This design comes from an exercise in tuning for small area and a short achievable clock period on the open sky130 flow, not from production work.
Only simulation tests tie the RTL to the original design; equivalence was not proved.
Some runs may be left out. An edit can pass the tests and still lose a function that they never use.

run_1/sizing.png
(2 px per um)
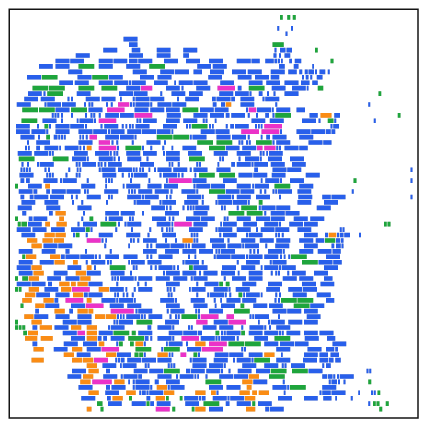
run_1/top_view.png
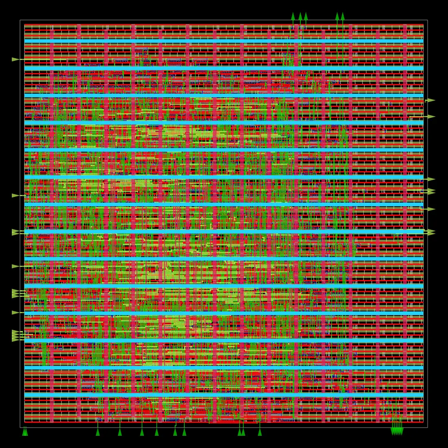
run_1/class_map.png
(2 px per um) Fill, decap, tap and diode cells in gray.
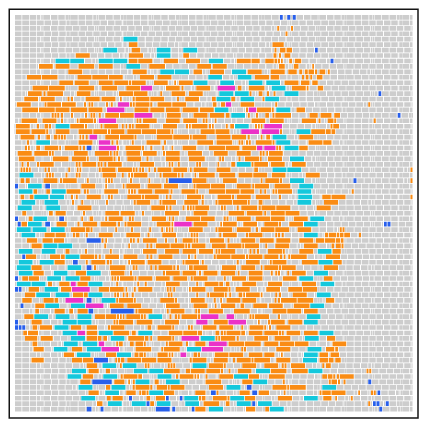
==> flow/constraint.sdc <==
create_clock -name core_clock -period 13.0 [get_ports {clk}]
set_input_delay 2.6000 -clock core_clock [delete_from_list [all_inputs] [get_ports {clk}]]
set_output_delay 2.6000 -clock core_clock [all_outputs]
set_load 0.01 [all_outputs]
==> flow/design.v <==
module fir_filter
#(
    parameter NUM_ELEMENTS = 7
)
(
    input clk,
    input rst,
    input [ 7 : 0 ] weight_data,
    input [ 2 : 0 ] weight_idx,
    input weight_valid,
    output weight_ready,
    input [ 7 : 0 ] input_data,
    input input_valid,
    output input_ready,
    output [ 15 : 0 ] output_data,
    input output_ready,
    output output_valid
);
    assign weight_ready = 1;
    assign input_ready = 1;
    assign output_valid = 1;
    reg [7:0] w0;
    reg [7:0] w1;
    reg [7:0] w2;
    reg [7:0] w3;
    reg [7:0] w4;
    reg [7:0] w5;
    reg [7:0] w6;
    reg [7:0] v0;
    reg [7:0] v1;
    reg [7:0] v2;
    reg [7:0] v3;
    reg [7:0] v4;
    reg [7:0] v5;
    wire [7:0] wdr = rst ? 8'd0 : weight_data;
    wire [7:0] wn0;
    wmux m0 (.s(rst | (weight_valid && weight_idx == 3'd0)), .a(w0), .b(wdr), .y(wn0));
    wire [7:0] wn1;
    wmux m1 (.s(rst | (weight_valid && weight_idx == 3'd1)), .a(w1), .b(wdr), .y(wn1));
    wire [7:0] wn2;
    wmux m2 (.s(rst | (weight_valid && weight_idx == 3'd2)), .a(w2), .b(wdr), .y(wn2));
    wire [7:0] wn3;
    wmux m3 (.s(rst | (weight_valid && weight_idx == 3'd3)), .a(w3), .b(wdr), .y(wn3));
    wire [7:0] wn4;
    wmux m4 (.s(rst | (weight_valid && weight_idx == 3'd4)), .a(w4), .b(wdr), .y(wn4));
    wire [7:0] wn5;
    wmux m5 (.s(rst | (weight_valid && weight_idx == 3'd5)), .a(w5), .b(wdr), .y(wn5));
    wire [7:0] wn6;
    wmux m6 (.s(rst | (weight_valid && weight_idx == 3'd6)), .a(w6), .b(wdr), .y(wn6));
    always @(posedge clk) begin
        w0 <= wn0;
        w1 <= wn1;
        w2 <= wn2;
        w3 <= wn3;
        w4 <= wn4;
        w5 <= wn5;
        w6 <= wn6;
        v0 <= rst ? 8'd0 : input_data;
        v1 <= rst ? 8'd0 : v0;
        v2 <= rst ? 8'd0 : v1;
        v3 <= rst ? 8'd0 : v2;
        v4 <= rst ? 8'd0 : v3;
        v5 <= rst ? 8'd0 : v4;
    end
    wire p0_0_0 = ~(wn0[0] & input_data[0]);
    wire p0_0_1 = ~(wn0[0] & input_data[1]);
    wire p0_0_2 = ~(wn0[0] & input_data[2]);
    wire p0_0_3 = ~(wn0[0] & input_data[3]);
    wire p0_0_4 = ~(wn0[0] & input_data[4]);
    wire p0_0_5 = ~(wn0[0] & input_data[5]);
    wire p0_0_6 = ~(wn0[0] & input_data[6]);
    wire p0_0_7 = ~(wn0[0] & input_data[7]);
    wire p0_1_0 = ~(wn0[1] & input_data[0]);
    wire p0_1_1 = ~(wn0[1] & input_data[1]);
    wire p0_1_2 = ~(wn0[1] & input_data[2]);
    wire p0_1_3 = ~(wn0[1] & input_data[3]);
    wire p0_1_4 = ~(wn0[1] & input_data[4]);
    wire p0_1_5 = ~(wn0[1] & input_data[5]);
    wire p0_1_6 = ~(wn0[1] & input_data[6]);
    wire p0_1_7 = ~(wn0[1] & input_data[7]);
    wire p0_2_0 = ~(wn0[2] & input_data[0]);
    wire p0_2_1 = ~(wn0[2] & input_data[1]);
    wire p0_2_2 = ~(wn0[2] & input_data[2]);
    wire p0_2_3 = ~(wn0[2] & input_data[3]);
    wire p0_2_4 = ~(wn0[2] & input_data[4]);
    wire p0_2_5 = ~(wn0[2] & input_data[5]);
    wire p0_2_6 = ~(wn0[2] & input_data[6]);
    wire p0_2_7 = ~(wn0[2] & input_data[7]);
    wire p0_3_0 = ~(wn0[3] & input_data[0]);
    wire p0_3_1 = ~(wn0[3] & input_data[1]);
    wire p0_3_2 = ~(wn0[3] & input_data[2]);
    wire p0_3_3 = ~(wn0[3] & input_data[3]);
    wire p0_3_4 = ~(wn0[3] & input_data[4]);
    wire p0_3_5 = ~(wn0[3] & input_data[5]);
    wire p0_3_6 = ~(wn0[3] & input_data[6]);
    wire p0_3_7 = ~(wn0[3] & input_data[7]);
    wire p0_4_0 = ~(wn0[4] & input_data[0]);
    wire p0_4_1 = ~(wn0[4] & input_data[1]);
    wire p0_4_2 = ~(wn0[4] & input_data[2]);
    wire p0_4_3 = ~(wn0[4] & input_data[3]);
    wire p0_4_4 = ~(wn0[4] & input_data[4]);
    wire p0_4_5 = ~(wn0[4] & input_data[5]);
    wire p0_4_6 = ~(wn0[4] & input_data[6]);
    wire p0_4_7 = ~(wn0[4] & input_data[7]);
    wire p0_5_0 = ~(wn0[5] & input_data[0]);
    wire p0_5_1 = ~(wn0[5] & input_data[1]);
    wire p0_5_2 = ~(wn0[5] & input_data[2]);
    wire p0_5_3 = ~(wn0[5] & input_data[3]);
    wire p0_5_4 = ~(wn0[5] & input_data[4]);
    wire p0_5_5 = ~(wn0[5] & input_data[5]);
    wire p0_5_6 = ~(wn0[5] & input_data[6]);
    wire p0_5_7 = ~(wn0[5] & input_data[7]);
    wire p0_6_0 = ~(wn0[6] & input_data[0]);
    wire p0_6_1 = ~(wn0[6] & input_data[1]);
    wire p0_6_2 = ~(wn0[6] & input_data[2]);
    wire p0_6_3 = ~(wn0[6] & input_data[3]);
    wire p0_6_4 = ~(wn0[6] & input_data[4]);
    wire p0_6_5 = ~(wn0[6] & input_data[5]);
    wire p0_6_6 = ~(wn0[6] & input_data[6]);
    wire p0_6_7 = ~(wn0[6] & input_data[7]);
    wire p0_7_0 = ~(wn0[7] & input_data[0]);
    wire p0_7_1 = ~(wn0[7] & input_data[1]);
    wire p0_7_2 = ~(wn0[7] & input_data[2]);
    wire p0_7_3 = ~(wn0[7] & input_data[3]);
    wire p0_7_4 = ~(wn0[7] & input_data[4]);
    wire p0_7_5 = ~(wn0[7] & input_data[5]);
    wire p0_7_6 = ~(wn0[7] & input_data[6]);
    wire p0_7_7 = ~(wn0[7] & input_data[7]);
    wire p1_0_0 = ~(wn1[0] & v0[0]);
    wire p1_0_1 = ~(wn1[0] & v0[1]);
    wire p1_0_2 = ~(wn1[0] & v0[2]);
    wire p1_0_3 = ~(wn1[0] & v0[3]);
    wire p1_0_4 = ~(wn1[0] & v0[4]);
    wire p1_0_5 = ~(wn1[0] & v0[5]);
    wire p1_0_6 = ~(wn1[0] & v0[6]);
    wire p1_0_7 = ~(wn1[0] & v0[7]);
    wire p1_1_0 = ~(wn1[1] & v0[0]);
    wire p1_1_1 = ~(wn1[1] & v0[1]);
    wire p1_1_2 = ~(wn1[1] & v0[2]);
    wire p1_1_3 = ~(wn1[1] & v0[3]);
    wire p1_1_4 = ~(wn1[1] & v0[4]);
    wire p1_1_5 = ~(wn1[1] & v0[5]);
    wire p1_1_6 = ~(wn1[1] & v0[6]);
    wire p1_1_7 = ~(wn1[1] & v0[7]);
    wire p1_2_0 = ~(wn1[2] & v0[0]);
    wire p1_2_1 = ~(wn1[2] & v0[1]);
    wire p1_2_2 = ~(wn1[2] & v0[2]);
    wire p1_2_3 = ~(wn1[2] & v0[3]);
    wire p1_2_4 = ~(wn1[2] & v0[4]);
    wire p1_2_5 = ~(wn1[2] & v0[5]);
    wire p1_2_6 = ~(wn1[2] & v0[6]);
    wire p1_2_7 = ~(wn1[2] & v0[7]);
    wire p1_3_0 = ~(wn1[3] & v0[0]);
    wire p1_3_1 = ~(wn1[3] & v0[1]);
    wire p1_3_2 = ~(wn1[3] & v0[2]);
    wire p1_3_3 = ~(wn1[3] & v0[3]);
    wire p1_3_4 = ~(wn1[3] & v0[4]);
    wire p1_3_5 = ~(wn1[3] & v0[5]);
    wire p1_3_6 = ~(wn1[3] & v0[6]);
    wire p1_3_7 = ~(wn1[3] & v0[7]);
    wire p1_4_0 = ~(wn1[4] & v0[0]);
    wire p1_4_1 = ~(wn1[4] & v0[1]);
    wire p1_4_2 = ~(wn1[4] & v0[2]);
    wire p1_4_3 = ~(wn1[4] & v0[3]);
    wire p1_4_4 = ~(wn1[4] & v0[4]);
    wire p1_4_5 = ~(wn1[4] & v0[5]);
    wire p1_4_6 = ~(wn1[4] & v0[6]);
    wire p1_4_7 = ~(wn1[4] & v0[7]);
    wire p1_5_0 = ~(wn1[5] & v0[0]);
    wire p1_5_1 = ~(wn1[5] & v0[1]);
    wire p1_5_2 = ~(wn1[5] & v0[2]);
    wire p1_5_3 = ~(wn1[5] & v0[3]);
    wire p1_5_4 = ~(wn1[5] & v0[4]);
    wire p1_5_5 = ~(wn1[5] & v0[5]);
    wire p1_5_6 = ~(wn1[5] & v0[6]);
    wire p1_5_7 = ~(wn1[5] & v0[7]);
    wire p1_6_0 = ~(wn1[6] & v0[0]);
    wire p1_6_1 = ~(wn1[6] & v0[1]);
    wire p1_6_2 = ~(wn1[6] & v0[2]);
    wire p1_6_3 = ~(wn1[6] & v0[3]);
    wire p1_6_4 = ~(wn1[6] & v0[4]);
    wire p1_6_5 = ~(wn1[6] & v0[5]);
    wire p1_6_6 = ~(wn1[6] & v0[6]);
    wire p1_6_7 = ~(wn1[6] & v0[7]);
    wire p1_7_0 = ~(wn1[7] & v0[0]);
    wire p1_7_1 = ~(wn1[7] & v0[1]);
    wire p1_7_2 = ~(wn1[7] & v0[2]);
    wire p1_7_3 = ~(wn1[7] & v0[3]);
    wire p1_7_4 = ~(wn1[7] & v0[4]);
    wire p1_7_5 = ~(wn1[7] & v0[5]);
    wire p1_7_6 = ~(wn1[7] & v0[6]);
    wire p1_7_7 = ~(wn1[7] & v0[7]);
    wire p2_0_0 = ~(wn2[0] & v1[0]);
    wire p2_0_1 = ~(wn2[0] & v1[1]);
    wire p2_0_2 = ~(wn2[0] & v1[2]);
    wire p2_0_3 = ~(wn2[0] & v1[3]);
    wire p2_0_4 = ~(wn2[0] & v1[4]);
    wire p2_0_5 = ~(wn2[0] & v1[5]);
    wire p2_0_6 = ~(wn2[0] & v1[6]);
    wire p2_0_7 = ~(wn2[0] & v1[7]);
    wire p2_1_0 = ~(wn2[1] & v1[0]);
    wire p2_1_1 = ~(wn2[1] & v1[1]);
    wire p2_1_2 = ~(wn2[1] & v1[2]);
    wire p2_1_3 = ~(wn2[1] & v1[3]);
    wire p2_1_4 = ~(wn2[1] & v1[4]);
    wire p2_1_5 = ~(wn2[1] & v1[5]);
    wire p2_1_6 = ~(wn2[1] & v1[6]);
    wire p2_1_7 = ~(wn2[1] & v1[7]);
    wire p2_2_0 = ~(wn2[2] & v1[0]);
    wire p2_2_1 = ~(wn2[2] & v1[1]);
    wire p2_2_2 = ~(wn2[2] & v1[2]);
    wire p2_2_3 = ~(wn2[2] & v1[3]);
    wire p2_2_4 = ~(wn2[2] & v1[4]);
    wire p2_2_5 = ~(wn2[2] & v1[5]);
    wire p2_2_6 = ~(wn2[2] & v1[6]);
    wire p2_2_7 = ~(wn2[2] & v1[7]);
    wire p2_3_0 = ~(wn2[3] & v1[0]);
    wire p2_3_1 = ~(wn2[3] & v1[1]);
    wire p2_3_2 = ~(wn2[3] & v1[2]);
    wire p2_3_3 = ~(wn2[3] & v1[3]);
    wire p2_3_4 = ~(wn2[3] & v1[4]);
    wire p2_3_5 = ~(wn2[3] & v1[5]);
    wire p2_3_6 = ~(wn2[3] & v1[6]);
    wire p2_3_7 = ~(wn2[3] & v1[7]);
    wire p2_4_0 = ~(wn2[4] & v1[0]);
    wire p2_4_1 = ~(wn2[4] & v1[1]);
    wire p2_4_2 = ~(wn2[4] & v1[2]);
    wire p2_4_3 = ~(wn2[4] & v1[3]);
    wire p2_4_4 = ~(wn2[4] & v1[4]);
    wire p2_4_5 = ~(wn2[4] & v1[5]);
    wire p2_4_6 = ~(wn2[4] & v1[6]);
    wire p2_4_7 = ~(wn2[4] & v1[7]);
    wire p2_5_0 = ~(wn2[5] & v1[0]);
    wire p2_5_1 = ~(wn2[5] & v1[1]);
    wire p2_5_2 = ~(wn2[5] & v1[2]);
    wire p2_5_3 = ~(wn2[5] & v1[3]);
    wire p2_5_4 = ~(wn2[5] & v1[4]);
    wire p2_5_5 = ~(wn2[5] & v1[5]);
    wire p2_5_6 = ~(wn2[5] & v1[6]);
    wire p2_5_7 = ~(wn2[5] & v1[7]);
    wire p2_6_0 = ~(wn2[6] & v1[0]);
    wire p2_6_1 = ~(wn2[6] & v1[1]);
    wire p2_6_2 = ~(wn2[6] & v1[2]);
    wire p2_6_3 = ~(wn2[6] & v1[3]);
    wire p2_6_4 = ~(wn2[6] & v1[4]);
    wire p2_6_5 = ~(wn2[6] & v1[5]);
    wire p2_6_6 = ~(wn2[6] & v1[6]);
    wire p2_6_7 = ~(wn2[6] & v1[7]);
    wire p2_7_0 = ~(wn2[7] & v1[0]);
    wire p2_7_1 = ~(wn2[7] & v1[1]);
    wire p2_7_2 = ~(wn2[7] & v1[2]);
    wire p2_7_3 = ~(wn2[7] & v1[3]);
    wire p2_7_4 = ~(wn2[7] & v1[4]);
    wire p2_7_5 = ~(wn2[7] & v1[5]);
    wire p2_7_6 = ~(wn2[7] & v1[6]);
    wire p2_7_7 = ~(wn2[7] & v1[7]);
    wire p3_0_0 = ~(wn3[0] & v2[0]);
    wire p3_0_1 = ~(wn3[0] & v2[1]);
    wire p3_0_2 = ~(wn3[0] & v2[2]);
    wire p3_0_3 = ~(wn3[0] & v2[3]);
    wire p3_0_4 = ~(wn3[0] & v2[4]);
    wire p3_0_5 = ~(wn3[0] & v2[5]);
    wire p3_0_6 = ~(wn3[0] & v2[6]);
    wire p3_0_7 = ~(wn3[0] & v2[7]);
    wire p3_1_0 = ~(wn3[1] & v2[0]);
    wire p3_1_1 = ~(wn3[1] & v2[1]);
    wire p3_1_2 = ~(wn3[1] & v2[2]);
    wire p3_1_3 = ~(wn3[1] & v2[3]);
    wire p3_1_4 = ~(wn3[1] & v2[4]);
    wire p3_1_5 = ~(wn3[1] & v2[5]);
    wire p3_1_6 = ~(wn3[1] & v2[6]);
    wire p3_1_7 = ~(wn3[1] & v2[7]);
    wire p3_2_0 = ~(wn3[2] & v2[0]);
    wire p3_2_1 = ~(wn3[2] & v2[1]);
    wire p3_2_2 = ~(wn3[2] & v2[2]);
    wire p3_2_3 = ~(wn3[2] & v2[3]);
    wire p3_2_4 = ~(wn3[2] & v2[4]);
    wire p3_2_5 = ~(wn3[2] & v2[5]);
    wire p3_2_6 = ~(wn3[2] & v2[6]);
    wire p3_2_7 = ~(wn3[2] & v2[7]);
    wire p3_3_0 = ~(wn3[3] & v2[0]);
    wire p3_3_1 = ~(wn3[3] & v2[1]);
    wire p3_3_2 = ~(wn3[3] & v2[2]);
    wire p3_3_3 = ~(wn3[3] & v2[3]);
    wire p3_3_4 = ~(wn3[3] & v2[4]);
    wire p3_3_5 = ~(wn3[3] & v2[5]);
    wire p3_3_6 = ~(wn3[3] & v2[6]);
    wire p3_3_7 = ~(wn3[3] & v2[7]);
    wire p3_4_0 = ~(wn3[4] & v2[0]);
    wire p3_4_1 = ~(wn3[4] & v2[1]);
    wire p3_4_2 = ~(wn3[4] & v2[2]);
    wire p3_4_3 = ~(wn3[4] & v2[3]);
    wire p3_4_4 = ~(wn3[4] & v2[4]);
    wire p3_4_5 = ~(wn3[4] & v2[5]);
    wire p3_4_6 = ~(wn3[4] & v2[6]);
    wire p3_4_7 = ~(wn3[4] & v2[7]);
    wire p3_5_0 = ~(wn3[5] & v2[0]);
    wire p3_5_1 = ~(wn3[5] & v2[1]);
    wire p3_5_2 = ~(wn3[5] & v2[2]);
    wire p3_5_3 = ~(wn3[5] & v2[3]);
    wire p3_5_4 = ~(wn3[5] & v2[4]);
    wire p3_5_5 = ~(wn3[5] & v2[5]);
    wire p3_5_6 = ~(wn3[5] & v2[6]);
    wire p3_5_7 = ~(wn3[5] & v2[7]);
    wire p3_6_0 = ~(wn3[6] & v2[0]);
    wire p3_6_1 = ~(wn3[6] & v2[1]);
    wire p3_6_2 = ~(wn3[6] & v2[2]);
    wire p3_6_3 = ~(wn3[6] & v2[3]);
    wire p3_6_4 = ~(wn3[6] & v2[4]);
    wire p3_6_5 = ~(wn3[6] & v2[5]);
    wire p3_6_6 = ~(wn3[6] & v2[6]);
    wire p3_6_7 = ~(wn3[6] & v2[7]);
    wire p3_7_0 = ~(wn3[7] & v2[0]);
    wire p3_7_1 = ~(wn3[7] & v2[1]);
    wire p3_7_2 = ~(wn3[7] & v2[2]);
    wire p3_7_3 = ~(wn3[7] & v2[3]);
    wire p3_7_4 = ~(wn3[7] & v2[4]);
    wire p3_7_5 = ~(wn3[7] & v2[5]);
    wire p3_7_6 = ~(wn3[7] & v2[6]);
    wire p3_7_7 = ~(wn3[7] & v2[7]);
    wire p4_0_0 = ~(wn4[0] & v3[0]);
    wire p4_0_1 = ~(wn4[0] & v3[1]);
    wire p4_0_2 = ~(wn4[0] & v3[2]);
    wire p4_0_3 = ~(wn4[0] & v3[3]);
    wire p4_0_4 = ~(wn4[0] & v3[4]);
    wire p4_0_5 = ~(wn4[0] & v3[5]);
    wire p4_0_6 = ~(wn4[0] & v3[6]);
    wire p4_0_7 = ~(wn4[0] & v3[7]);
    wire p4_1_0 = ~(wn4[1] & v3[0]);
    wire p4_1_1 = ~(wn4[1] & v3[1]);
    wire p4_1_2 = ~(wn4[1] & v3[2]);
    wire p4_1_3 = ~(wn4[1] & v3[3]);
    wire p4_1_4 = ~(wn4[1] & v3[4]);
    wire p4_1_5 = ~(wn4[1] & v3[5]);
    wire p4_1_6 = ~(wn4[1] & v3[6]);
    wire p4_1_7 = ~(wn4[1] & v3[7]);
    wire p4_2_0 = ~(wn4[2] & v3[0]);
    wire p4_2_1 = ~(wn4[2] & v3[1]);
    wire p4_2_2 = ~(wn4[2] & v3[2]);
    wire p4_2_3 = ~(wn4[2] & v3[3]);
    wire p4_2_4 = ~(wn4[2] & v3[4]);
    wire p4_2_5 = ~(wn4[2] & v3[5]);
    wire p4_2_6 = ~(wn4[2] & v3[6]);
    wire p4_2_7 = ~(wn4[2] & v3[7]);
    wire p4_3_0 = ~(wn4[3] & v3[0]);
    wire p4_3_1 = ~(wn4[3] & v3[1]);
    wire p4_3_2 = ~(wn4[3] & v3[2]);
    wire p4_3_3 = ~(wn4[3] & v3[3]);
    wire p4_3_4 = ~(wn4[3] & v3[4]);
    wire p4_3_5 = ~(wn4[3] & v3[5]);
    wire p4_3_6 = ~(wn4[3] & v3[6]);
    wire p4_3_7 = ~(wn4[3] & v3[7]);
    wire p4_4_0 = ~(wn4[4] & v3[0]);
    wire p4_4_1 = ~(wn4[4] & v3[1]);
    wire p4_4_2 = ~(wn4[4] & v3[2]);
    wire p4_4_3 = ~(wn4[4] & v3[3]);
    wire p4_4_4 = ~(wn4[4] & v3[4]);
    wire p4_4_5 = ~(wn4[4] & v3[5]);
    wire p4_4_6 = ~(wn4[4] & v3[6]);
    wire p4_4_7 = ~(wn4[4] & v3[7]);
    wire p4_5_0 = ~(wn4[5] & v3[0]);
    wire p4_5_1 = ~(wn4[5] & v3[1]);
    wire p4_5_2 = ~(wn4[5] & v3[2]);
    wire p4_5_3 = ~(wn4[5] & v3[3]);
    wire p4_5_4 = ~(wn4[5] & v3[4]);
    wire p4_5_5 = ~(wn4[5] & v3[5]);
    wire p4_5_6 = ~(wn4[5] & v3[6]);
    wire p4_5_7 = ~(wn4[5] & v3[7]);
    wire p4_6_0 = ~(wn4[6] & v3[0]);
    wire p4_6_1 = ~(wn4[6] & v3[1]);
    wire p4_6_2 = ~(wn4[6] & v3[2]);
    wire p4_6_3 = ~(wn4[6] & v3[3]);
    wire p4_6_4 = ~(wn4[6] & v3[4]);
    wire p4_6_5 = ~(wn4[6] & v3[5]);
    wire p4_6_6 = ~(wn4[6] & v3[6]);
    wire p4_6_7 = ~(wn4[6] & v3[7]);
    wire p4_7_0 = ~(wn4[7] & v3[0]);
    wire p4_7_1 = ~(wn4[7] & v3[1]);
    wire p4_7_2 = ~(wn4[7] & v3[2]);
    wire p4_7_3 = ~(wn4[7] & v3[3]);
    wire p4_7_4 = ~(wn4[7] & v3[4]);
    wire p4_7_5 = ~(wn4[7] & v3[5]);
    wire p4_7_6 = ~(wn4[7] & v3[6]);
    wire p4_7_7 = ~(wn4[7] & v3[7]);
    wire p5_0_0 = ~(wn5[0] & v4[0]);
    wire p5_0_1 = ~(wn5[0] & v4[1]);
    wire p5_0_2 = ~(wn5[0] & v4[2]);
    wire p5_0_3 = ~(wn5[0] & v4[3]);
    wire p5_0_4 = ~(wn5[0] & v4[4]);
    wire p5_0_5 = ~(wn5[0] & v4[5]);
    wire p5_0_6 = ~(wn5[0] & v4[6]);
    wire p5_0_7 = ~(wn5[0] & v4[7]);
    wire p5_1_0 = ~(wn5[1] & v4[0]);
    wire p5_1_1 = ~(wn5[1] & v4[1]);
    wire p5_1_2 = ~(wn5[1] & v4[2]);
    wire p5_1_3 = ~(wn5[1] & v4[3]);
    wire p5_1_4 = ~(wn5[1] & v4[4]);
    wire p5_1_5 = ~(wn5[1] & v4[5]);
    wire p5_1_6 = ~(wn5[1] & v4[6]);
    wire p5_1_7 = ~(wn5[1] & v4[7]);
    wire p5_2_0 = ~(wn5[2] & v4[0]);
    wire p5_2_1 = ~(wn5[2] & v4[1]);
    wire p5_2_2 = ~(wn5[2] & v4[2]);
    wire p5_2_3 = ~(wn5[2] & v4[3]);
    wire p5_2_4 = ~(wn5[2] & v4[4]);
    wire p5_2_5 = ~(wn5[2] & v4[5]);
    wire p5_2_6 = ~(wn5[2] & v4[6]);
    wire p5_2_7 = ~(wn5[2] & v4[7]);
    wire p5_3_0 = ~(wn5[3] & v4[0]);
    wire p5_3_1 = ~(wn5[3] & v4[1]);
    wire p5_3_2 = ~(wn5[3] & v4[2]);
    wire p5_3_3 = ~(wn5[3] & v4[3]);
    wire p5_3_4 = ~(wn5[3] & v4[4]);
    wire p5_3_5 = ~(wn5[3] & v4[5]);
    wire p5_3_6 = ~(wn5[3] & v4[6]);
    wire p5_3_7 = ~(wn5[3] & v4[7]);
    wire p5_4_0 = ~(wn5[4] & v4[0]);
    wire p5_4_1 = ~(wn5[4] & v4[1]);
    wire p5_4_2 = ~(wn5[4] & v4[2]);
    wire p5_4_3 = ~(wn5[4] & v4[3]);
    wire p5_4_4 = ~(wn5[4] & v4[4]);
    wire p5_4_5 = ~(wn5[4] & v4[5]);
    wire p5_4_6 = ~(wn5[4] & v4[6]);
    wire p5_4_7 = ~(wn5[4] & v4[7]);
    wire p5_5_0 = ~(wn5[5] & v4[0]);
    wire p5_5_1 = ~(wn5[5] & v4[1]);
    wire p5_5_2 = ~(wn5[5] & v4[2]);
    wire p5_5_3 = ~(wn5[5] & v4[3]);
    wire p5_5_4 = ~(wn5[5] & v4[4]);
    wire p5_5_5 = ~(wn5[5] & v4[5]);
    wire p5_5_6 = ~(wn5[5] & v4[6]);
    wire p5_5_7 = ~(wn5[5] & v4[7]);
    wire p5_6_0 = ~(wn5[6] & v4[0]);
    wire p5_6_1 = ~(wn5[6] & v4[1]);
    wire p5_6_2 = ~(wn5[6] & v4[2]);
    wire p5_6_3 = ~(wn5[6] & v4[3]);
    wire p5_6_4 = ~(wn5[6] & v4[4]);
    wire p5_6_5 = ~(wn5[6] & v4[5]);
    wire p5_6_6 = ~(wn5[6] & v4[6]);
    wire p5_6_7 = ~(wn5[6] & v4[7]);
    wire p5_7_0 = ~(wn5[7] & v4[0]);
    wire p5_7_1 = ~(wn5[7] & v4[1]);
    wire p5_7_2 = ~(wn5[7] & v4[2]);
    wire p5_7_3 = ~(wn5[7] & v4[3]);
    wire p5_7_4 = ~(wn5[7] & v4[4]);
    wire p5_7_5 = ~(wn5[7] & v4[5]);
    wire p5_7_6 = ~(wn5[7] & v4[6]);
    wire p5_7_7 = ~(wn5[7] & v4[7]);
    wire p6_0_0 = ~(wn6[0] & v5[0]);
    wire p6_0_1 = ~(wn6[0] & v5[1]);
    wire p6_0_2 = ~(wn6[0] & v5[2]);
    wire p6_0_3 = ~(wn6[0] & v5[3]);
    wire p6_0_4 = ~(wn6[0] & v5[4]);
    wire p6_0_5 = ~(wn6[0] & v5[5]);
    wire p6_0_6 = ~(wn6[0] & v5[6]);
    wire p6_0_7 = ~(wn6[0] & v5[7]);
    wire p6_1_0 = ~(wn6[1] & v5[0]);
    wire p6_1_1 = ~(wn6[1] & v5[1]);
    wire p6_1_2 = ~(wn6[1] & v5[2]);
    wire p6_1_3 = ~(wn6[1] & v5[3]);
    wire p6_1_4 = ~(wn6[1] & v5[4]);
    wire p6_1_5 = ~(wn6[1] & v5[5]);
    wire p6_1_6 = ~(wn6[1] & v5[6]);
    wire p6_1_7 = ~(wn6[1] & v5[7]);
    wire p6_2_0 = ~(wn6[2] & v5[0]);
    wire p6_2_1 = ~(wn6[2] & v5[1]);
    wire p6_2_2 = ~(wn6[2] & v5[2]);
    wire p6_2_3 = ~(wn6[2] & v5[3]);
    wire p6_2_4 = ~(wn6[2] & v5[4]);
    wire p6_2_5 = ~(wn6[2] & v5[5]);
    wire p6_2_6 = ~(wn6[2] & v5[6]);
    wire p6_2_7 = ~(wn6[2] & v5[7]);
    wire p6_3_0 = ~(wn6[3] & v5[0]);
    wire p6_3_1 = ~(wn6[3] & v5[1]);
    wire p6_3_2 = ~(wn6[3] & v5[2]);
    wire p6_3_3 = ~(wn6[3] & v5[3]);
    wire p6_3_4 = ~(wn6[3] & v5[4]);
    wire p6_3_5 = ~(wn6[3] & v5[5]);
    wire p6_3_6 = ~(wn6[3] & v5[6]);
    wire p6_3_7 = ~(wn6[3] & v5[7]);
    wire p6_4_0 = ~(wn6[4] & v5[0]);
    wire p6_4_1 = ~(wn6[4] & v5[1]);
    wire p6_4_2 = ~(wn6[4] & v5[2]);
    wire p6_4_3 = ~(wn6[4] & v5[3]);
    wire p6_4_4 = ~(wn6[4] & v5[4]);
    wire p6_4_5 = ~(wn6[4] & v5[5]);
    wire p6_4_6 = ~(wn6[4] & v5[6]);
    wire p6_4_7 = ~(wn6[4] & v5[7]);
    wire p6_5_0 = ~(wn6[5] & v5[0]);
    wire p6_5_1 = ~(wn6[5] & v5[1]);
    wire p6_5_2 = ~(wn6[5] & v5[2]);
    wire p6_5_3 = ~(wn6[5] & v5[3]);
    wire p6_5_4 = ~(wn6[5] & v5[4]);
    wire p6_5_5 = ~(wn6[5] & v5[5]);
    wire p6_5_6 = ~(wn6[5] & v5[6]);
    wire p6_5_7 = ~(wn6[5] & v5[7]);
    wire p6_6_0 = ~(wn6[6] & v5[0]);
    wire p6_6_1 = ~(wn6[6] & v5[1]);
    wire p6_6_2 = ~(wn6[6] & v5[2]);
    wire p6_6_3 = ~(wn6[6] & v5[3]);
    wire p6_6_4 = ~(wn6[6] & v5[4]);
    wire p6_6_5 = ~(wn6[6] & v5[5]);
    wire p6_6_6 = ~(wn6[6] & v5[6]);
    wire p6_6_7 = ~(wn6[6] & v5[7]);
    wire p6_7_0 = ~(wn6[7] & v5[0]);
    wire p6_7_1 = ~(wn6[7] & v5[1]);
    wire p6_7_2 = ~(wn6[7] & v5[2]);
    wire p6_7_3 = ~(wn6[7] & v5[3]);
    wire p6_7_4 = ~(wn6[7] & v5[4]);
    wire p6_7_5 = ~(wn6[7] & v5[5]);
    wire p6_7_6 = ~(wn6[7] & v5[6]);
    wire p6_7_7 = ~(wn6[7] & v5[7]);
    wire s1, c2;
    fa us1 (.a(p0_0_0), .b(p1_0_0), .c(p2_0_0), .s(s1), .co(c2));
    wire s3, c4;
    fa us3 (.a(p3_0_0), .b(p4_0_0), .c(p5_0_0), .s(s3), .co(c4));
    wire s5, c6;
    fa us5 (.a(p0_0_1), .b(p0_1_0), .c(p1_0_1), .s(s5), .co(c6));
    wire s7, c8;
    fa us7 (.a(p1_1_0), .b(p2_0_1), .c(p2_1_0), .s(s7), .co(c8));
    wire s9, c10;
    fa us9 (.a(p3_0_1), .b(p3_1_0), .c(p4_0_1), .s(s9), .co(c10));
    wire s11, c12;
    fa us11 (.a(p4_1_0), .b(p5_0_1), .c(p5_1_0), .s(s11), .co(c12));
    wire s13, c14;
    fa us13 (.a(p0_0_2), .b(p0_1_1), .c(p0_2_0), .s(s13), .co(c14));
    wire s15, c16;
    fa us15 (.a(p1_0_2), .b(p1_1_1), .c(p1_2_0), .s(s15), .co(c16));
    wire s17, c18;
    fa us17 (.a(p2_0_2), .b(p2_1_1), .c(p2_2_0), .s(s17), .co(c18));
    wire s19, c20;
    fa us19 (.a(p3_0_2), .b(p3_1_1), .c(p3_2_0), .s(s19), .co(c20));
    wire s21, c22;
    fa us21 (.a(p4_0_2), .b(p4_1_1), .c(p4_2_0), .s(s21), .co(c22));
    wire s23, c24;
    fa us23 (.a(p5_0_2), .b(p5_1_1), .c(p5_2_0), .s(s23), .co(c24));
    wire s25, c26;
    fa us25 (.a(p6_0_2), .b(p6_1_1), .c(p6_2_0), .s(s25), .co(c26));
    wire s27, c28;
    fa us27 (.a(1'b1), .b(p0_0_3), .c(p0_1_2), .s(s27), .co(c28));
    wire s29, c30;
    fa us29 (.a(p0_2_1), .b(p0_3_0), .c(p1_0_3), .s(s29), .co(c30));
    wire s31, c32;
    fa us31 (.a(p1_1_2), .b(p1_2_1), .c(p1_3_0), .s(s31), .co(c32));
    wire s33, c34;
    fa us33 (.a(p2_0_3), .b(p2_1_2), .c(p2_2_1), .s(s33), .co(c34));
    wire s35, c36;
    fa us35 (.a(p2_3_0), .b(p3_0_3), .c(p3_1_2), .s(s35), .co(c36));
    wire s37, c38;
    fa us37 (.a(p3_2_1), .b(p3_3_0), .c(p4_0_3), .s(s37), .co(c38));
    wire s39, c40;
    fa us39 (.a(p4_1_2), .b(p4_2_1), .c(p4_3_0), .s(s39), .co(c40));
    wire s41, c42;
    fa us41 (.a(p5_0_3), .b(p5_1_2), .c(p5_2_1), .s(s41), .co(c42));
    wire s43, c44;
    fa us43 (.a(p5_3_0), .b(p6_0_3), .c(p6_1_2), .s(s43), .co(c44));
    wire s45, c46;
    fa us45 (.a(1'b1), .b(p0_0_4), .c(p0_1_3), .s(s45), .co(c46));
    wire s47, c48;
    fa us47 (.a(p0_2_2), .b(p0_3_1), .c(p0_4_0), .s(s47), .co(c48));
    wire s49, c50;
    fa us49 (.a(p1_0_4), .b(p1_1_3), .c(p1_2_2), .s(s49), .co(c50));
    wire s51, c52;
    fa us51 (.a(p1_3_1), .b(p1_4_0), .c(p2_0_4), .s(s51), .co(c52));
    wire s53, c54;
    fa us53 (.a(p2_1_3), .b(p2_2_2), .c(p2_3_1), .s(s53), .co(c54));
    wire s55, c56;
    fa us55 (.a(p2_4_0), .b(p3_0_4), .c(p3_1_3), .s(s55), .co(c56));
    wire s57, c58;
    fa us57 (.a(p3_2_2), .b(p3_3_1), .c(p3_4_0), .s(s57), .co(c58));
    wire s59, c60;
    fa us59 (.a(p4_0_4), .b(p4_1_3), .c(p4_2_2), .s(s59), .co(c60));
    wire s61, c62;
    fa us61 (.a(p4_3_1), .b(p4_4_0), .c(p5_0_4), .s(s61), .co(c62));
    wire s63, c64;
    fa us63 (.a(p5_1_3), .b(p5_2_2), .c(p5_3_1), .s(s63), .co(c64));
    wire s65, c66;
    fa us65 (.a(p5_4_0), .b(p6_0_4), .c(p6_1_3), .s(s65), .co(c66));
    wire s67, c68;
    fa us67 (.a(p6_2_2), .b(p6_3_1), .c(p6_4_0), .s(s67), .co(c68));
    wire s69, c70;
    fa us69 (.a(1'b1), .b(p0_0_5), .c(p0_1_4), .s(s69), .co(c70));
    wire s71, c72;
    fa us71 (.a(p0_2_3), .b(p0_3_2), .c(p0_4_1), .s(s71), .co(c72));
    wire s73, c74;
    fa us73 (.a(p0_5_0), .b(p1_0_5), .c(p1_1_4), .s(s73), .co(c74));
    wire s75, c76;
    fa us75 (.a(p1_2_3), .b(p1_3_2), .c(p1_4_1), .s(s75), .co(c76));
    wire s77, c78;
    fa us77 (.a(p1_5_0), .b(p2_0_5), .c(p2_1_4), .s(s77), .co(c78));
    wire s79, c80;
    fa us79 (.a(p2_2_3), .b(p2_3_2), .c(p2_4_1), .s(s79), .co(c80));
    wire s81, c82;
    fa us81 (.a(p2_5_0), .b(p3_0_5), .c(p3_1_4), .s(s81), .co(c82));
    wire s83, c84;
    fa us83 (.a(p3_2_3), .b(p3_3_2), .c(p3_4_1), .s(s83), .co(c84));
    wire s85, c86;
    fa us85 (.a(p3_5_0), .b(p4_0_5), .c(p4_1_4), .s(s85), .co(c86));
    wire s87, c88;
    fa us87 (.a(p4_2_3), .b(p4_3_2), .c(p4_4_1), .s(s87), .co(c88));
    wire s89, c90;
    fa us89 (.a(p4_5_0), .b(p5_0_5), .c(p5_1_4), .s(s89), .co(c90));
    wire s91, c92;
    fa us91 (.a(p5_2_3), .b(p5_3_2), .c(p5_4_1), .s(s91), .co(c92));
    wire s93, c94;
    fa us93 (.a(p5_5_0), .b(p6_0_5), .c(p6_1_4), .s(s93), .co(c94));
    wire s95, c96;
    fa us95 (.a(p6_2_3), .b(p6_3_2), .c(p6_4_1), .s(s95), .co(c96));
    wire s97, c98;
    fa us97 (.a(1'b1), .b(p0_0_6), .c(p0_1_5), .s(s97), .co(c98));
    wire s99, c100;
    fa us99 (.a(p0_2_4), .b(p0_3_3), .c(p0_4_2), .s(s99), .co(c100));
    wire s101, c102;
    fa us101 (.a(p0_5_1), .b(p0_6_0), .c(p1_0_6), .s(s101), .co(c102));
    wire s103, c104;
    fa us103 (.a(p1_1_5), .b(p1_2_4), .c(p1_3_3), .s(s103), .co(c104));
    wire s105, c106;
    fa us105 (.a(p1_4_2), .b(p1_5_1), .c(p1_6_0), .s(s105), .co(c106));
    wire s107, c108;
    fa us107 (.a(p2_0_6), .b(p2_1_5), .c(p2_2_4), .s(s107), .co(c108));
    wire s109, c110;
    fa us109 (.a(p2_3_3), .b(p2_4_2), .c(p2_5_1), .s(s109), .co(c110));
    wire s111, c112;
    fa us111 (.a(p2_6_0), .b(p3_0_6), .c(p3_1_5), .s(s111), .co(c112));
    wire s113, c114;
    fa us113 (.a(p3_2_4), .b(p3_3_3), .c(p3_4_2), .s(s113), .co(c114));
    wire s115, c116;
    fa us115 (.a(p3_5_1), .b(p3_6_0), .c(p4_0_6), .s(s115), .co(c116));
    wire s117, c118;
    fa us117 (.a(p4_1_5), .b(p4_2_4), .c(p4_3_3), .s(s117), .co(c118));
    wire s119, c120;
    fa us119 (.a(p4_4_2), .b(p4_5_1), .c(p4_6_0), .s(s119), .co(c120));
    wire s121, c122;
    fa us121 (.a(p5_0_6), .b(p5_1_5), .c(p5_2_4), .s(s121), .co(c122));
    wire s123, c124;
    fa us123 (.a(p5_3_3), .b(p5_4_2), .c(p5_5_1), .s(s123), .co(c124));
    wire s125, c126;
    fa us125 (.a(p5_6_0), .b(p6_0_6), .c(p6_1_5), .s(s125), .co(c126));
    wire s127, c128;
    fa us127 (.a(p6_2_4), .b(p6_3_3), .c(p6_4_2), .s(s127), .co(c128));
    wire s129, c130;
    fa us129 (.a(1'b1), .b(p0_0_7), .c(p0_1_6), .s(s129), .co(c130));
    wire s131, c132;
    fa us131 (.a(p0_2_5), .b(p0_3_4), .c(p0_4_3), .s(s131), .co(c132));
    wire s133, c134;
    fa us133 (.a(p0_5_2), .b(p0_6_1), .c(p0_7_0), .s(s133), .co(c134));
    wire s135, c136;
    fa us135 (.a(p1_0_7), .b(p1_1_6), .c(p1_2_5), .s(s135), .co(c136));
    wire s137, c138;
    fa us137 (.a(p1_3_4), .b(p1_4_3), .c(p1_5_2), .s(s137), .co(c138));
    wire s139, c140;
    fa us139 (.a(p1_6_1), .b(p1_7_0), .c(p2_0_7), .s(s139), .co(c140));
    wire s141, c142;
    fa us141 (.a(p2_1_6), .b(p2_2_5), .c(p2_3_4), .s(s141), .co(c142));
    wire s143, c144;
    fa us143 (.a(p2_4_3), .b(p2_5_2), .c(p2_6_1), .s(s143), .co(c144));
    wire s145, c146;
    fa us145 (.a(p2_7_0), .b(p3_0_7), .c(p3_1_6), .s(s145), .co(c146));
    wire s147, c148;
    fa us147 (.a(p3_2_5), .b(p3_3_4), .c(p3_4_3), .s(s147), .co(c148));
    wire s149, c150;
    fa us149 (.a(p3_5_2), .b(p3_6_1), .c(p3_7_0), .s(s149), .co(c150));
    wire s151, c152;
    fa us151 (.a(p4_0_7), .b(p4_1_6), .c(p4_2_5), .s(s151), .co(c152));
    wire s153, c154;
    fa us153 (.a(p4_3_4), .b(p4_4_3), .c(p4_5_2), .s(s153), .co(c154));
    wire s155, c156;
    fa us155 (.a(p4_6_1), .b(p4_7_0), .c(p5_0_7), .s(s155), .co(c156));
    wire s157, c158;
    fa us157 (.a(p5_1_6), .b(p5_2_5), .c(p5_3_4), .s(s157), .co(c158));
    wire s159, c160;
    fa us159 (.a(p5_4_3), .b(p5_5_2), .c(p5_6_1), .s(s159), .co(c160));
    wire s161, c162;
    fa us161 (.a(p5_7_0), .b(p6_0_7), .c(p6_1_6), .s(s161), .co(c162));
    wire s163, c164;
    fa us163 (.a(p6_2_5), .b(p6_3_4), .c(p6_4_3), .s(s163), .co(c164));
    wire s165, c166;
    fa us165 (.a(p6_5_2), .b(p6_6_1), .c(p6_7_0), .s(s165), .co(c166));
    wire s167, c168;
    fa us167 (.a(1'b1), .b(p0_1_7), .c(p0_2_6), .s(s167), .co(c168));
    wire s169, c170;
    fa us169 (.a(p0_3_5), .b(p0_4_4), .c(p0_5_3), .s(s169), .co(c170));
    wire s171, c172;
    fa us171 (.a(p0_6_2), .b(p0_7_1), .c(p1_1_7), .s(s171), .co(c172));
    wire s173, c174;
    fa us173 (.a(p1_2_6), .b(p1_3_5), .c(p1_4_4), .s(s173), .co(c174));
    wire s175, c176;
    fa us175 (.a(p1_5_3), .b(p1_6_2), .c(p1_7_1), .s(s175), .co(c176));
    wire s177, c178;
    fa us177 (.a(p2_1_7), .b(p2_2_6), .c(p2_3_5), .s(s177), .co(c178));
    wire s179, c180;
    fa us179 (.a(p2_4_4), .b(p2_5_3), .c(p2_6_2), .s(s179), .co(c180));
    wire s181, c182;
    fa us181 (.a(p2_7_1), .b(p3_1_7), .c(p3_2_6), .s(s181), .co(c182));
    wire s183, c184;
    fa us183 (.a(p3_3_5), .b(p3_4_4), .c(p3_5_3), .s(s183), .co(c184));
    wire s185, c186;
    fa us185 (.a(p3_6_2), .b(p3_7_1), .c(p4_1_7), .s(s185), .co(c186));
    wire s187, c188;
    fa us187 (.a(p4_2_6), .b(p4_3_5), .c(p4_4_4), .s(s187), .co(c188));
    wire s189, c190;
    fa us189 (.a(p4_5_3), .b(p4_6_2), .c(p4_7_1), .s(s189), .co(c190));
    wire s191, c192;
    fa us191 (.a(p5_1_7), .b(p5_2_6), .c(p5_3_5), .s(s191), .co(c192));
    wire s193, c194;
    fa us193 (.a(p5_4_4), .b(p5_5_3), .c(p5_6_2), .s(s193), .co(c194));
    wire s195, c196;
    fa us195 (.a(p5_7_1), .b(p6_1_7), .c(p6_2_6), .s(s195), .co(c196));
    wire s197, c198;
    fa us197 (.a(p6_3_5), .b(p6_4_4), .c(p6_5_3), .s(s197), .co(c198));
    wire s199, c200;
    fa us199 (.a(p0_2_7), .b(p0_3_6), .c(p0_4_5), .s(s199), .co(c200));
    wire s201, c202;
    fa us201 (.a(p0_5_4), .b(p0_6_3), .c(p0_7_2), .s(s201), .co(c202));
    wire s203, c204;
    fa us203 (.a(p1_2_7), .b(p1_3_6), .c(p1_4_5), .s(s203), .co(c204));
    wire s205, c206;
    fa us205 (.a(p1_5_4), .b(p1_6_3), .c(p1_7_2), .s(s205), .co(c206));
    wire s207, c208;
    fa us207 (.a(p2_2_7), .b(p2_3_6), .c(p2_4_5), .s(s207), .co(c208));
    wire s209, c210;
    fa us209 (.a(p2_5_4), .b(p2_6_3), .c(p2_7_2), .s(s209), .co(c210));
    wire s211, c212;
    fa us211 (.a(p3_2_7), .b(p3_3_6), .c(p3_4_5), .s(s211), .co(c212));
    wire s213, c214;
    fa us213 (.a(p3_5_4), .b(p3_6_3), .c(p3_7_2), .s(s213), .co(c214));
    wire s215, c216;
    fa us215 (.a(p4_2_7), .b(p4_3_6), .c(p4_4_5), .s(s215), .co(c216));
    wire s217, c218;
    fa us217 (.a(p4_5_4), .b(p4_6_3), .c(p4_7_2), .s(s217), .co(c218));
    wire s219, c220;
    fa us219 (.a(p5_2_7), .b(p5_3_6), .c(p5_4_5), .s(s219), .co(c220));
    wire s221, c222;
    fa us221 (.a(p5_5_4), .b(p5_6_3), .c(p5_7_2), .s(s221), .co(c222));
    wire s223, c224;
    fa us223 (.a(p6_2_7), .b(p6_3_6), .c(p6_4_5), .s(s223), .co(c224));
    wire s225, c226;
    fa us225 (.a(p6_5_4), .b(p6_6_3), .c(p6_7_2), .s(s225), .co(c226));
    wire s227, c228;
    fa us227 (.a(1'b1), .b(p0_3_7), .c(p0_4_6), .s(s227), .co(c228));
    wire s229, c230;
    fa us229 (.a(p0_5_5), .b(p0_6_4), .c(p0_7_3), .s(s229), .co(c230));
    wire s231, c232;
    fa us231 (.a(p1_3_7), .b(p1_4_6), .c(p1_5_5), .s(s231), .co(c232));
    wire s233, c234;
    fa us233 (.a(p1_6_4), .b(p1_7_3), .c(p2_3_7), .s(s233), .co(c234));
    wire s235, c236;
    fa us235 (.a(p2_4_6), .b(p2_5_5), .c(p2_6_4), .s(s235), .co(c236));
    wire s237, c238;
    fa us237 (.a(p2_7_3), .b(p3_3_7), .c(p3_4_6), .s(s237), .co(c238));
    wire s239, c240;
    fa us239 (.a(p3_5_5), .b(p3_6_4), .c(p3_7_3), .s(s239), .co(c240));
    wire s241, c242;
    fa us241 (.a(p4_3_7), .b(p4_4_6), .c(p4_5_5), .s(s241), .co(c242));
    wire s243, c244;
    fa us243 (.a(p4_6_4), .b(p4_7_3), .c(p5_3_7), .s(s243), .co(c244));
    wire s245, c246;
    fa us245 (.a(p5_4_6), .b(p5_5_5), .c(p5_6_4), .s(s245), .co(c246));
    wire s247, c248;
    fa us247 (.a(p5_7_3), .b(p6_3_7), .c(p6_4_6), .s(s247), .co(c248));
    wire s249, c250;
    fa us249 (.a(p6_5_5), .b(p6_6_4), .c(p6_7_3), .s(s249), .co(c250));
    wire s251, c252;
    fa us251 (.a(1'b1), .b(p0_4_7), .c(p0_5_6), .s(s251), .co(c252));
    wire s253, c254;
    fa us253 (.a(p0_6_5), .b(p0_7_4), .c(p1_4_7), .s(s253), .co(c254));
    wire s255, c256;
    fa us255 (.a(p1_5_6), .b(p1_6_5), .c(p1_7_4), .s(s255), .co(c256));
    wire s257, c258;
    fa us257 (.a(p2_4_7), .b(p2_5_6), .c(p2_6_5), .s(s257), .co(c258));
    wire s259, c260;
    fa us259 (.a(p2_7_4), .b(p3_4_7), .c(p3_5_6), .s(s259), .co(c260));
    wire s261, c262;
    fa us261 (.a(p3_6_5), .b(p3_7_4), .c(p4_4_7), .s(s261), .co(c262));
    wire s263, c264;
    fa us263 (.a(p4_5_6), .b(p4_6_5), .c(p4_7_4), .s(s263), .co(c264));
    wire s265, c266;
    fa us265 (.a(p5_4_7), .b(p5_5_6), .c(p5_6_5), .s(s265), .co(c266));
    wire s267, c268;
    fa us267 (.a(p5_7_4), .b(p6_4_7), .c(p6_5_6), .s(s267), .co(c268));
    wire s269, c270;
    fa us269 (.a(p0_5_7), .b(p0_6_6), .c(p0_7_5), .s(s269), .co(c270));
    wire s271, c272;
    fa us271 (.a(p1_5_7), .b(p1_6_6), .c(p1_7_5), .s(s271), .co(c272));
    wire s273, c274;
    fa us273 (.a(p2_5_7), .b(p2_6_6), .c(p2_7_5), .s(s273), .co(c274));
    wire s275, c276;
    fa us275 (.a(p3_5_7), .b(p3_6_6), .c(p3_7_5), .s(s275), .co(c276));
    wire s277, c278;
    fa us277 (.a(p4_5_7), .b(p4_6_6), .c(p4_7_5), .s(s277), .co(c278));
    wire s279, c280;
    fa us279 (.a(p5_5_7), .b(p5_6_6), .c(p5_7_5), .s(s279), .co(c280));
    wire s281, c282;
    fa us281 (.a(p6_5_7), .b(p6_6_6), .c(p6_7_5), .s(s281), .co(c282));
    wire s283, c284;
    fa us283 (.a(p0_6_7), .b(p0_7_6), .c(p1_6_7), .s(s283), .co(c284));
    wire s285, c286;
    fa us285 (.a(p1_7_6), .b(p2_6_7), .c(p2_7_6), .s(s285), .co(c286));
    wire s287, c288;
    fa us287 (.a(p3_6_7), .b(p3_7_6), .c(p4_6_7), .s(s287), .co(c288));
    wire s289, c290;
    fa us289 (.a(p4_7_6), .b(p5_6_7), .c(p5_7_6), .s(s289), .co(c290));
    wire s291, c292;
    fa us291 (.a(p0_7_7), .b(p1_7_7), .c(p2_7_7), .s(s291), .co(c292));
    wire s293, c294;
    fa us293 (.a(p3_7_7), .b(p4_7_7), .c(p5_7_7), .s(s293), .co(c294));
    wire s295, c296;
    fa us295 (.a(s1), .b(s3), .c(p6_0_0), .s(s295), .co(c296));
    wire s297, c298;
    fa us297 (.a(c2), .b(c4), .c(s5), .s(s297), .co(c298));
    wire s299, c300;
    fa us299 (.a(s7), .b(s9), .c(s11), .s(s299), .co(c300));
    wire s301, c302;
    fa us301 (.a(c6), .b(c8), .c(c10), .s(s301), .co(c302));
    wire s303, c304;
    fa us303 (.a(c12), .b(s13), .c(s15), .s(s303), .co(c304));
    wire s305, c306;
    fa us305 (.a(s17), .b(s19), .c(s21), .s(s305), .co(c306));
    wire s307, c308;
    fa us307 (.a(c14), .b(c16), .c(c18), .s(s307), .co(c308));
    wire s309, c310;
    fa us309 (.a(c20), .b(c22), .c(c24), .s(s309), .co(c310));
    wire s311, c312;
    fa us311 (.a(c26), .b(s27), .c(s29), .s(s311), .co(c312));
    wire s313, c314;
    fa us313 (.a(s31), .b(s33), .c(s35), .s(s313), .co(c314));
    wire s315, c316;
    fa us315 (.a(s37), .b(s39), .c(s41), .s(s315), .co(c316));
    wire s317, c318;
    fa us317 (.a(s43), .b(p6_2_1), .c(p6_3_0), .s(s317), .co(c318));
    wire s319, c320;
    fa us319 (.a(c28), .b(c30), .c(c32), .s(s319), .co(c320));
    wire s321, c322;
    fa us321 (.a(c34), .b(c36), .c(c38), .s(s321), .co(c322));
    wire s323, c324;
    fa us323 (.a(c40), .b(c42), .c(c44), .s(s323), .co(c324));
    wire s325, c326;
    fa us325 (.a(s45), .b(s47), .c(s49), .s(s325), .co(c326));
    wire s327, c328;
    fa us327 (.a(s51), .b(s53), .c(s55), .s(s327), .co(c328));
    wire s329, c330;
    fa us329 (.a(s57), .b(s59), .c(s61), .s(s329), .co(c330));
    wire s331, c332;
    fa us331 (.a(s63), .b(s65), .c(s67), .s(s331), .co(c332));
    wire s333, c334;
    fa us333 (.a(c46), .b(c48), .c(c50), .s(s333), .co(c334));
    wire s335, c336;
    fa us335 (.a(c52), .b(c54), .c(c56), .s(s335), .co(c336));
    wire s337, c338;
    fa us337 (.a(c58), .b(c60), .c(c62), .s(s337), .co(c338));
    wire s339, c340;
    fa us339 (.a(c64), .b(c66), .c(c68), .s(s339), .co(c340));
    wire s341, c342;
    fa us341 (.a(s69), .b(s71), .c(s73), .s(s341), .co(c342));
    wire s343, c344;
    fa us343 (.a(s75), .b(s77), .c(s79), .s(s343), .co(c344));
    wire s345, c346;
    fa us345 (.a(s81), .b(s83), .c(s85), .s(s345), .co(c346));
    wire s347, c348;
    fa us347 (.a(s87), .b(s89), .c(s91), .s(s347), .co(c348));
    wire s349, c350;
    fa us349 (.a(s93), .b(s95), .c(p6_5_0), .s(s349), .co(c350));
    wire s351, c352;
    fa us351 (.a(c70), .b(c72), .c(c74), .s(s351), .co(c352));
    wire s353, c354;
    fa us353 (.a(c76), .b(c78), .c(c80), .s(s353), .co(c354));
    wire s355, c356;
    fa us355 (.a(c82), .b(c84), .c(c86), .s(s355), .co(c356));
    wire s357, c358;
    fa us357 (.a(c88), .b(c90), .c(c92), .s(s357), .co(c358));
    wire s359, c360;
    fa us359 (.a(c94), .b(c96), .c(s97), .s(s359), .co(c360));
    wire s361, c362;
    fa us361 (.a(s99), .b(s101), .c(s103), .s(s361), .co(c362));
    wire s363, c364;
    fa us363 (.a(s105), .b(s107), .c(s109), .s(s363), .co(c364));
    wire s365, c366;
    fa us365 (.a(s111), .b(s113), .c(s115), .s(s365), .co(c366));
    wire s367, c368;
    fa us367 (.a(s117), .b(s119), .c(s121), .s(s367), .co(c368));
    wire s369, c370;
    fa us369 (.a(s123), .b(s125), .c(s127), .s(s369), .co(c370));
    wire s371, c372;
    fa us371 (.a(c98), .b(c100), .c(c102), .s(s371), .co(c372));
    wire s373, c374;
    fa us373 (.a(c104), .b(c106), .c(c108), .s(s373), .co(c374));
    wire s375, c376;
    fa us375 (.a(c110), .b(c112), .c(c114), .s(s375), .co(c376));
    wire s377, c378;
    fa us377 (.a(c116), .b(c118), .c(c120), .s(s377), .co(c378));
    wire s379, c380;
    fa us379 (.a(c122), .b(c124), .c(c126), .s(s379), .co(c380));
    wire s381, c382;
    fa us381 (.a(c128), .b(s129), .c(s131), .s(s381), .co(c382));
    wire s383, c384;
    fa us383 (.a(s133), .b(s135), .c(s137), .s(s383), .co(c384));
    wire s385, c386;
    fa us385 (.a(s139), .b(s141), .c(s143), .s(s385), .co(c386));
    wire s387, c388;
    fa us387 (.a(s145), .b(s147), .c(s149), .s(s387), .co(c388));
    wire s389, c390;
    fa us389 (.a(s151), .b(s153), .c(s155), .s(s389), .co(c390));
    wire s391, c392;
    fa us391 (.a(s157), .b(s159), .c(s161), .s(s391), .co(c392));
    wire s393, c394;
    fa us393 (.a(c130), .b(c132), .c(c134), .s(s393), .co(c394));
    wire s395, c396;
    fa us395 (.a(c136), .b(c138), .c(c140), .s(s395), .co(c396));
    wire s397, c398;
    fa us397 (.a(c142), .b(c144), .c(c146), .s(s397), .co(c398));
    wire s399, c400;
    fa us399 (.a(c148), .b(c150), .c(c152), .s(s399), .co(c400));
    wire s401, c402;
    fa us401 (.a(c154), .b(c156), .c(c158), .s(s401), .co(c402));
    wire s403, c404;
    fa us403 (.a(c160), .b(c162), .c(c164), .s(s403), .co(c404));
    wire s405, c406;
    fa us405 (.a(c166), .b(s167), .c(s169), .s(s405), .co(c406));
    wire s407, c408;
    fa us407 (.a(s171), .b(s173), .c(s175), .s(s407), .co(c408));
    wire s409, c410;
    fa us409 (.a(s177), .b(s179), .c(s181), .s(s409), .co(c410));
    wire s411, c412;
    fa us411 (.a(s183), .b(s185), .c(s187), .s(s411), .co(c412));
    wire s413, c414;
    fa us413 (.a(s189), .b(s191), .c(s193), .s(s413), .co(c414));
    wire s415, c416;
    fa us415 (.a(s195), .b(s197), .c(p6_6_2), .s(s415), .co(c416));
    wire s417, c418;
    fa us417 (.a(c168), .b(c170), .c(c172), .s(s417), .co(c418));
    wire s419, c420;
    fa us419 (.a(c174), .b(c176), .c(c178), .s(s419), .co(c420));
    wire s421, c422;
    fa us421 (.a(c180), .b(c182), .c(c184), .s(s421), .co(c422));
    wire s423, c424;
    fa us423 (.a(c186), .b(c188), .c(c190), .s(s423), .co(c424));
    wire s425, c426;
    fa us425 (.a(c192), .b(c194), .c(c196), .s(s425), .co(c426));
    wire s427, c428;
    fa us427 (.a(c198), .b(s199), .c(s201), .s(s427), .co(c428));
    wire s429, c430;
    fa us429 (.a(s203), .b(s205), .c(s207), .s(s429), .co(c430));
    wire s431, c432;
    fa us431 (.a(s209), .b(s211), .c(s213), .s(s431), .co(c432));
    wire s433, c434;
    fa us433 (.a(s215), .b(s217), .c(s219), .s(s433), .co(c434));
    wire s435, c436;
    fa us435 (.a(s221), .b(s223), .c(s225), .s(s435), .co(c436));
    wire s437, c438;
    fa us437 (.a(c200), .b(c202), .c(c204), .s(s437), .co(c438));
    wire s439, c440;
    fa us439 (.a(c206), .b(c208), .c(c210), .s(s439), .co(c440));
    wire s441, c442;
    fa us441 (.a(c212), .b(c214), .c(c216), .s(s441), .co(c442));
    wire s443, c444;
    fa us443 (.a(c218), .b(c220), .c(c222), .s(s443), .co(c444));
    wire s445, c446;
    fa us445 (.a(c224), .b(c226), .c(s227), .s(s445), .co(c446));
    wire s447, c448;
    fa us447 (.a(s229), .b(s231), .c(s233), .s(s447), .co(c448));
    wire s449, c450;
    fa us449 (.a(s235), .b(s237), .c(s239), .s(s449), .co(c450));
    wire s451, c452;
    fa us451 (.a(s241), .b(s243), .c(s245), .s(s451), .co(c452));
    wire s453, c454;
    fa us453 (.a(c228), .b(c230), .c(c232), .s(s453), .co(c454));
    wire s455, c456;
    fa us455 (.a(c234), .b(c236), .c(c238), .s(s455), .co(c456));
    wire s457, c458;
    fa us457 (.a(c240), .b(c242), .c(c244), .s(s457), .co(c458));
    wire s459, c460;
    fa us459 (.a(c246), .b(c248), .c(c250), .s(s459), .co(c460));
    wire s461, c462;
    fa us461 (.a(s251), .b(s253), .c(s255), .s(s461), .co(c462));
    wire s463, c464;
    fa us463 (.a(s257), .b(s259), .c(s261), .s(s463), .co(c464));
    wire s465, c466;
    fa us465 (.a(s263), .b(s265), .c(s267), .s(s465), .co(c466));
    wire s467, c468;
    fa us467 (.a(c252), .b(c254), .c(c256), .s(s467), .co(c468));
    wire s469, c470;
    fa us469 (.a(c258), .b(c260), .c(c262), .s(s469), .co(c470));
    wire s471, c472;
    fa us471 (.a(c264), .b(c266), .c(c268), .s(s471), .co(c472));
    wire s473, c474;
    fa us473 (.a(s269), .b(s271), .c(s273), .s(s473), .co(c474));
    wire s475, c476;
    fa us475 (.a(s275), .b(s277), .c(s279), .s(s475), .co(c476));
    wire s477, c478;
    fa us477 (.a(c270), .b(c272), .c(c274), .s(s477), .co(c478));
    wire s479, c480;
    fa us479 (.a(c276), .b(c278), .c(c280), .s(s479), .co(c480));
    wire s481, c482;
    fa us481 (.a(c282), .b(s283), .c(s285), .s(s481), .co(c482));
    wire s483, c484;
    fa us483 (.a(s287), .b(s289), .c(p6_6_7), .s(s483), .co(c484));
    wire s485, c486;
    fa us485 (.a(c284), .b(c286), .c(c288), .s(s485), .co(c486));
    wire s487, c488;
    fa us487 (.a(c290), .b(s291), .c(s293), .s(s487), .co(c488));
    wire s489, c490;
    fa us489 (.a(c296), .b(s297), .c(s299), .s(s489), .co(c490));
    wire s491, c492;
    fa us491 (.a(c298), .b(c300), .c(s301), .s(s491), .co(c492));
    wire s493, c494;
    fa us493 (.a(s303), .b(s305), .c(s23), .s(s493), .co(c494));
    wire s495, c496;
    fa us495 (.a(c302), .b(c304), .c(c306), .s(s495), .co(c496));
    wire s497, c498;
    fa us497 (.a(s307), .b(s309), .c(s311), .s(s497), .co(c498));
    wire s499, c500;
    fa us499 (.a(s313), .b(s315), .c(s317), .s(s499), .co(c500));
    wire s501, c502;
    fa us501 (.a(c308), .b(c310), .c(c312), .s(s501), .co(c502));
    wire s503, c504;
    fa us503 (.a(c314), .b(c316), .c(c318), .s(s503), .co(c504));
    wire s505, c506;
    fa us505 (.a(s319), .b(s321), .c(s323), .s(s505), .co(c506));
    wire s507, c508;
    fa us507 (.a(s325), .b(s327), .c(s329), .s(s507), .co(c508));
    wire s509, c510;
    fa us509 (.a(c320), .b(c322), .c(c324), .s(s509), .co(c510));
    wire s511, c512;
    fa us511 (.a(c326), .b(c328), .c(c330), .s(s511), .co(c512));
    wire s513, c514;
    fa us513 (.a(c332), .b(s333), .c(s335), .s(s513), .co(c514));
    wire s515, c516;
    fa us515 (.a(s337), .b(s339), .c(s341), .s(s515), .co(c516));
    wire s517, c518;
    fa us517 (.a(s343), .b(s345), .c(s347), .s(s517), .co(c518));
    wire s519, c520;
    fa us519 (.a(c334), .b(c336), .c(c338), .s(s519), .co(c520));
    wire s521, c522;
    fa us521 (.a(c340), .b(c342), .c(c344), .s(s521), .co(c522));
    wire s523, c524;
    fa us523 (.a(c346), .b(c348), .c(c350), .s(s523), .co(c524));
    wire s525, c526;
    fa us525 (.a(s351), .b(s353), .c(s355), .s(s525), .co(c526));
    wire s527, c528;
    fa us527 (.a(s357), .b(s359), .c(s361), .s(s527), .co(c528));
    wire s529, c530;
    fa us529 (.a(s363), .b(s365), .c(s367), .s(s529), .co(c530));
    wire s531, c532;
    fa us531 (.a(s369), .b(p6_5_1), .c(p6_6_0), .s(s531), .co(c532));
    wire s533, c534;
    fa us533 (.a(c352), .b(c354), .c(c356), .s(s533), .co(c534));
    wire s535, c536;
    fa us535 (.a(c358), .b(c360), .c(c362), .s(s535), .co(c536));
    wire s537, c538;
    fa us537 (.a(c364), .b(c366), .c(c368), .s(s537), .co(c538));
    wire s539, c540;
    fa us539 (.a(c370), .b(s371), .c(s373), .s(s539), .co(c540));
    wire s541, c542;
    fa us541 (.a(s375), .b(s377), .c(s379), .s(s541), .co(c542));
    wire s543, c544;
    fa us543 (.a(s381), .b(s383), .c(s385), .s(s543), .co(c544));
    wire s545, c546;
    fa us545 (.a(s387), .b(s389), .c(s391), .s(s545), .co(c546));
    wire s547, c548;
    fa us547 (.a(c372), .b(c374), .c(c376), .s(s547), .co(c548));
    wire s549, c550;
    fa us549 (.a(c378), .b(c380), .c(c382), .s(s549), .co(c550));
    wire s551, c552;
    fa us551 (.a(c384), .b(c386), .c(c388), .s(s551), .co(c552));
    wire s553, c554;
    fa us553 (.a(c390), .b(c392), .c(s393), .s(s553), .co(c554));
    wire s555, c556;
    fa us555 (.a(s395), .b(s397), .c(s399), .s(s555), .co(c556));
    wire s557, c558;
    fa us557 (.a(s401), .b(s403), .c(s405), .s(s557), .co(c558));
    wire s559, c560;
    fa us559 (.a(s407), .b(s409), .c(s411), .s(s559), .co(c560));
    wire s561, c562;
    fa us561 (.a(s413), .b(s415), .c(p6_7_1), .s(s561), .co(c562));
    wire s563, c564;
    fa us563 (.a(c394), .b(c396), .c(c398), .s(s563), .co(c564));
    wire s565, c566;
    fa us565 (.a(c400), .b(c402), .c(c404), .s(s565), .co(c566));
    wire s567, c568;
    fa us567 (.a(c406), .b(c408), .c(c410), .s(s567), .co(c568));
    wire s569, c570;
    fa us569 (.a(c412), .b(c414), .c(c416), .s(s569), .co(c570));
    wire s571, c572;
    fa us571 (.a(s417), .b(s419), .c(s421), .s(s571), .co(c572));
    wire s573, c574;
    fa us573 (.a(s423), .b(s425), .c(s427), .s(s573), .co(c574));
    wire s575, c576;
    fa us575 (.a(s429), .b(s431), .c(s433), .s(s575), .co(c576));
    wire s577, c578;
    fa us577 (.a(c418), .b(c420), .c(c422), .s(s577), .co(c578));
    wire s579, c580;
    fa us579 (.a(c424), .b(c426), .c(c428), .s(s579), .co(c580));
    wire s581, c582;
    fa us581 (.a(c430), .b(c432), .c(c434), .s(s581), .co(c582));
    wire s583, c584;
    fa us583 (.a(c436), .b(s437), .c(s439), .s(s583), .co(c584));
    wire s585, c586;
    fa us585 (.a(s441), .b(s443), .c(s445), .s(s585), .co(c586));
    wire s587, c588;
    fa us587 (.a(s447), .b(s449), .c(s451), .s(s587), .co(c588));
    wire s589, c590;
    fa us589 (.a(c438), .b(c440), .c(c442), .s(s589), .co(c590));
    wire s591, c592;
    fa us591 (.a(c444), .b(c446), .c(c448), .s(s591), .co(c592));
    wire s593, c594;
    fa us593 (.a(c450), .b(c452), .c(s453), .s(s593), .co(c594));
    wire s595, c596;
    fa us595 (.a(s455), .b(s457), .c(s459), .s(s595), .co(c596));
    wire s597, c598;
    fa us597 (.a(s461), .b(s463), .c(s465), .s(s597), .co(c598));
    wire s599, c600;
    fa us599 (.a(c454), .b(c456), .c(c458), .s(s599), .co(c600));
    wire s601, c602;
    fa us601 (.a(c460), .b(c462), .c(c464), .s(s601), .co(c602));
    wire s603, c604;
    fa us603 (.a(c466), .b(s467), .c(s469), .s(s603), .co(c604));
    wire s605, c606;
    fa us605 (.a(s471), .b(s473), .c(s475), .s(s605), .co(c606));
    wire s607, c608;
    fa us607 (.a(c468), .b(c470), .c(c472), .s(s607), .co(c608));
    wire s609, c610;
    fa us609 (.a(c474), .b(c476), .c(s477), .s(s609), .co(c610));
    wire s611, c612;
    fa us611 (.a(s479), .b(s481), .c(s483), .s(s611), .co(c612));
    wire s613, c614;
    fa us613 (.a(c478), .b(c480), .c(c482), .s(s613), .co(c614));
    wire s615, c616;
    fa us615 (.a(c484), .b(s485), .c(s487), .s(s615), .co(c616));
    wire s617, c618;
    fa us617 (.a(c486), .b(c488), .c(c292), .s(s617), .co(c618));
    wire s619, c620;
    fa us619 (.a(s489), .b(p6_0_1), .c(p6_1_0), .s(s619), .co(c620));
    wire s621, c622;
    fa us621 (.a(c490), .b(s491), .c(s493), .s(s621), .co(c622));
    wire s623, c624;
    fa us623 (.a(c492), .b(c494), .c(s495), .s(s623), .co(c624));
    wire s625, c626;
    fa us625 (.a(c496), .b(c498), .c(c500), .s(s625), .co(c626));
    wire s627, c628;
    fa us627 (.a(s501), .b(s503), .c(s505), .s(s627), .co(c628));
    wire s629, c630;
    fa us629 (.a(c502), .b(c504), .c(c506), .s(s629), .co(c630));
    wire s631, c632;
    fa us631 (.a(c508), .b(s509), .c(s511), .s(s631), .co(c632));
    wire s633, c634;
    fa us633 (.a(s513), .b(s515), .c(s517), .s(s633), .co(c634));
    wire s635, c636;
    fa us635 (.a(c510), .b(c512), .c(c514), .s(s635), .co(c636));
    wire s637, c638;
    fa us637 (.a(c516), .b(c518), .c(s519), .s(s637), .co(c638));
    wire s639, c640;
    fa us639 (.a(s521), .b(s523), .c(s525), .s(s639), .co(c640));
    wire s641, c642;
    fa us641 (.a(s527), .b(s529), .c(s531), .s(s641), .co(c642));
    wire s643, c644;
    fa us643 (.a(c520), .b(c522), .c(c524), .s(s643), .co(c644));
    wire s645, c646;
    fa us645 (.a(c526), .b(c528), .c(c530), .s(s645), .co(c646));
    wire s647, c648;
    fa us647 (.a(c532), .b(s533), .c(s535), .s(s647), .co(c648));
    wire s649, c650;
    fa us649 (.a(s537), .b(s539), .c(s541), .s(s649), .co(c650));
    wire s651, c652;
    fa us651 (.a(s543), .b(s545), .c(s163), .s(s651), .co(c652));
    wire s653, c654;
    fa us653 (.a(c534), .b(c536), .c(c538), .s(s653), .co(c654));
    wire s655, c656;
    fa us655 (.a(c540), .b(c542), .c(c544), .s(s655), .co(c656));
    wire s657, c658;
    fa us657 (.a(c546), .b(s547), .c(s549), .s(s657), .co(c658));
    wire s659, c660;
    fa us659 (.a(s551), .b(s553), .c(s555), .s(s659), .co(c660));
    wire s661, c662;
    fa us661 (.a(s557), .b(s559), .c(s561), .s(s661), .co(c662));
    wire s663, c664;
    fa us663 (.a(c548), .b(c550), .c(c552), .s(s663), .co(c664));
    wire s665, c666;
    fa us665 (.a(c554), .b(c556), .c(c558), .s(s665), .co(c666));
    wire s667, c668;
    fa us667 (.a(c560), .b(c562), .c(s563), .s(s667), .co(c668));
    wire s669, c670;
    fa us669 (.a(s565), .b(s567), .c(s569), .s(s669), .co(c670));
    wire s671, c672;
    fa us671 (.a(s571), .b(s573), .c(s575), .s(s671), .co(c672));
    wire s673, c674;
    fa us673 (.a(c564), .b(c566), .c(c568), .s(s673), .co(c674));
    wire s675, c676;
    fa us675 (.a(c570), .b(c572), .c(c574), .s(s675), .co(c676));
    wire s677, c678;
    fa us677 (.a(c576), .b(s577), .c(s579), .s(s677), .co(c678));
    wire s679, c680;
    fa us679 (.a(s581), .b(s583), .c(s585), .s(s679), .co(c680));
    wire s681, c682;
    fa us681 (.a(s587), .b(s247), .c(s249), .s(s681), .co(c682));
    wire s683, c684;
    fa us683 (.a(c578), .b(c580), .c(c582), .s(s683), .co(c684));
    wire s685, c686;
    fa us685 (.a(c584), .b(c586), .c(c588), .s(s685), .co(c686));
    wire s687, c688;
    fa us687 (.a(s589), .b(s591), .c(s593), .s(s687), .co(c688));
    wire s689, c690;
    fa us689 (.a(s595), .b(s597), .c(p6_6_5), .s(s689), .co(c690));
    wire s691, c692;
    fa us691 (.a(c590), .b(c592), .c(c594), .s(s691), .co(c692));
    wire s693, c694;
    fa us693 (.a(c596), .b(c598), .c(s599), .s(s693), .co(c694));
    wire s695, c696;
    fa us695 (.a(s601), .b(s603), .c(s605), .s(s695), .co(c696));
    wire s697, c698;
    fa us697 (.a(c600), .b(c602), .c(c604), .s(s697), .co(c698));
    wire s699, c700;
    fa us699 (.a(c606), .b(s607), .c(s609), .s(s699), .co(c700));
    wire s701, c702;
    fa us701 (.a(c608), .b(c610), .c(c612), .s(s701), .co(c702));
    wire s703, c704;
    fa us703 (.a(s613), .b(s615), .c(p6_7_7), .s(s703), .co(c704));
    wire s705, c706;
    fa us705 (.a(c614), .b(c616), .c(s617), .s(s705), .co(c706));
    wire s707, c708;
    fa us707 (.a(c620), .b(s621), .c(s25), .s(s707), .co(c708));
    wire s709, c710;
    fa us709 (.a(c622), .b(s623), .c(s497), .s(s709), .co(c710));
    wire s711, c712;
    fa us711 (.a(c624), .b(s625), .c(s627), .s(s711), .co(c712));
    wire s713, c714;
    fa us713 (.a(c626), .b(c628), .c(s629), .s(s713), .co(c714));
    wire s715, c716;
    fa us715 (.a(s631), .b(s633), .c(s349), .s(s715), .co(c716));
    wire s717, c718;
    fa us717 (.a(c630), .b(c632), .c(c634), .s(s717), .co(c718));
    wire s719, c720;
    fa us719 (.a(s635), .b(s637), .c(s639), .s(s719), .co(c720));
    wire s721, c722;
    fa us721 (.a(c636), .b(c638), .c(c640), .s(s721), .co(c722));
    wire s723, c724;
    fa us723 (.a(c642), .b(s643), .c(s645), .s(s723), .co(c724));
    wire s725, c726;
    fa us725 (.a(s647), .b(s649), .c(s651), .s(s725), .co(c726));
    wire s727, c728;
    fa us727 (.a(c644), .b(c646), .c(c648), .s(s727), .co(c728));
    wire s729, c730;
    fa us729 (.a(c650), .b(c652), .c(s653), .s(s729), .co(c730));
    wire s731, c732;
    fa us731 (.a(s655), .b(s657), .c(s659), .s(s731), .co(c732));
    wire s733, c734;
    fa us733 (.a(c654), .b(c656), .c(c658), .s(s733), .co(c734));
    wire s735, c736;
    fa us735 (.a(c660), .b(c662), .c(s663), .s(s735), .co(c736));
    wire s737, c738;
    fa us737 (.a(s665), .b(s667), .c(s669), .s(s737), .co(c738));
    wire s739, c740;
    fa us739 (.a(c664), .b(c666), .c(c668), .s(s739), .co(c740));
    wire s741, c742;
    fa us741 (.a(c670), .b(c672), .c(s673), .s(s741), .co(c742));
    wire s743, c744;
    fa us743 (.a(s675), .b(s677), .c(s679), .s(s743), .co(c744));
    wire s745, c746;
    fa us745 (.a(c674), .b(c676), .c(c678), .s(s745), .co(c746));
    wire s747, c748;
    fa us747 (.a(c680), .b(c682), .c(s683), .s(s747), .co(c748));
    wire s749, c750;
    fa us749 (.a(s685), .b(s687), .c(s689), .s(s749), .co(c750));
    wire s751, c752;
    fa us751 (.a(c684), .b(c686), .c(c688), .s(s751), .co(c752));
    wire s753, c754;
    fa us753 (.a(c690), .b(s691), .c(s693), .s(s753), .co(c754));
    wire s755, c756;
    fa us755 (.a(c692), .b(c694), .c(c696), .s(s755), .co(c756));
    wire s757, c758;
    fa us757 (.a(s697), .b(s699), .c(s611), .s(s757), .co(c758));
    wire s759, c760;
    fa us759 (.a(c698), .b(c700), .c(s701), .s(s759), .co(c760));
    wire s761, c762;
    fa us761 (.a(c702), .b(c704), .c(s705), .s(s761), .co(c762));
    wire s763, c764;
    fa us763 (.a(c708), .b(s709), .c(s499), .s(s763), .co(c764));
    wire s765, c766;
    fa us765 (.a(c710), .b(s711), .c(s507), .s(s765), .co(c766));
    wire s767, c768;
    fa us767 (.a(c712), .b(s713), .c(s715), .s(s767), .co(c768));
    wire s769, c770;
    fa us769 (.a(c714), .b(c716), .c(s717), .s(s769), .co(c770));
    wire s771, c772;
    fa us771 (.a(c718), .b(c720), .c(s721), .s(s771), .co(c772));
    wire s773, c774;
    fa us773 (.a(s723), .b(s725), .c(s165), .s(s773), .co(c774));
    wire s775, c776;
    fa us775 (.a(c722), .b(c724), .c(c726), .s(s775), .co(c776));
    wire s777, c778;
    fa us777 (.a(s727), .b(s729), .c(s731), .s(s777), .co(c778));
    wire s779, c780;
    fa us779 (.a(c728), .b(c730), .c(c732), .s(s779), .co(c780));
    wire s781, c782;
    fa us781 (.a(s733), .b(s735), .c(s737), .s(s781), .co(c782));
    wire s783, c784;
    fa us783 (.a(c734), .b(c736), .c(c738), .s(s783), .co(c784));
    wire s785, c786;
    fa us785 (.a(s739), .b(s741), .c(s743), .s(s785), .co(c786));
    wire s787, c788;
    fa us787 (.a(c740), .b(c742), .c(c744), .s(s787), .co(c788));
    wire s789, c790;
    fa us789 (.a(s745), .b(s747), .c(s749), .s(s789), .co(c790));
    wire s791, c792;
    fa us791 (.a(c746), .b(c748), .c(c750), .s(s791), .co(c792));
    wire s793, c794;
    fa us793 (.a(s751), .b(s753), .c(s695), .s(s793), .co(c794));
    wire s795, c796;
    fa us795 (.a(c752), .b(c754), .c(s755), .s(s795), .co(c796));
    wire s797, c798;
    fa us797 (.a(c756), .b(c758), .c(s759), .s(s797), .co(c798));
    wire s799, c800;
    fa us799 (.a(c760), .b(s761), .c(c294), .s(s799), .co(c800));
    reg q0, q1, q2, q3, q4, q5, q6, q7, q8, q9, q10, q11, q12, q13, q14, q15, q16, q17, q18, q19, q20, q21, q22, q23, q24, q25, q26, q27, q28, q29, q30, q31, q32, q33, q34, q35, q36, q37, q38, q39, q40, q41, q42, q43, q44, q45, q46, q47, q48, q49, q50, q51;
    always @(posedge clk) begin
        q0 <= s295;
        q1 <= s619;
        q2 <= s707;
        q3 <= s763;
        q4 <= c764;
        q5 <= s765;
        q6 <= s331;
        q7 <= c766;
        q8 <= s767;
        q9 <= c768;
        q10 <= s769;
        q11 <= s719;
        q12 <= s641;
        q13 <= c770;
        q14 <= s771;
        q15 <= s773;
        q16 <= c772;
        q17 <= c774;
        q18 <= s775;
        q19 <= s777;
        q20 <= s661;
        q21 <= c776;
        q22 <= c778;
        q23 <= s779;
        q24 <= s781;
        q25 <= s671;
        q26 <= s435;
        q27 <= c780;
        q28 <= c782;
        q29 <= s783;
        q30 <= s785;
        q31 <= s681;
        q32 <= c784;
        q33 <= c786;
        q34 <= s787;
        q35 <= s789;
        q36 <= p6_7_4;
        q37 <= c788;
        q38 <= c790;
        q39 <= s791;
        q40 <= s793;
        q41 <= s281;
        q42 <= c792;
        q43 <= c794;
        q44 <= s795;
        q45 <= s757;
        q46 <= p6_7_6;
        q47 <= c796;
        q48 <= s797;
        q49 <= s703;
        q50 <= c798;
        q51 <= s799;
    end
    wire s801, c802;
    ha us801 (.a(q16), .b(q17), .s(s801), .co(c802));
    wire s803, c804;
    fa us803 (.a(q21), .b(q22), .c(q23), .s(s803), .co(c804));
    wire s805, c806;
    ha us805 (.a(q24), .b(q25), .s(s805), .co(c806));
    wire s807, c808;
    fa us807 (.a(q27), .b(q28), .c(q29), .s(s807), .co(c808));
    wire s809, c810;
    ha us809 (.a(q30), .b(q31), .s(s809), .co(c810));
    wire s811, c812;
    fa us811 (.a(q32), .b(q33), .c(q34), .s(s811), .co(c812));
    wire s813, c814;
    ha us813 (.a(q35), .b(q36), .s(s813), .co(c814));
    wire s815, c816;
    fa us815 (.a(q37), .b(q38), .c(q39), .s(s815), .co(c816));
    wire s817, c818;
    ha us817 (.a(q40), .b(q41), .s(s817), .co(c818));
    wire s819, c820;
    fa us819 (.a(q42), .b(q43), .c(q44), .s(s819), .co(c820));
    wire s821, c822;
    ha us821 (.a(q45), .b(q46), .s(s821), .co(c822));
    wire s823, c824;
    ha us823 (.a(q47), .b(q48), .s(s823), .co(c824));
    wire s825, c826;
    ha us825 (.a(q9), .b(q10), .s(s825), .co(c826));
    wire s827, c828;
    ha us827 (.a(q13), .b(q14), .s(s827), .co(c828));
    wire s829, c830;
    fa us829 (.a(s801), .b(q18), .c(q19), .s(s829), .co(c830));
    wire s831, c832;
    fa us831 (.a(c802), .b(s803), .c(s805), .s(s831), .co(c832));
    wire s833, c834;
    fa us833 (.a(c804), .b(c806), .c(s807), .s(s833), .co(c834));
    wire s835, c836;
    fa us835 (.a(c808), .b(c810), .c(s811), .s(s835), .co(c836));
    wire s837, c838;
    fa us837 (.a(c812), .b(c814), .c(s815), .s(s837), .co(c838));
    wire s839, c840;
    fa us839 (.a(c816), .b(c818), .c(s819), .s(s839), .co(c840));
    wire s841, c842;
    fa us841 (.a(c820), .b(c822), .c(s823), .s(s841), .co(c842));
    wire s843, c844;
    ha us843 (.a(c824), .b(q50), .s(s843), .co(c844));
    wire s845, c846;
    ha us845 (.a(q4), .b(q5), .s(s845), .co(c846));
    wire s847, c848;
    ha us847 (.a(q7), .b(q8), .s(s847), .co(c848));
    wire s849, c850;
    fa us849 (.a(s825), .b(q11), .c(q12), .s(s849), .co(c850));
    wire s851, c852;
    fa us851 (.a(c826), .b(s827), .c(q15), .s(s851), .co(c852));
    wire s853, c854;
    fa us853 (.a(c828), .b(s829), .c(q20), .s(s853), .co(c854));
    wire s855, c856;
    fa us855 (.a(c830), .b(s831), .c(q26), .s(s855), .co(c856));
    wire s857, c858;
    fa us857 (.a(c832), .b(s833), .c(s809), .s(s857), .co(c858));
    wire s859, c860;
    fa us859 (.a(c834), .b(s835), .c(s813), .s(s859), .co(c860));
    wire s861, c862;
    fa us861 (.a(c836), .b(s837), .c(s817), .s(s861), .co(c862));
    wire s863, c864;
    fa us863 (.a(c838), .b(s839), .c(s821), .s(s863), .co(c864));
    wire s865, c866;
    fa us865 (.a(c840), .b(s841), .c(q49), .s(s865), .co(c866));
    wire s867, c868;
    fa us867 (.a(c842), .b(s843), .c(q51), .s(s867), .co(c868));
    wire [15:0] ra = {c866, c864, c862, c860, c858, c856, c854, c852, c850, c848, c846, s845, q3, q2, q1, q0};
    wire [15:0] rb = {s867, s865, s863, s861, s859, s857, s855, s853, s851, s849, s847, q6, 1'b0, 1'b0, 1'b0, 1'b0};
    wire [15:0] sum;
    cpa16 add (.a(ra), .b(rb), .s(sum));
    assign output_data = ~sum;
endmodule
module fa (input a, input b, input c, output s, output co);
    assign s = a ^ b ^ c;
    assign co = (a & b) | (a & c) | (b & c);
endmodule
module ha (input a, input b, output s, output co);
    assign s = a ^ b;
    assign co = a & b;
endmodule
module wmux (input s, input [7:0] a, input [7:0] b, output [7:0] y);
    assign y = s ? b : a;
endmodule
module cpa16 (input [15:0] a, input [15:0] b, output [15:0] s);
    wire [15:0] p = a ^ b;
    wire [15:0] g0 = a & b, p0 = p;
    wire [15:0] g1, p1, g2, p2, g3, p3, g4, p4;
    genvar i;
    generate for (i = 0; i < 16; i = i + 1) begin : pf
        if (i % 2 == 1) begin
            assign g1[i] = g0[i] | (p0[i] & g0[i-1]);
            assign p1[i] = p0[i] & p0[i-1];
        end else begin
            assign g1[i] = g0[i]; assign p1[i] = p0[i];
        end
        if (i % 4 >= 2) begin
            assign g2[i] = g1[i] | (p1[i] & g1[i - i % 4 + 1]);
            assign p2[i] = p1[i] & p1[i - i % 4 + 1];
        end else begin
            assign g2[i] = g1[i]; assign p2[i] = p1[i];
        end
        if (i % 8 >= 4) begin
            assign g3[i] = g2[i] | (p2[i] & g2[i - i % 8 + 3]);
            assign p3[i] = p2[i] & p2[i - i % 8 + 3];
        end else begin
            assign g3[i] = g2[i]; assign p3[i] = p2[i];
        end
        if (i % 16 >= 8) begin
            assign g4[i] = g3[i] | (p3[i] & g3[7]);
            assign p4[i] = p3[i] & p3[7];
        end else begin
            assign g4[i] = g3[i]; assign p4[i] = p3[i];
        end
    end endgenerate
    assign s = p ^ {g4[14:0], 1'b0};
endmodule
==> flow/standard.sh <==
#!/bin/bash
# synth_recipe.tcl (not shown) runs the flow's synth.tcl, then flattens the netlist and writes it again
# the make line also repeats each setting of config.mk as NAME=value (left out here)
make -C /OpenROAD-flow-scripts/flow DESIGN_CONFIG=/design/flow/config.mk WORK_HOME=/design/flow/orfs CLKGATE_MAP_FILE= SYNTH_SCRIPT=/design/flow/synth_recipe.tcl "${@:-finish}"
==> flow/config.mk <==
export PLATFORM = sky130hd
export DESIGN_NAME = fir_filter
export DESIGN_NICKNAME = fir_filter
export VERILOG_FILES = /design/flow/design.v
export SDC_FILE = /design/flow/constraint.sdc
export NUM_CORES = 4
export LEC_CHECK = 0
export CAP_MARGIN = 20
export CORE_MARGIN = 2
export CORE_UTILIZATION = 40
export SLEW_MARGIN = 20
export SYNTH_HIERARCHICAL = 1
export SYNTH_MINIMUM_KEEP_SIZE = 0
==> flow/flow/run.sh <==
#!/bin/bash
# Standard layout, with stronger port buffers and timing repair aimed past the clock period.
set -euo pipefail
export BUFFER_PORTS_ARGS="-buffer_cell ${PORTBUF:-sky130_fd_sc_hd__buf_2}"
export SETUP_SLACK_MARGIN=${MARGIN:-6.5}
bash standard.sh > standard.log 2>&1
==> flow_summary.yaml, run 1 <==
yosys:
  syn_avg_cell_area_um2: 11.5
  synth_top_area_share_pct: 53.5
  synth_flop_cell: "dfxtp_1"
  yosys.area.top_type: "fa_1"
  synth_edf_count: 0
  synth-async-reset-ratio_pct: 0
  synth.cell_area_um2: 15900
  synthTopCellsByArea: "fa_1 53%, dfxtp_1 20%, nand2_1 11%"
  syn_inst: 1385
  ys_ff_latch: 156
  yosysSeqAreaShare_pct: 19.6
place:
  gp_congestion: 0.992
  dp_cells: 1833
  place_area_um2: 16500
  io_buffers: 37
clock_network:
  cts_hold_buf: 0
  clk_path_buf_depth: 2
  cts_num_sinks: 156
  clk_pin_slew_ns: 0.07
  numCtsBuffers: 17
  clockRootBuffer: "clkbuf_16"
  clkLatencyLatePin_ns: 0.45
hold_path:
  min_to: "q36"
  worstHoldPathCells: 1
  hold_path.class: "flop to flop"
route:
  first_pass_iters: 5
  routedWlPerCell_um: 24.7
critical_path:
  critPathSlowestCell: "fa_2"
  reg2reg_to: "q8"
  start_kind: "input pin"
  path_class: "input pin to flop"
  setup.worst_path.end: "q35"
  critical_path_depth: 12
  cp_max_fo: 15
  cp_cell_sequence: "clkbuf_4 -> buf_16 -> a31o_4 -> buf_4 -> mux2_4 -> nand2_1 -> fa_1 -> fa_1 -> fa_2 -> fa_2 -> fa_1 -> fa_1"
  worstSetupEndpointType: "flop"
  path_delay_family: "adder cells"
  path_buf_inv: 3
  critPathLaunch: "rst"
  path_common_cell: "fa_1"
grt:
  globalRoute.totalOverflow: 0
  grt_pass1_wl_mm: 70.9
  antenna_found_initial: 0
  grt_max_degree: 32
  track_usage_pct: 23.8
  grt_pass1_vias: 11400
status:
  status: "no timing/DRC/antenna violations"
floorplan:
  die_width_um: 204
  start_util_pct: 40.3
  dieArea_um2: 41500
sta:
  setup_violations: 0
  fin_worst_skew_ns: 0.0181
  tns_ns: 0
  report.final.slew_viol_count: 0
  worst_pin_slew_ns: 0.718
  slew_headroom_pct: 52.0
  period_minus_slack_ns: 6.54
  post-route-period-util_pct: 50.3
  hold_slack_ns: 0.541
  fmax_mhz: 153
-- sizing.png (at the start) --
x3 and x4 -> orange  # cells 88, share 6.5%
x6 and larger -> magenta  # cells 35, share 2.6%
x2 -> green  # cells 122, share 9.0%
x1 and smaller -> blue  # cells 1112, share 82%

-- top_view.png (at the start) --
fin area: 17500 um^2
Finished Layout Cells: 1882
IO Count: 43

-- class_map.png (at the start) --
remaining buffers and delay cells -> blue  # cells 54, share of their area 2.5%
registers -> cyan  # cells 156, share of their area 19%
clock drivers and dummy loads -> magenta  # cells 32, share of their area 3.7%
remaining logic cells -> orange  # cells 1115, share of their area 75%
Core ar.: 39500 um^2
register share of the cell area: 17.9%
final core occ: 44.2%
Rows: 73

-- run 1: layer usage --
metal | vias to the layer above | share of wire (%) | track usage (%)
met4 | 0 | 4.2 | 8.71
met3 | 113 | 9.2 | 6.73
li1 | 4058 | - | -
met5 | - | 0 | 0
met1 | 5337 | 40 | 30.3
met2 | 499 | 47 | 38.9
-- run 1: area by class of cell --
type                    count  area (um^2)
clock buffers              17          425
clock inverters            15          199
fillers                  3663        22100
inverters                  26         97.6
multi-input cells        1089        12600
flip-flops and latches    156         3120
well taps                 525          657
repair buffers             54          423
-- run 1: modules after synthesis, one instance, submodules excluded --
module,cells,times used
wmux,9,7
ha,1,12
fir_filter,811,1
fa,1,422
cpa16,77,1
-- run 1: repair_timing --
item	4_1_cts	5_1_grt
resized for setup	23	10
cloned	2	1
endpoints found under the setup margin	41	22
pin swaps	1	0
buffers inserted	1	13
-- run 1: layout by cell type (no fill, tap or decap), types with 5 or more instances in the layout --
cell | netlist | layout
nor2b_1 | 56 | 48
xnor2_1 | 6 | 6
mux2_4 | 56 | 57
dfxtp_1 | 156 | 156
fa_2 | 0 | 59
a21oi_1 | 6 | 5
fa_1 | 426 | 367
conb_1 | 2 | 16
inv_1 | 26 | 26
ha_1 | 26 | 26
nand2_2 | 0 | 19
nand2_1 | 452 | 432
buf_4 | 3 | 11
clkbuf_16 | 0 | 17
buf_2 | 9 | 36
nor2b_4 | 0 | 6
-- run 1: cell families (layout without fill, tap and decap cells) --
kind of cell	after synthesis	in the layout	share of synthesized area, %
XOR/XNOR	9	9	0.494
flip-flops	156	156	19.6
adder cells (fa/ha/maj)	452	452	55.5
multiplexers	56	57	5.27
AO/OA/AOI/OAI	32	32	1.50
AND/OR/NAND/NOR	523	523	13.4
other	2	16	0.0471
buffers and inverters	155	112	4.17
-- run 1: cell usage after synthesis, types with 4 or more instances --
master,n
inv_1,26
a21o_1,7
a21oi_1,6
buf_6,8
mux2_4,56
buf_2,9
nand2_1,452
ha_1,26
dfxtp_1,156
a31o_1,4
fa_1,426
xnor2_1,6
buf_1,41
nor2_1,5
nor2b_1,56
clkbuf_1,68
==> run 2, diff against run 1 <==
--- a/flow/design.v
+++ b/flow/design.v
@@ -539,3 +539,3 @@
     wire s27, c28;
-    fa us27 (.a(1'b1), .b(p0_0_3), .c(p0_1_2), .s(s27), .co(c28));
+    fa1 us27 (.a(p0_0_3), .b(p0_1_2), .s(s27), .co(c28));
     wire s29, c30;
@@ -557,3 +557,3 @@
     wire s45, c46;
-    fa us45 (.a(1'b1), .b(p0_0_4), .c(p0_1_3), .s(s45), .co(c46));
+    fa1 us45 (.a(p0_0_4), .b(p0_1_3), .s(s45), .co(c46));
     wire s47, c48;
@@ -581,3 +581,3 @@
     wire s69, c70;
-    fa us69 (.a(1'b1), .b(p0_0_5), .c(p0_1_4), .s(s69), .co(c70));
+    fa1 us69 (.a(p0_0_5), .b(p0_1_4), .s(s69), .co(c70));
     wire s71, c72;
@@ -609,3 +609,3 @@
     wire s97, c98;
-    fa us97 (.a(1'b1), .b(p0_0_6), .c(p0_1_5), .s(s97), .co(c98));
+    fa1 us97 (.a(p0_0_6), .b(p0_1_5), .s(s97), .co(c98));
     wire s99, c100;
@@ -641,3 +641,3 @@
     wire s129, c130;
-    fa us129 (.a(1'b1), .b(p0_0_7), .c(p0_1_6), .s(s129), .co(c130));
+    fa1 us129 (.a(p0_0_7), .b(p0_1_6), .s(s129), .co(c130));
     wire s131, c132;
@@ -679,3 +679,3 @@
     wire s167, c168;
-    fa us167 (.a(1'b1), .b(p0_1_7), .c(p0_2_6), .s(s167), .co(c168));
+    fa1 us167 (.a(p0_1_7), .b(p0_2_6), .s(s167), .co(c168));
     wire s169, c170;
@@ -739,3 +739,3 @@
     wire s227, c228;
-    fa us227 (.a(1'b1), .b(p0_3_7), .c(p0_4_6), .s(s227), .co(c228));
+    fa1 us227 (.a(p0_3_7), .b(p0_4_6), .s(s227), .co(c228));
     wire s229, c230;
@@ -763,3 +763,3 @@
     wire s251, c252;
-    fa us251 (.a(1'b1), .b(p0_4_7), .c(p0_5_6), .s(s251), .co(c252));
+    fa1 us251 (.a(p0_4_7), .b(p0_5_6), .s(s251), .co(c252));
     wire s253, c254;
@@ -1435,6 +1435,4 @@
     fa us867 (.a(c842), .b(s843), .c(q51), .s(s867), .co(c868));
-    wire [15:0] ra = {c866, c864, c862, c860, c858, c856, c854, c852, c850, c848, c846, s845, q3, q2, q1, q0};
-    wire [15:0] rb = {s867, s865, s863, s861, s859, s857, s855, s853, s851, s849, s847, q6, 1'b0, 1'b0, 1'b0, 1'b0};
     wire [15:0] sum;
-    cpa16 add (.a(ra), .b(rb), .s(sum));
+    cpa add (.x({s867, s865, s863, s861, s859, s857, s855, s853, s851, s849, s847, q6, c866, c864, c862, c860, c858, c856, c854, c852, c850, c848, c846, s845, q3, q2, q1, q0}), .s(sum));
     assign output_data = ~sum;
@@ -1449,2 +1447,6 @@
 endmodule
+module fa1 (input a, input b, output s, output co);
+    assign s = ~(a ^ b);
+    assign co = a | b;
+endmodule
 module wmux (input s, input [7:0] a, input [7:0] b, output [7:0] y);
@@ -1452,3 +1454,5 @@
 endmodule
-module cpa16 (input [15:0] a, input [15:0] b, output [15:0] s);
+module cpa (input [27:0] x, output [15:0] s);
+    wire [15:0] a = {x[15], x[14], x[13], x[12], x[11], x[10], x[9], x[8], x[7], x[6], x[5], x[4], x[3], x[2], x[1], x[0]};
+    wire [15:0] b = {x[27], x[26], x[25], x[24], x[23], x[22], x[21], x[20], x[19], x[18], x[17], x[16], 1'b0, 1'b0, 1'b0, 1'b0};
     wire [15:0] p = a ^ b;
run_2/m4.png
(3 px per um) Supply wires on this layer in gray.
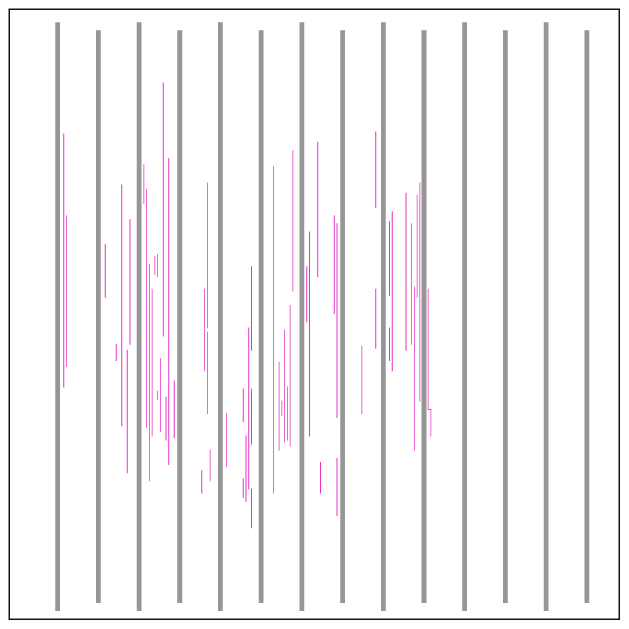
nets with wire on the layer = 45
wire length on this layer = 2090 um
longest straight run = 109 um
share of all routed wire = 4.1%
total wire length: 51.2 mm
Vias: 10400

run_2/placed.png
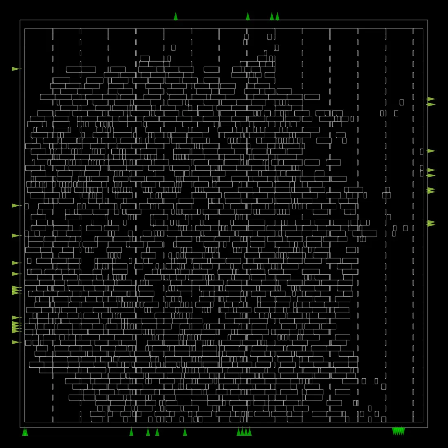
Finished Layout Cells: 1898
final core occ: 45.7%
# fillers: 3499

==> run 2 against run 1 <==
- clock-buffer cell count unchanged
- critical path depth stayed put
- non-clock buffer count grew 19
- worst setup slack worse by 0.0071 ns
- die area decreased by 0.76%
- via count grew 3.5%
==> flow_summary.yaml, run 2 <==
sta:
  worst_pin_slew_ns: 0.638
  tns_ns: 0
  fmax_mhz: 153
  report.final.slew_viol_count: 0
  period_minus_slack_ns: 6.55
  fin_worst_skew_ns: 0.0120
  setup_violations: 0
  slew_headroom_pct: 57.4
  post-route-period-util_pct: 50.4
yosys:
  ys_ff_latch: 156
  syn_avg_cell_area_um2: 11.4
  yosys.area_share.adder_pct: 55.1
  muxShareOfSynthArea_pct: 5.32
  synth.cell_area_um2: 15800
  synth-compound-area-share_pct: 1.12
  syn_inst: 1387
  synth-async-reset-ratio_pct: 0
  synth_flop_cell: "dfxtp_1"
  yosys.area.top_type: "fa_1"
  synth_top_area_share_pct: 52.8
  synth_xor_area_share_pct: 0.498
  synth_edf_count: 0
  synth_top_family_by_area: "adder cells"
  synth-simple-area-share_pct: 13.1
  synth_common_cells: "449 x nand2_1, 417 x fa_1, 156 x dfxtp_1"
  synth_most_common_cell: "nand2_1"
  synthTopCellsByArea: "fa_1 53%, dfxtp_1 20%, nand2_1 11%"
  yosysSeqAreaShare_pct: 19.7
clock_network:
  clockRootBuffer: "clkbuf_16"
  clkLatencyLatePin_ns: 0.45
  cts_hold_buf: 0
  numCtsBuffers: 17
  clk_path_buf_depth: 2
  cts_num_sinks: 156
  clk_pin_slew_ns: 0.07
  cts_tree: "built"
final_layout:
  multi_input_area_um2: 12600
  final_cell_mix: "419 x nand2_1, 340 x fa_1, 156 x dfxtp_1"
  layout_commonest_cell: "nand2_1"
  seq_area_um2: 3120
critical_path:
  worstSetupEndpointType: "flop"
  start_kind: "input pin"
  critPathLaunch: "rst"
  path_class: "input pin to flop"
  path_common_cell: "fa_1"
  cp_max_fo: 10
  path_delay_family: "adder cells"
  reg2reg_to: "q8"
  setup.worst_path.end: "q15"
  path_buf_inv: 3
  cp_cell_sequence: "clkbuf_4 -> buf_12 -> buf_4 -> nor2b_4 -> mux2_4 -> nand2_1 -> fa_1 -> fa_1 -> fa_1 -> fa_1 -> fa_1 -> fa_1"
  critical_path_depth: 12
  critPathSlowestCell: "fa_1"
floorplan:
  rows: 72
  io_pins: 43
  start_util_pct: 40.7
  die_width_um: 203
  core_area_um2: 38800
  dieArea_um2: 41200
place:
  gp_congestion: 0.919
  io_buffers: 37
  dp_hpwl_mm: 36.6
  dp_cells: 1812
grt:
  grt_pass1_wl_mm: 69.7
  globalRoute.totalOverflow: 0
  grt_max_degree: 33
  grt_pass1_vias: 11000
  antenna_found_initial: 1
  track_usage_pct: 23.6
status:
  status: "no timing/DRC/antenna violations"
route:
  routedWlPerCell_um: 27.0
  final_antenna_net_count: 0
  first_pass_iters: 6
hold_path:
  worstHoldPathCells: 1
  hold_path.class: "flop to flop"
run_2/class_map.png
(2 px per um) Fill, decap, tap and diode cells in gray.
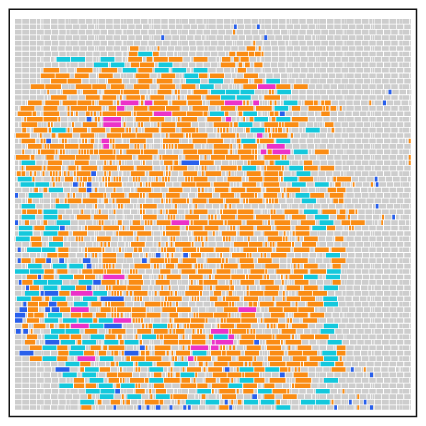
clock drivers and dummy loads -> magenta  # cells 31, share of their area 3.5%
remaining logic cells -> orange  # cells 1120, share of their area 75%
remaining buffers and delay cells -> blue  # cells 73, share of their area 3.6%
registers -> cyan  # cells 156, share of their area 18%

run_2/sizing.png
(2 px per um)
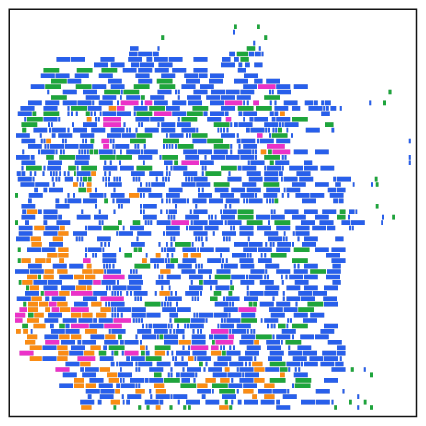
x2 -> green  # cells 162, share 12%
x3 and x4 -> orange  # cells 107, share 7.8%
x1 and smaller -> blue  # cells 1068, share 77%
x6 and larger -> magenta  # cells 43, share 3.1%

==> run 2: cell types whose count changed in the layout (fill, tap and decap cells not counted), sizes merged, moves of 3 or more <==
cell / before / now
a211o: 3 / 0
a21oi: 6 / 2
buf: 51 / 69
clkinv: 6 / 3
conb: 16 / 3
fa: 426 / 417
ha: 26 / 30
inv: 33 / 61
mux2: 57 / 72
nand2: 452 / 449
nor2: 5 / 2
==> run 2: Yosys stat by module (local to each module, per instance) <==
module | flip-flops and latches | cells inside | area [um^2] | times used
ha | 0 | 1 | 12.5 | 12
fa1 | 0 | 5 | 27.5 | 8
fa | 0 | 1 | 20.0 | 414
cpa | 0 | 48 | 448 | 1
wmux | 0 | 9 | 131 | 7
fir_filter | 156 | 810 | 5790 | 1
==> run 2: layer usage <==
layer	GRT usage [%]	up-vias	wire length [um]
met5	0	-	13
met2	38.0	663	23300
li1	-	4112	-
met3	6.10	134	6000
met4	7.38	2	2090
met1	31.4	5451	19700
==> run 2: worst min path at each step <==
stage,end,slack [ns]
2_1_floorplan,w0[0],0.44
5_1_grt,w0[6],0.59
3_5_place_dp,q36,0.55
3_3_place_gp,q36,0.54
4_1_cts,q36,0.56
6_report,q36,0.57
==> run 2: repair_timing <==
item                                    CTS  global route
endpoints found under the setup margin   40            16
pin swaps                                 1            26
resized for setup                        19            63
gates cloned                              1            22
setup buffers                             0            32
==> run 2: per-stage QoR <==
stage / instance area [um^2] / hold WS [ns] / utilization [%] / worst slack, ns
final: 17700 / 0.565 / 45.7 / 6.45
after global routing: 17700 / 0.588 / 45.7 / 6.41
after CTS: 17000 / 0.561 / 43.8 / 6.52
after detailed placement: 16300 / 0.552 / 42.0 / 5.27
after global placement: 16300 / 0.544 / 42.0 / 5.30
after floorplan: 16300 / 0.444 / - / 6.34
==> run 2: cells by family after synthesis <==
kind of cell / Yosys count
AO/OA/AOI/OAI: 21
XOR/XNOR: 9
adder cells (fa/ha/maj): 447
buffers and inverters: 185
flip-flops: 156
multiplexers: 56
other: 1
AND/OR/NAND/NOR: 512
==> run 2: cell type report <==
type | count | area share (%)
multi-input combinational | 1068 | 70.8
tap | 518 | 3.65
sequential | 156 | 17.6
clock buffer | 17 | 2.40
timing repair buffer | 73 | 3.48
clock inverter | 14 | 0.966
inverter | 52 | 1.10
==> run 3: too many edits to list; what changed since run 2 <==
flow/design.v: 1489 -> 1467 lines; modules unchanged: 5
  fir_filter: edited, 1439 -> 1408 lines
  dec2: new, 3 lines
  sel3: new, 3 lines
  sel2: new, 3 lines
==> module dec2 as of run 3 <==
module dec2 (input a, input b, output [2:0] s);
    assign s = {a & b, ~a & b, a & ~b};
endmodule
==> module sel3 as of run 3 <==
module sel3 (input [2:0] s, input [2:0] a, output y);
    assign y = ~((s[0] & a[0]) | (s[1] & a[1]) | (s[2] & a[2]));
endmodule
==> module sel2 as of run 3 <==
module sel2 (input [1:0] s, input [1:0] a, output y);
    assign y = ~((s[0] & a[0]) | (s[1] & a[1]));
endmodule
run_3/top_view.png
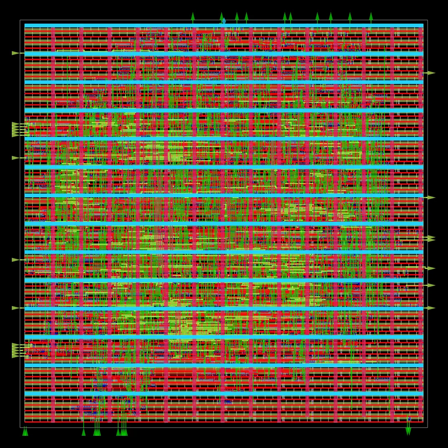
Rows: 70
total wire length: 45.7 mm
die width: 196 um
final core occ: 46.7%
die area: 38300 um^2

run_3/m4.png
(3 px per um) Supply wires on this layer in gray.
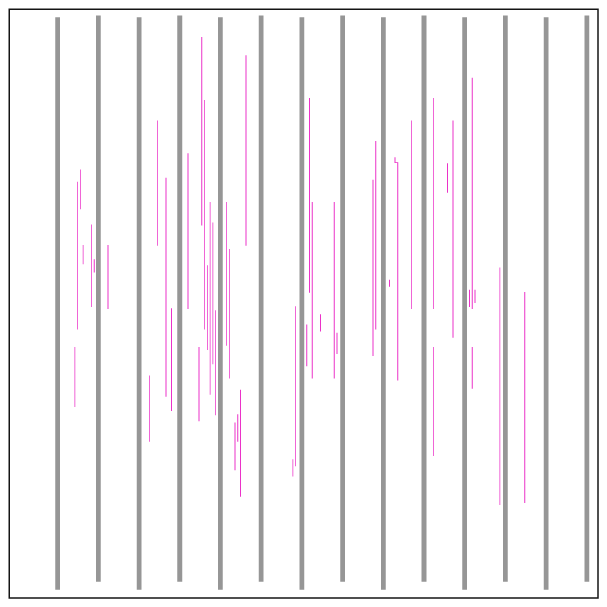
longest straight run = 78.9 um
wire length on this layer = 1880 um
nets with wire on the layer = 44
share of all routed wire = 4.1%
Vias: 10500

==> run 3 against run 2 <==
- maximum frequency decreased by 1.2%
- critical endpoint is now q3
- wire length decreased by 11%
- non-clock buffer count up 32
- cell count decreased by 11%
==> flow_summary.yaml, run 3 <==
yosys:
  syn_inst: 1127
  synth_top_area_share_pct: 41.8
  syn_avg_cell_area_um2: 13.1
  synthTopCellsByArea: "fa_1 42%, dfxtp_1 21%, a222oi_1 11%"
  synth_flop_cell: "dfxtp_1"
  synth_edf_count: 0
  yosysSeqAreaShare_pct: 21.4
  synth-async-reset-ratio_pct: 0
  yosys.area.top_type: "fa_1"
  synth_common_cells: "307 x fa_1, 168 x a222oi_1, 157 x dfxtp_1"
  ys_ff_latch: 157
critical_path:
  critPathSlowestCell: "a222oi_1"
  worstSetupEndpointType: "flop"
  cp_cell_sequence: "buf_12 -> buf_16 -> buf_12 -> nor2b_1 -> buf_4 -> mux2_4 -> and2b_2 -> a222oi_1 -> fa_1 -> fa_2 -> fa_2 -> fa_2 -> fa_1"
  path_buf_inv: 4
  start_kind: "input pin"
place:
  dp_hpwl_mm: 35.9
  gp_congestion: 0.953
  place_area_um2: 15400
route:
  final_antenna_net_count: 0
  first_pass_iters: 13
  wl_met1_mm: 18.4
  met3_length_mm: 3.72
  dr_wl_met2_mm: 21.6
final_layout:
  final_cell_mix: "260 x fa_1, 168 x a222oi_1, 156 x dfxtp_1"
  layout_commonest_cell: "fa_1"
floorplan:
  start_util_pct: 40.4
  io_pins: 43
clock_network:
  numCtsBuffers: 17
  clk_pin_slew_ns: 0.07
  clk_path_buf_depth: 2
  clockRootBuffer: "clkbuf_16"
  cts_hold_buf: 0
sta:
  report.final.slew_viol_count: 0
  fin_worst_skew_ns: 0.0135
  slew_headroom_pct: 31.6
  worst_pin_slew_ns: 1.03
grt:
  track_usage_pct: 25.0
  grt_pass1_wl_mm: 70.5
  antenna_found_initial: 0
  grt_pass1_vias: 11100
  grt_max_degree: 32
status:
  status: "no timing/DRC/antenna violations"
run_3/sizing.png
(2 px per um)
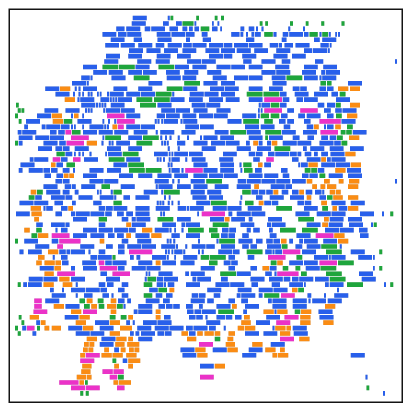
x1 and smaller -> blue  # cells 874, share 71%
x2 -> green  # cells 148, share 12%
x6 and larger -> magenta  # cells 49, share 4.0%
x3 and x4 -> orange  # cells 158, share 13%
fin area: 17000 um^2
P&R area growth vs syn: 15.6%
non-clock buffer count in the final layout: 105
slack of the critical path: 6.37 ns

run_3/class_map.png
(2 px per um) Fill, decap, tap and diode cells in gray.
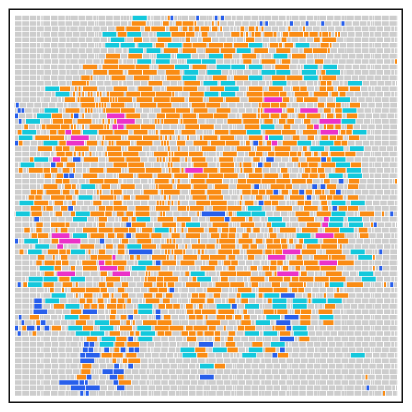
remaining buffers and delay cells -> blue  # cells 105, share of their area 5.9%
clock drivers and dummy loads -> magenta  # cells 32, share of their area 3.7%
remaining logic cells -> orange  # cells 935, share of their area 71%
registers -> cyan  # cells 157, share of their area 19%

==> run 3: changes by cell type in the layout (fill, tap and decap cells not counted), moves of 25 or more <==
cell	before	now
nand2_2	29	0
a222oi_1	0	168
nand2_1	419	113
fa_1	340	260
fa_2	77	47
buf_4	24	49
==> run 3: timing repair <==
| item | in CTS | in global routing |
|---|---|---|
| buffers inserted | 45 | 17 |
| endpoints found under the setup margin | 40 | 35 |
| pin swaps | 54 | 106 |
| gates cloned | 2 | 0 |
| resized for setup | 68 | 60 |
==> run 3: metrics by stage <==
step | util (%) | instances
6_report | 46.7 | 1697
3_3_place_gp | 42.2 | 1601
2_1_floorplan | - | 1129
4_1_cts | 45.9 | 1680
5_1_grt | 46.7 | 1697
3_5_place_dp | 42.2 | 1601
==> run 3: area by class of cell <==
type	instances	area (um^2)
inverters	56	210
fillers	3253	19400
repair buffers	105	970
clock buffers	17	425
clock inverters	15	186
well taps	468	586
flip-flops and latches	157	3140
multi-input cells	879	11500
==> run 3: worst paths after layout <==
check,from,end,slack [ns],cells past startpoint
worst min register to register,w2[0],w2[0],0.50,1
worst max register to register,v3[0],q48,6.69,13
worst min-delay path,w2[0],w2[0],0.50,1
worst max-delay path,rst,q3,6.37,13
==> run 3: cells by family (layout without fill, tap and decap cells) <==
family	count (synthesis)	count (layout)	synth area share, %
other	1	3	0.0255
AOI/OAI and AO/OA	213	213	14.7
xor gates and xnor gates	9	9	0.536
buffers and inverters	93	193	3.01
muxes	56	56	5.72
adders and majority gates	350	350	45.4
DFF	157	157	21.4
and+or+nand+nor	248	248	9.24
==> run 3: modules after synthesis, one instance, submodules excluded <==
module / times used / cells / cell area, um^2 / flops+latches
ha: 24 / 1 / 12.5 / 0
dec2: 24 / 3 / 22.5 / 0
sel2: 24 / 1 / 12.5 / 0
wmux: 7 / 9 / 131 / 0
fa: 304 / 1 / 20.0 / 0
cpa: 1 / 48 / 448 / 0
fa1: 9 / 5 / 27.5 / 0
sel3: 168 / 1 / 10.0 / 0
fir_filter: 1 / 379 / 4190 / 157
==> run 3: metal layers <==
layer  GRT usage, %  vias to the layer above
met5              0                        -
met4           9.03                        0
met3           3.61                      103
met2           41.1                      594
met1           34.0                     5419
li1               -                     4339
## Run 4: large edit since run 3, in outline
flow/design.v: 1467 -> 1483 lines; modules unchanged: 7
  fir_filter: edited, 1408 -> 1385 lines
  times3: new, 39 lines
  cpa: edited, 35 -> 35 lines
==> module cpa as of run 4 <==
module cpa (input [28:0] x, output [15:0] s);
    wire [15:0] a = {x[15], x[14], x[13], x[12], x[11], x[10], x[9], x[8], x[7], x[6], x[5], x[4], x[3], x[2], x[1], x[0]};
    wire [15:0] b = {x[28], x[27], x[26], x[25], x[24], x[23], x[22], x[21], x[20], x[19], x[18], x[17], x[16], 1'b0, 1'b0, 1'b0};
    wire [15:0] p = a ^ b;
    wire [15:0] g0 = a & b, p0 = p;
    wire [15:0] g1, p1, g2, p2, g3, p3, g4, p4;
    genvar i;
    generate for (i = 0; i < 16; i = i + 1) begin : pf
        if (i % 2 == 1) begin
            assign g1[i] = g0[i] | (p0[i] & g0[i-1]);
            assign p1[i] = p0[i] & p0[i-1];
        end else begin
            assign g1[i] = g0[i]; assign p1[i] = p0[i];
        end
        if (i % 4 >= 2) begin
            assign g2[i] = g1[i] | (p1[i] & g1[i - i % 4 + 1]);
            assign p2[i] = p1[i] & p1[i - i % 4 + 1];
        end else begin
            assign g2[i] = g1[i]; assign p2[i] = p1[i];
        end
        if (i % 8 >= 4) begin
            assign g3[i] = g2[i] | (p2[i] & g2[i - i % 8 + 3]);
            assign p3[i] = p2[i] & p2[i - i % 8 + 3];
        end else begin
            assign g3[i] = g2[i]; assign p3[i] = p2[i];
        end
        if (i % 16 >= 8) begin
            assign g4[i] = g3[i] | (p3[i] & g3[7]);
            assign p4[i] = p3[i] & p3[7];
        end else begin
            assign g4[i] = g3[i]; assign p4[i] = p3[i];
        end
    end endgenerate
    assign s = ~(p ^ {g4[14:0], 1'b0});
endmodule
==> module times3 as of run 4 <==
module times3 (input [7:0] u, output [9:0] t);
    wire [9:0] a = {2'b00, u};
    wire [9:0] b = {1'b0, u, 1'b0};
    wire [9:0] s;
    assign t = s;
    wire [9:0] p = a ^ b;
    wire [9:0] g = a & b;
    wire g0_1 = g[1] | (p[1] & g[0]);
    wire p0_1 = p[1] & p[0];
    wire g0_3 = g[3] | (p[3] & g[2]);
    wire p0_3 = p[3] & p[2];
    wire g0_5 = g[5] | (p[5] & g[4]);
    wire p0_5 = p[5] & p[4];
    wire g0_7 = g[7] | (p[7] & g[6]);
    wire p0_7 = p[7] & p[6];
    wire g0_9 = g[9] | (p[9] & g[8]);
    wire p0_9 = p[9] & p[8];
    wire g1_2 = g[2] | (p[2] & g0_1);
    wire p1_2 = p[2] & p0_1;
    wire g1_3 = g0_3 | (p0_3 & g0_1);
    wire p1_3 = p0_3 & p0_1;
    wire g1_6 = g[6] | (p[6] & g0_5);
    wire p1_6 = p[6] & p0_5;
    wire g1_7 = g0_7 | (p0_7 & g0_5);
    wire p1_7 = p0_7 & p0_5;
    wire g2_4 = g[4] | (p[4] & g1_3);
    wire p2_4 = p[4] & p1_3;
    wire g2_5 = g0_5 | (p0_5 & g1_3);
    wire p2_5 = p0_5 & p1_3;
    wire g2_6 = g1_6 | (p1_6 & g1_3);
    wire p2_6 = p1_6 & p1_3;
    wire g2_7 = g1_7 | (p1_7 & g1_3);
    wire p2_7 = p1_7 & p1_3;
    wire g3_8 = g[8] | (p[8] & g2_7);
    wire p3_8 = p[8] & p2_7;
    wire g3_9 = g0_9 | (p0_9 & g2_7);
    wire p3_9 = p0_9 & p2_7;
    assign s = p ^ {g3_8, g2_7, g2_6, g2_5, g2_4, g1_3, g1_2, g0_1, g[0], 1'b0};
endmodule
--- a/flow/config.mk
+++ b/flow/config.mk
@@ -9,4 +9,5 @@
 export CORE_MARGIN = 2
 export CORE_UTILIZATION = 40
+export CTS_BUF_LIST = sky130_fd_sc_hd__clkbuf_4 sky130_fd_sc_hd__clkbuf_8
 export SLEW_MARGIN = 20
 export SYNTH_HIERARCHICAL = 1
run_4/class_map.png
(2 px per um) Fill, decap, tap and diode cells in gray.
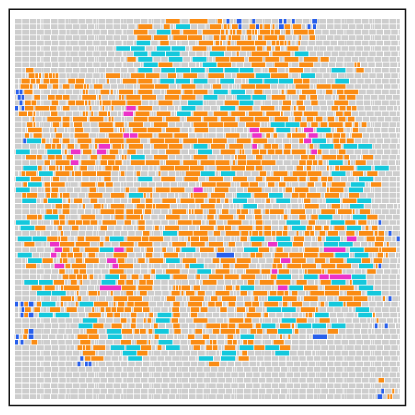
remaining buffers and delay cells -> blue  # cells 46, share of their area 1.8%
registers -> cyan  # cells 170, share of their area 22%
clock drivers and dummy loads -> magenta  # cells 32, share of their area 2.9%
remaining logic cells -> orange  # cells 944, share of their area 74%

run_4/sizing.png
(2 px per um)
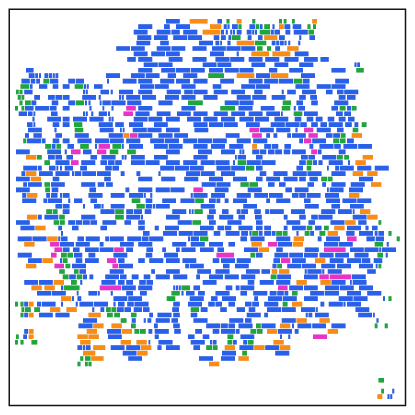
x2 -> green  # cells 149, share 13%
x6 and larger -> magenta  # cells 31, share 2.6%
x1 and smaller -> blue  # cells 928, share 78%
x3 and x4 -> orange  # cells 84, share 7.0%

==> run 4 against run 3 <==
- critical endpoint is now output_data[15]
- flip-flop and latch count grew 13
- wire length about the same
- non-clock buffer count fell by 59
- clock skew up 0.0096 ns
- maximum frequency up 3.2%
==> flow_summary.yaml, run 4 <==
place:
  place_area_um2: 15600
  dp_hpwl_mm: 36.8
  gp_congestion: 0.963
  io_buffers: 37
clock_network:
  clockRootBuffer: "clkbuf_8"
  clk_path_buf_depth: 2
  numCtsBuffers: 17
  clkLatencyLatePin_ns: 0.50
  cts_hold_buf: 0
  cts_tree: "built"
  clk_pin_slew_ns: 0.10
  ctsHtreeMaxLevel: 4
route:
  drcViolationCount: 0
  dr_wl_met2_mm: 21.7
  first_pass_iters: 14
  wl_met1_mm: 18.3
  met3_length_mm: 4.40
  drt_iter0_markers: 2322
  vias: 10600
  top_layer_used: "met4"
  routedWlPerCell_um: 27.5
  final_antenna_net_count: 0
yosys:
  synth.cell_area_um2: 15000
  syn_avg_cell_area_um2: 13.2
  syn_inst: 1130
  synth_warnings: 7
floorplan:
  core_area_um2: 36700
  io_pins: 43
  start_util_pct: 40.8
  die_width_um: 197
  rows: 70
sta:
  post-route-period-util_pct: 49.4
  period_minus_slack_ns: 6.43
  tns_ns: 0
  worst_pin_slew_ns: 0.860
  fin_worst_skew_ns: 0.0231
  setup_violations: 0
  report.final.slew_viol_count: 0
  grt_setup_unrepaired: "yes"
  slew_headroom_pct: 42.4
  hold_slack_ns: 0.494
hold_path:
  hp-start: "w0[3]"
  hold_path.class: "flop to flop"
  worstHoldPathCells: 1
  min_to: "w0[3]"
final_layout:
  synthToLayoutAreaGrowth_pct: 9.48
  post-route-cell-area_um2: 16400
  final_cell_mix: "280 x fa_1, 196 x a222oi_1, 168 x dfxtp_1"
  nNetsFinal: 1538
  num_antenna_cells: 0
  layout_commonest_cell: "fa_1"
run:
  max_cap_viol_count: 0
critical_path:
  reg2reg_to: "q34"
  worstSetupEndpointType: "output port"
  worstPathRequired_ns: 10.40
  ff2ff_path_depth: 12
  timing.reg2reg.setup_slack_ns: 7.13
  worstPathArrival_ns: 3.83
  start_kind: "flop"
  r2r-start: "v1[1]"
  path_class: "flop to output port"
grt:
  grt_pass1_wl_mm: 69.6
  antenna_found_initial: 0
  grt_pass1_vias: 10900
  globalRoute.totalOverflow: 0
  grt_max_degree: 57
  track_usage_pct: 24.3
status:
  status: "no timing/DRC/antenna violations"
run_4/placed.png
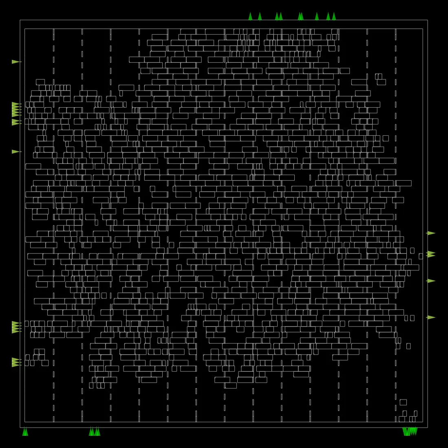
# fillers: 3321
n_taps: 468
register share of the cell area: 20.8%
final core occ: 44.6%

run_4/top_view.png
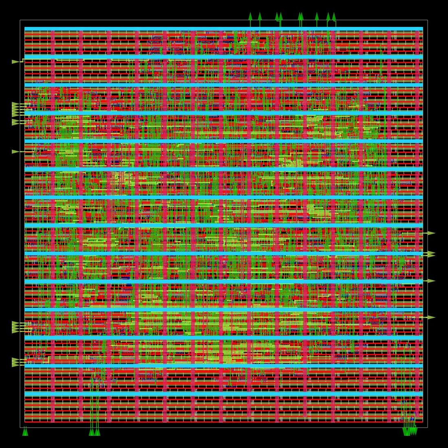
Finished Layout Cells: 1660
total wire length: 45.7 mm
die area: 39000 um^2

## run 4: per-stage QoR
step           worst slack (ns)  util (%)  std cells
2_1_floorplan              6.74         -       1132
3_3_place_gp               5.40      42.6       1624
3_5_place_dp               5.36      42.6       1624
4_1_cts                    6.50      44.1       1658
5_1_grt                    6.39      44.6       1660
6_report                   6.57      44.6       1660
## run 4: per-layer routing
metal	track usage, %	vias up
li1	-	4477
met2	39.9	591
met5	0	-
met4	6.43	0
met1	32.0	5427
met3	6.03	74
## run 4: worst max-delay path, cell delays in order, from the launching register on
cell and delay (ns):
dfxtp_1 0.31, ha_1 0.30, fa_1 0.53, fa_1 0.44, fa_1 0.52, ha_4 0.31, inv_1 0.09, or3_1 0.43
o32ai_2 0.21, nor2_1 0.06, buf_2 0.14
## run 4: worst max-delay path by stage
stage,start,end,slack (ns),cells after the start
finish,q48,output_data[15],6.57,10
global route,q48,output_data[15],6.39,10
CTS,q42,output_data[15],6.50,10
detailed placement,rst,q41,5.36,10
global placement,rst,q21,5.40,10
floorplan,input_data[1],q12,6.74,10
## run 4: area by class of cell
class,count,area [um^2],area share [%]
Multi-Input combinational cell,897,11500,70.1
Sequential cell,170,3410,20.8
Tap cell,468,586,3.58
Timing Repair Buffer,46,285,1.74
Clock buffer,18,248,1.51
Clock inverter,14,203,1.24
Inverter,47,176,1.08
## run 4: repair_timing
item / in CTS / in global routing
gates resized for setup: 26 / 29
setup buffers: 2 / 1
gates cloned: 0 / 1
pin swaps: 10 / 12
setup endpoints to repair: 61 / 37

==> layout pictures side by side <==
Cell density map.
(2 px per um) The die is cut into 20 by 20 equal tiles; dark blue is low, red is high, 0 to 100% covered.
Plate I
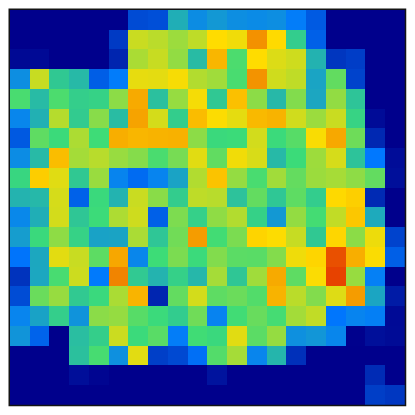
Plate II
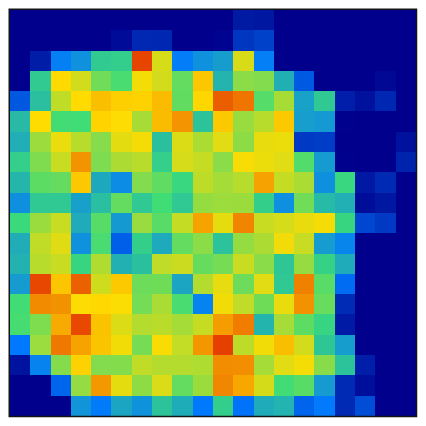
| from | picture |
|---|---|
| run 2 | Plate II |
| run 4 | Plate I |

re-timing with driven ports:
How much do the figures lean on ideal ports? The routed layouts below were timed once more, with nothing changed but the port constraints.
Step 1 (the two cells are an assumption about what drives the block):
set clk [get_ports {clk}]
set_driving_cell -lib_cell sky130_fd_sc_hd__clkbuf_16 $clk
set_driving_cell -lib_cell sky130_fd_sc_hd__buf_2 [delete_from_list [all_inputs] $clk]
Step 2 moves the port delays by t, midway between the first and last clock arrival at a register: inputs arrive t later, outputs are due t later. That takes back most of the time a late clock gives input paths.
a / b / c = ideal ports / drivers / drivers and shift; a / b = the first two.
run | shift t [ns] | setup WS [ns] | worst setup path at the end | worst data-port slew with drivers (ns) | pins driven straight from the clock port
run 1 | 0.495 | 6.458 / 6.493 / 5.998 | input to register | 0.05 | 1
run 2 | 0.491 | 6.451 / 6.483 / 5.992 | input to register | 0.05 | 1
run 3 | 0.493 | 6.370 / 6.356 / 5.863 | input to register | 0.06 | 1
run 4 | 0.537 | 6.574 / 6.526 / 6.069 | input to register | 0.03 | 1
After both steps setup and hold are still met in every run listed. For run 3, which loses most, drivers alone change the setup slack by -0.014 ns; drivers and shift together by -0.507 ns.
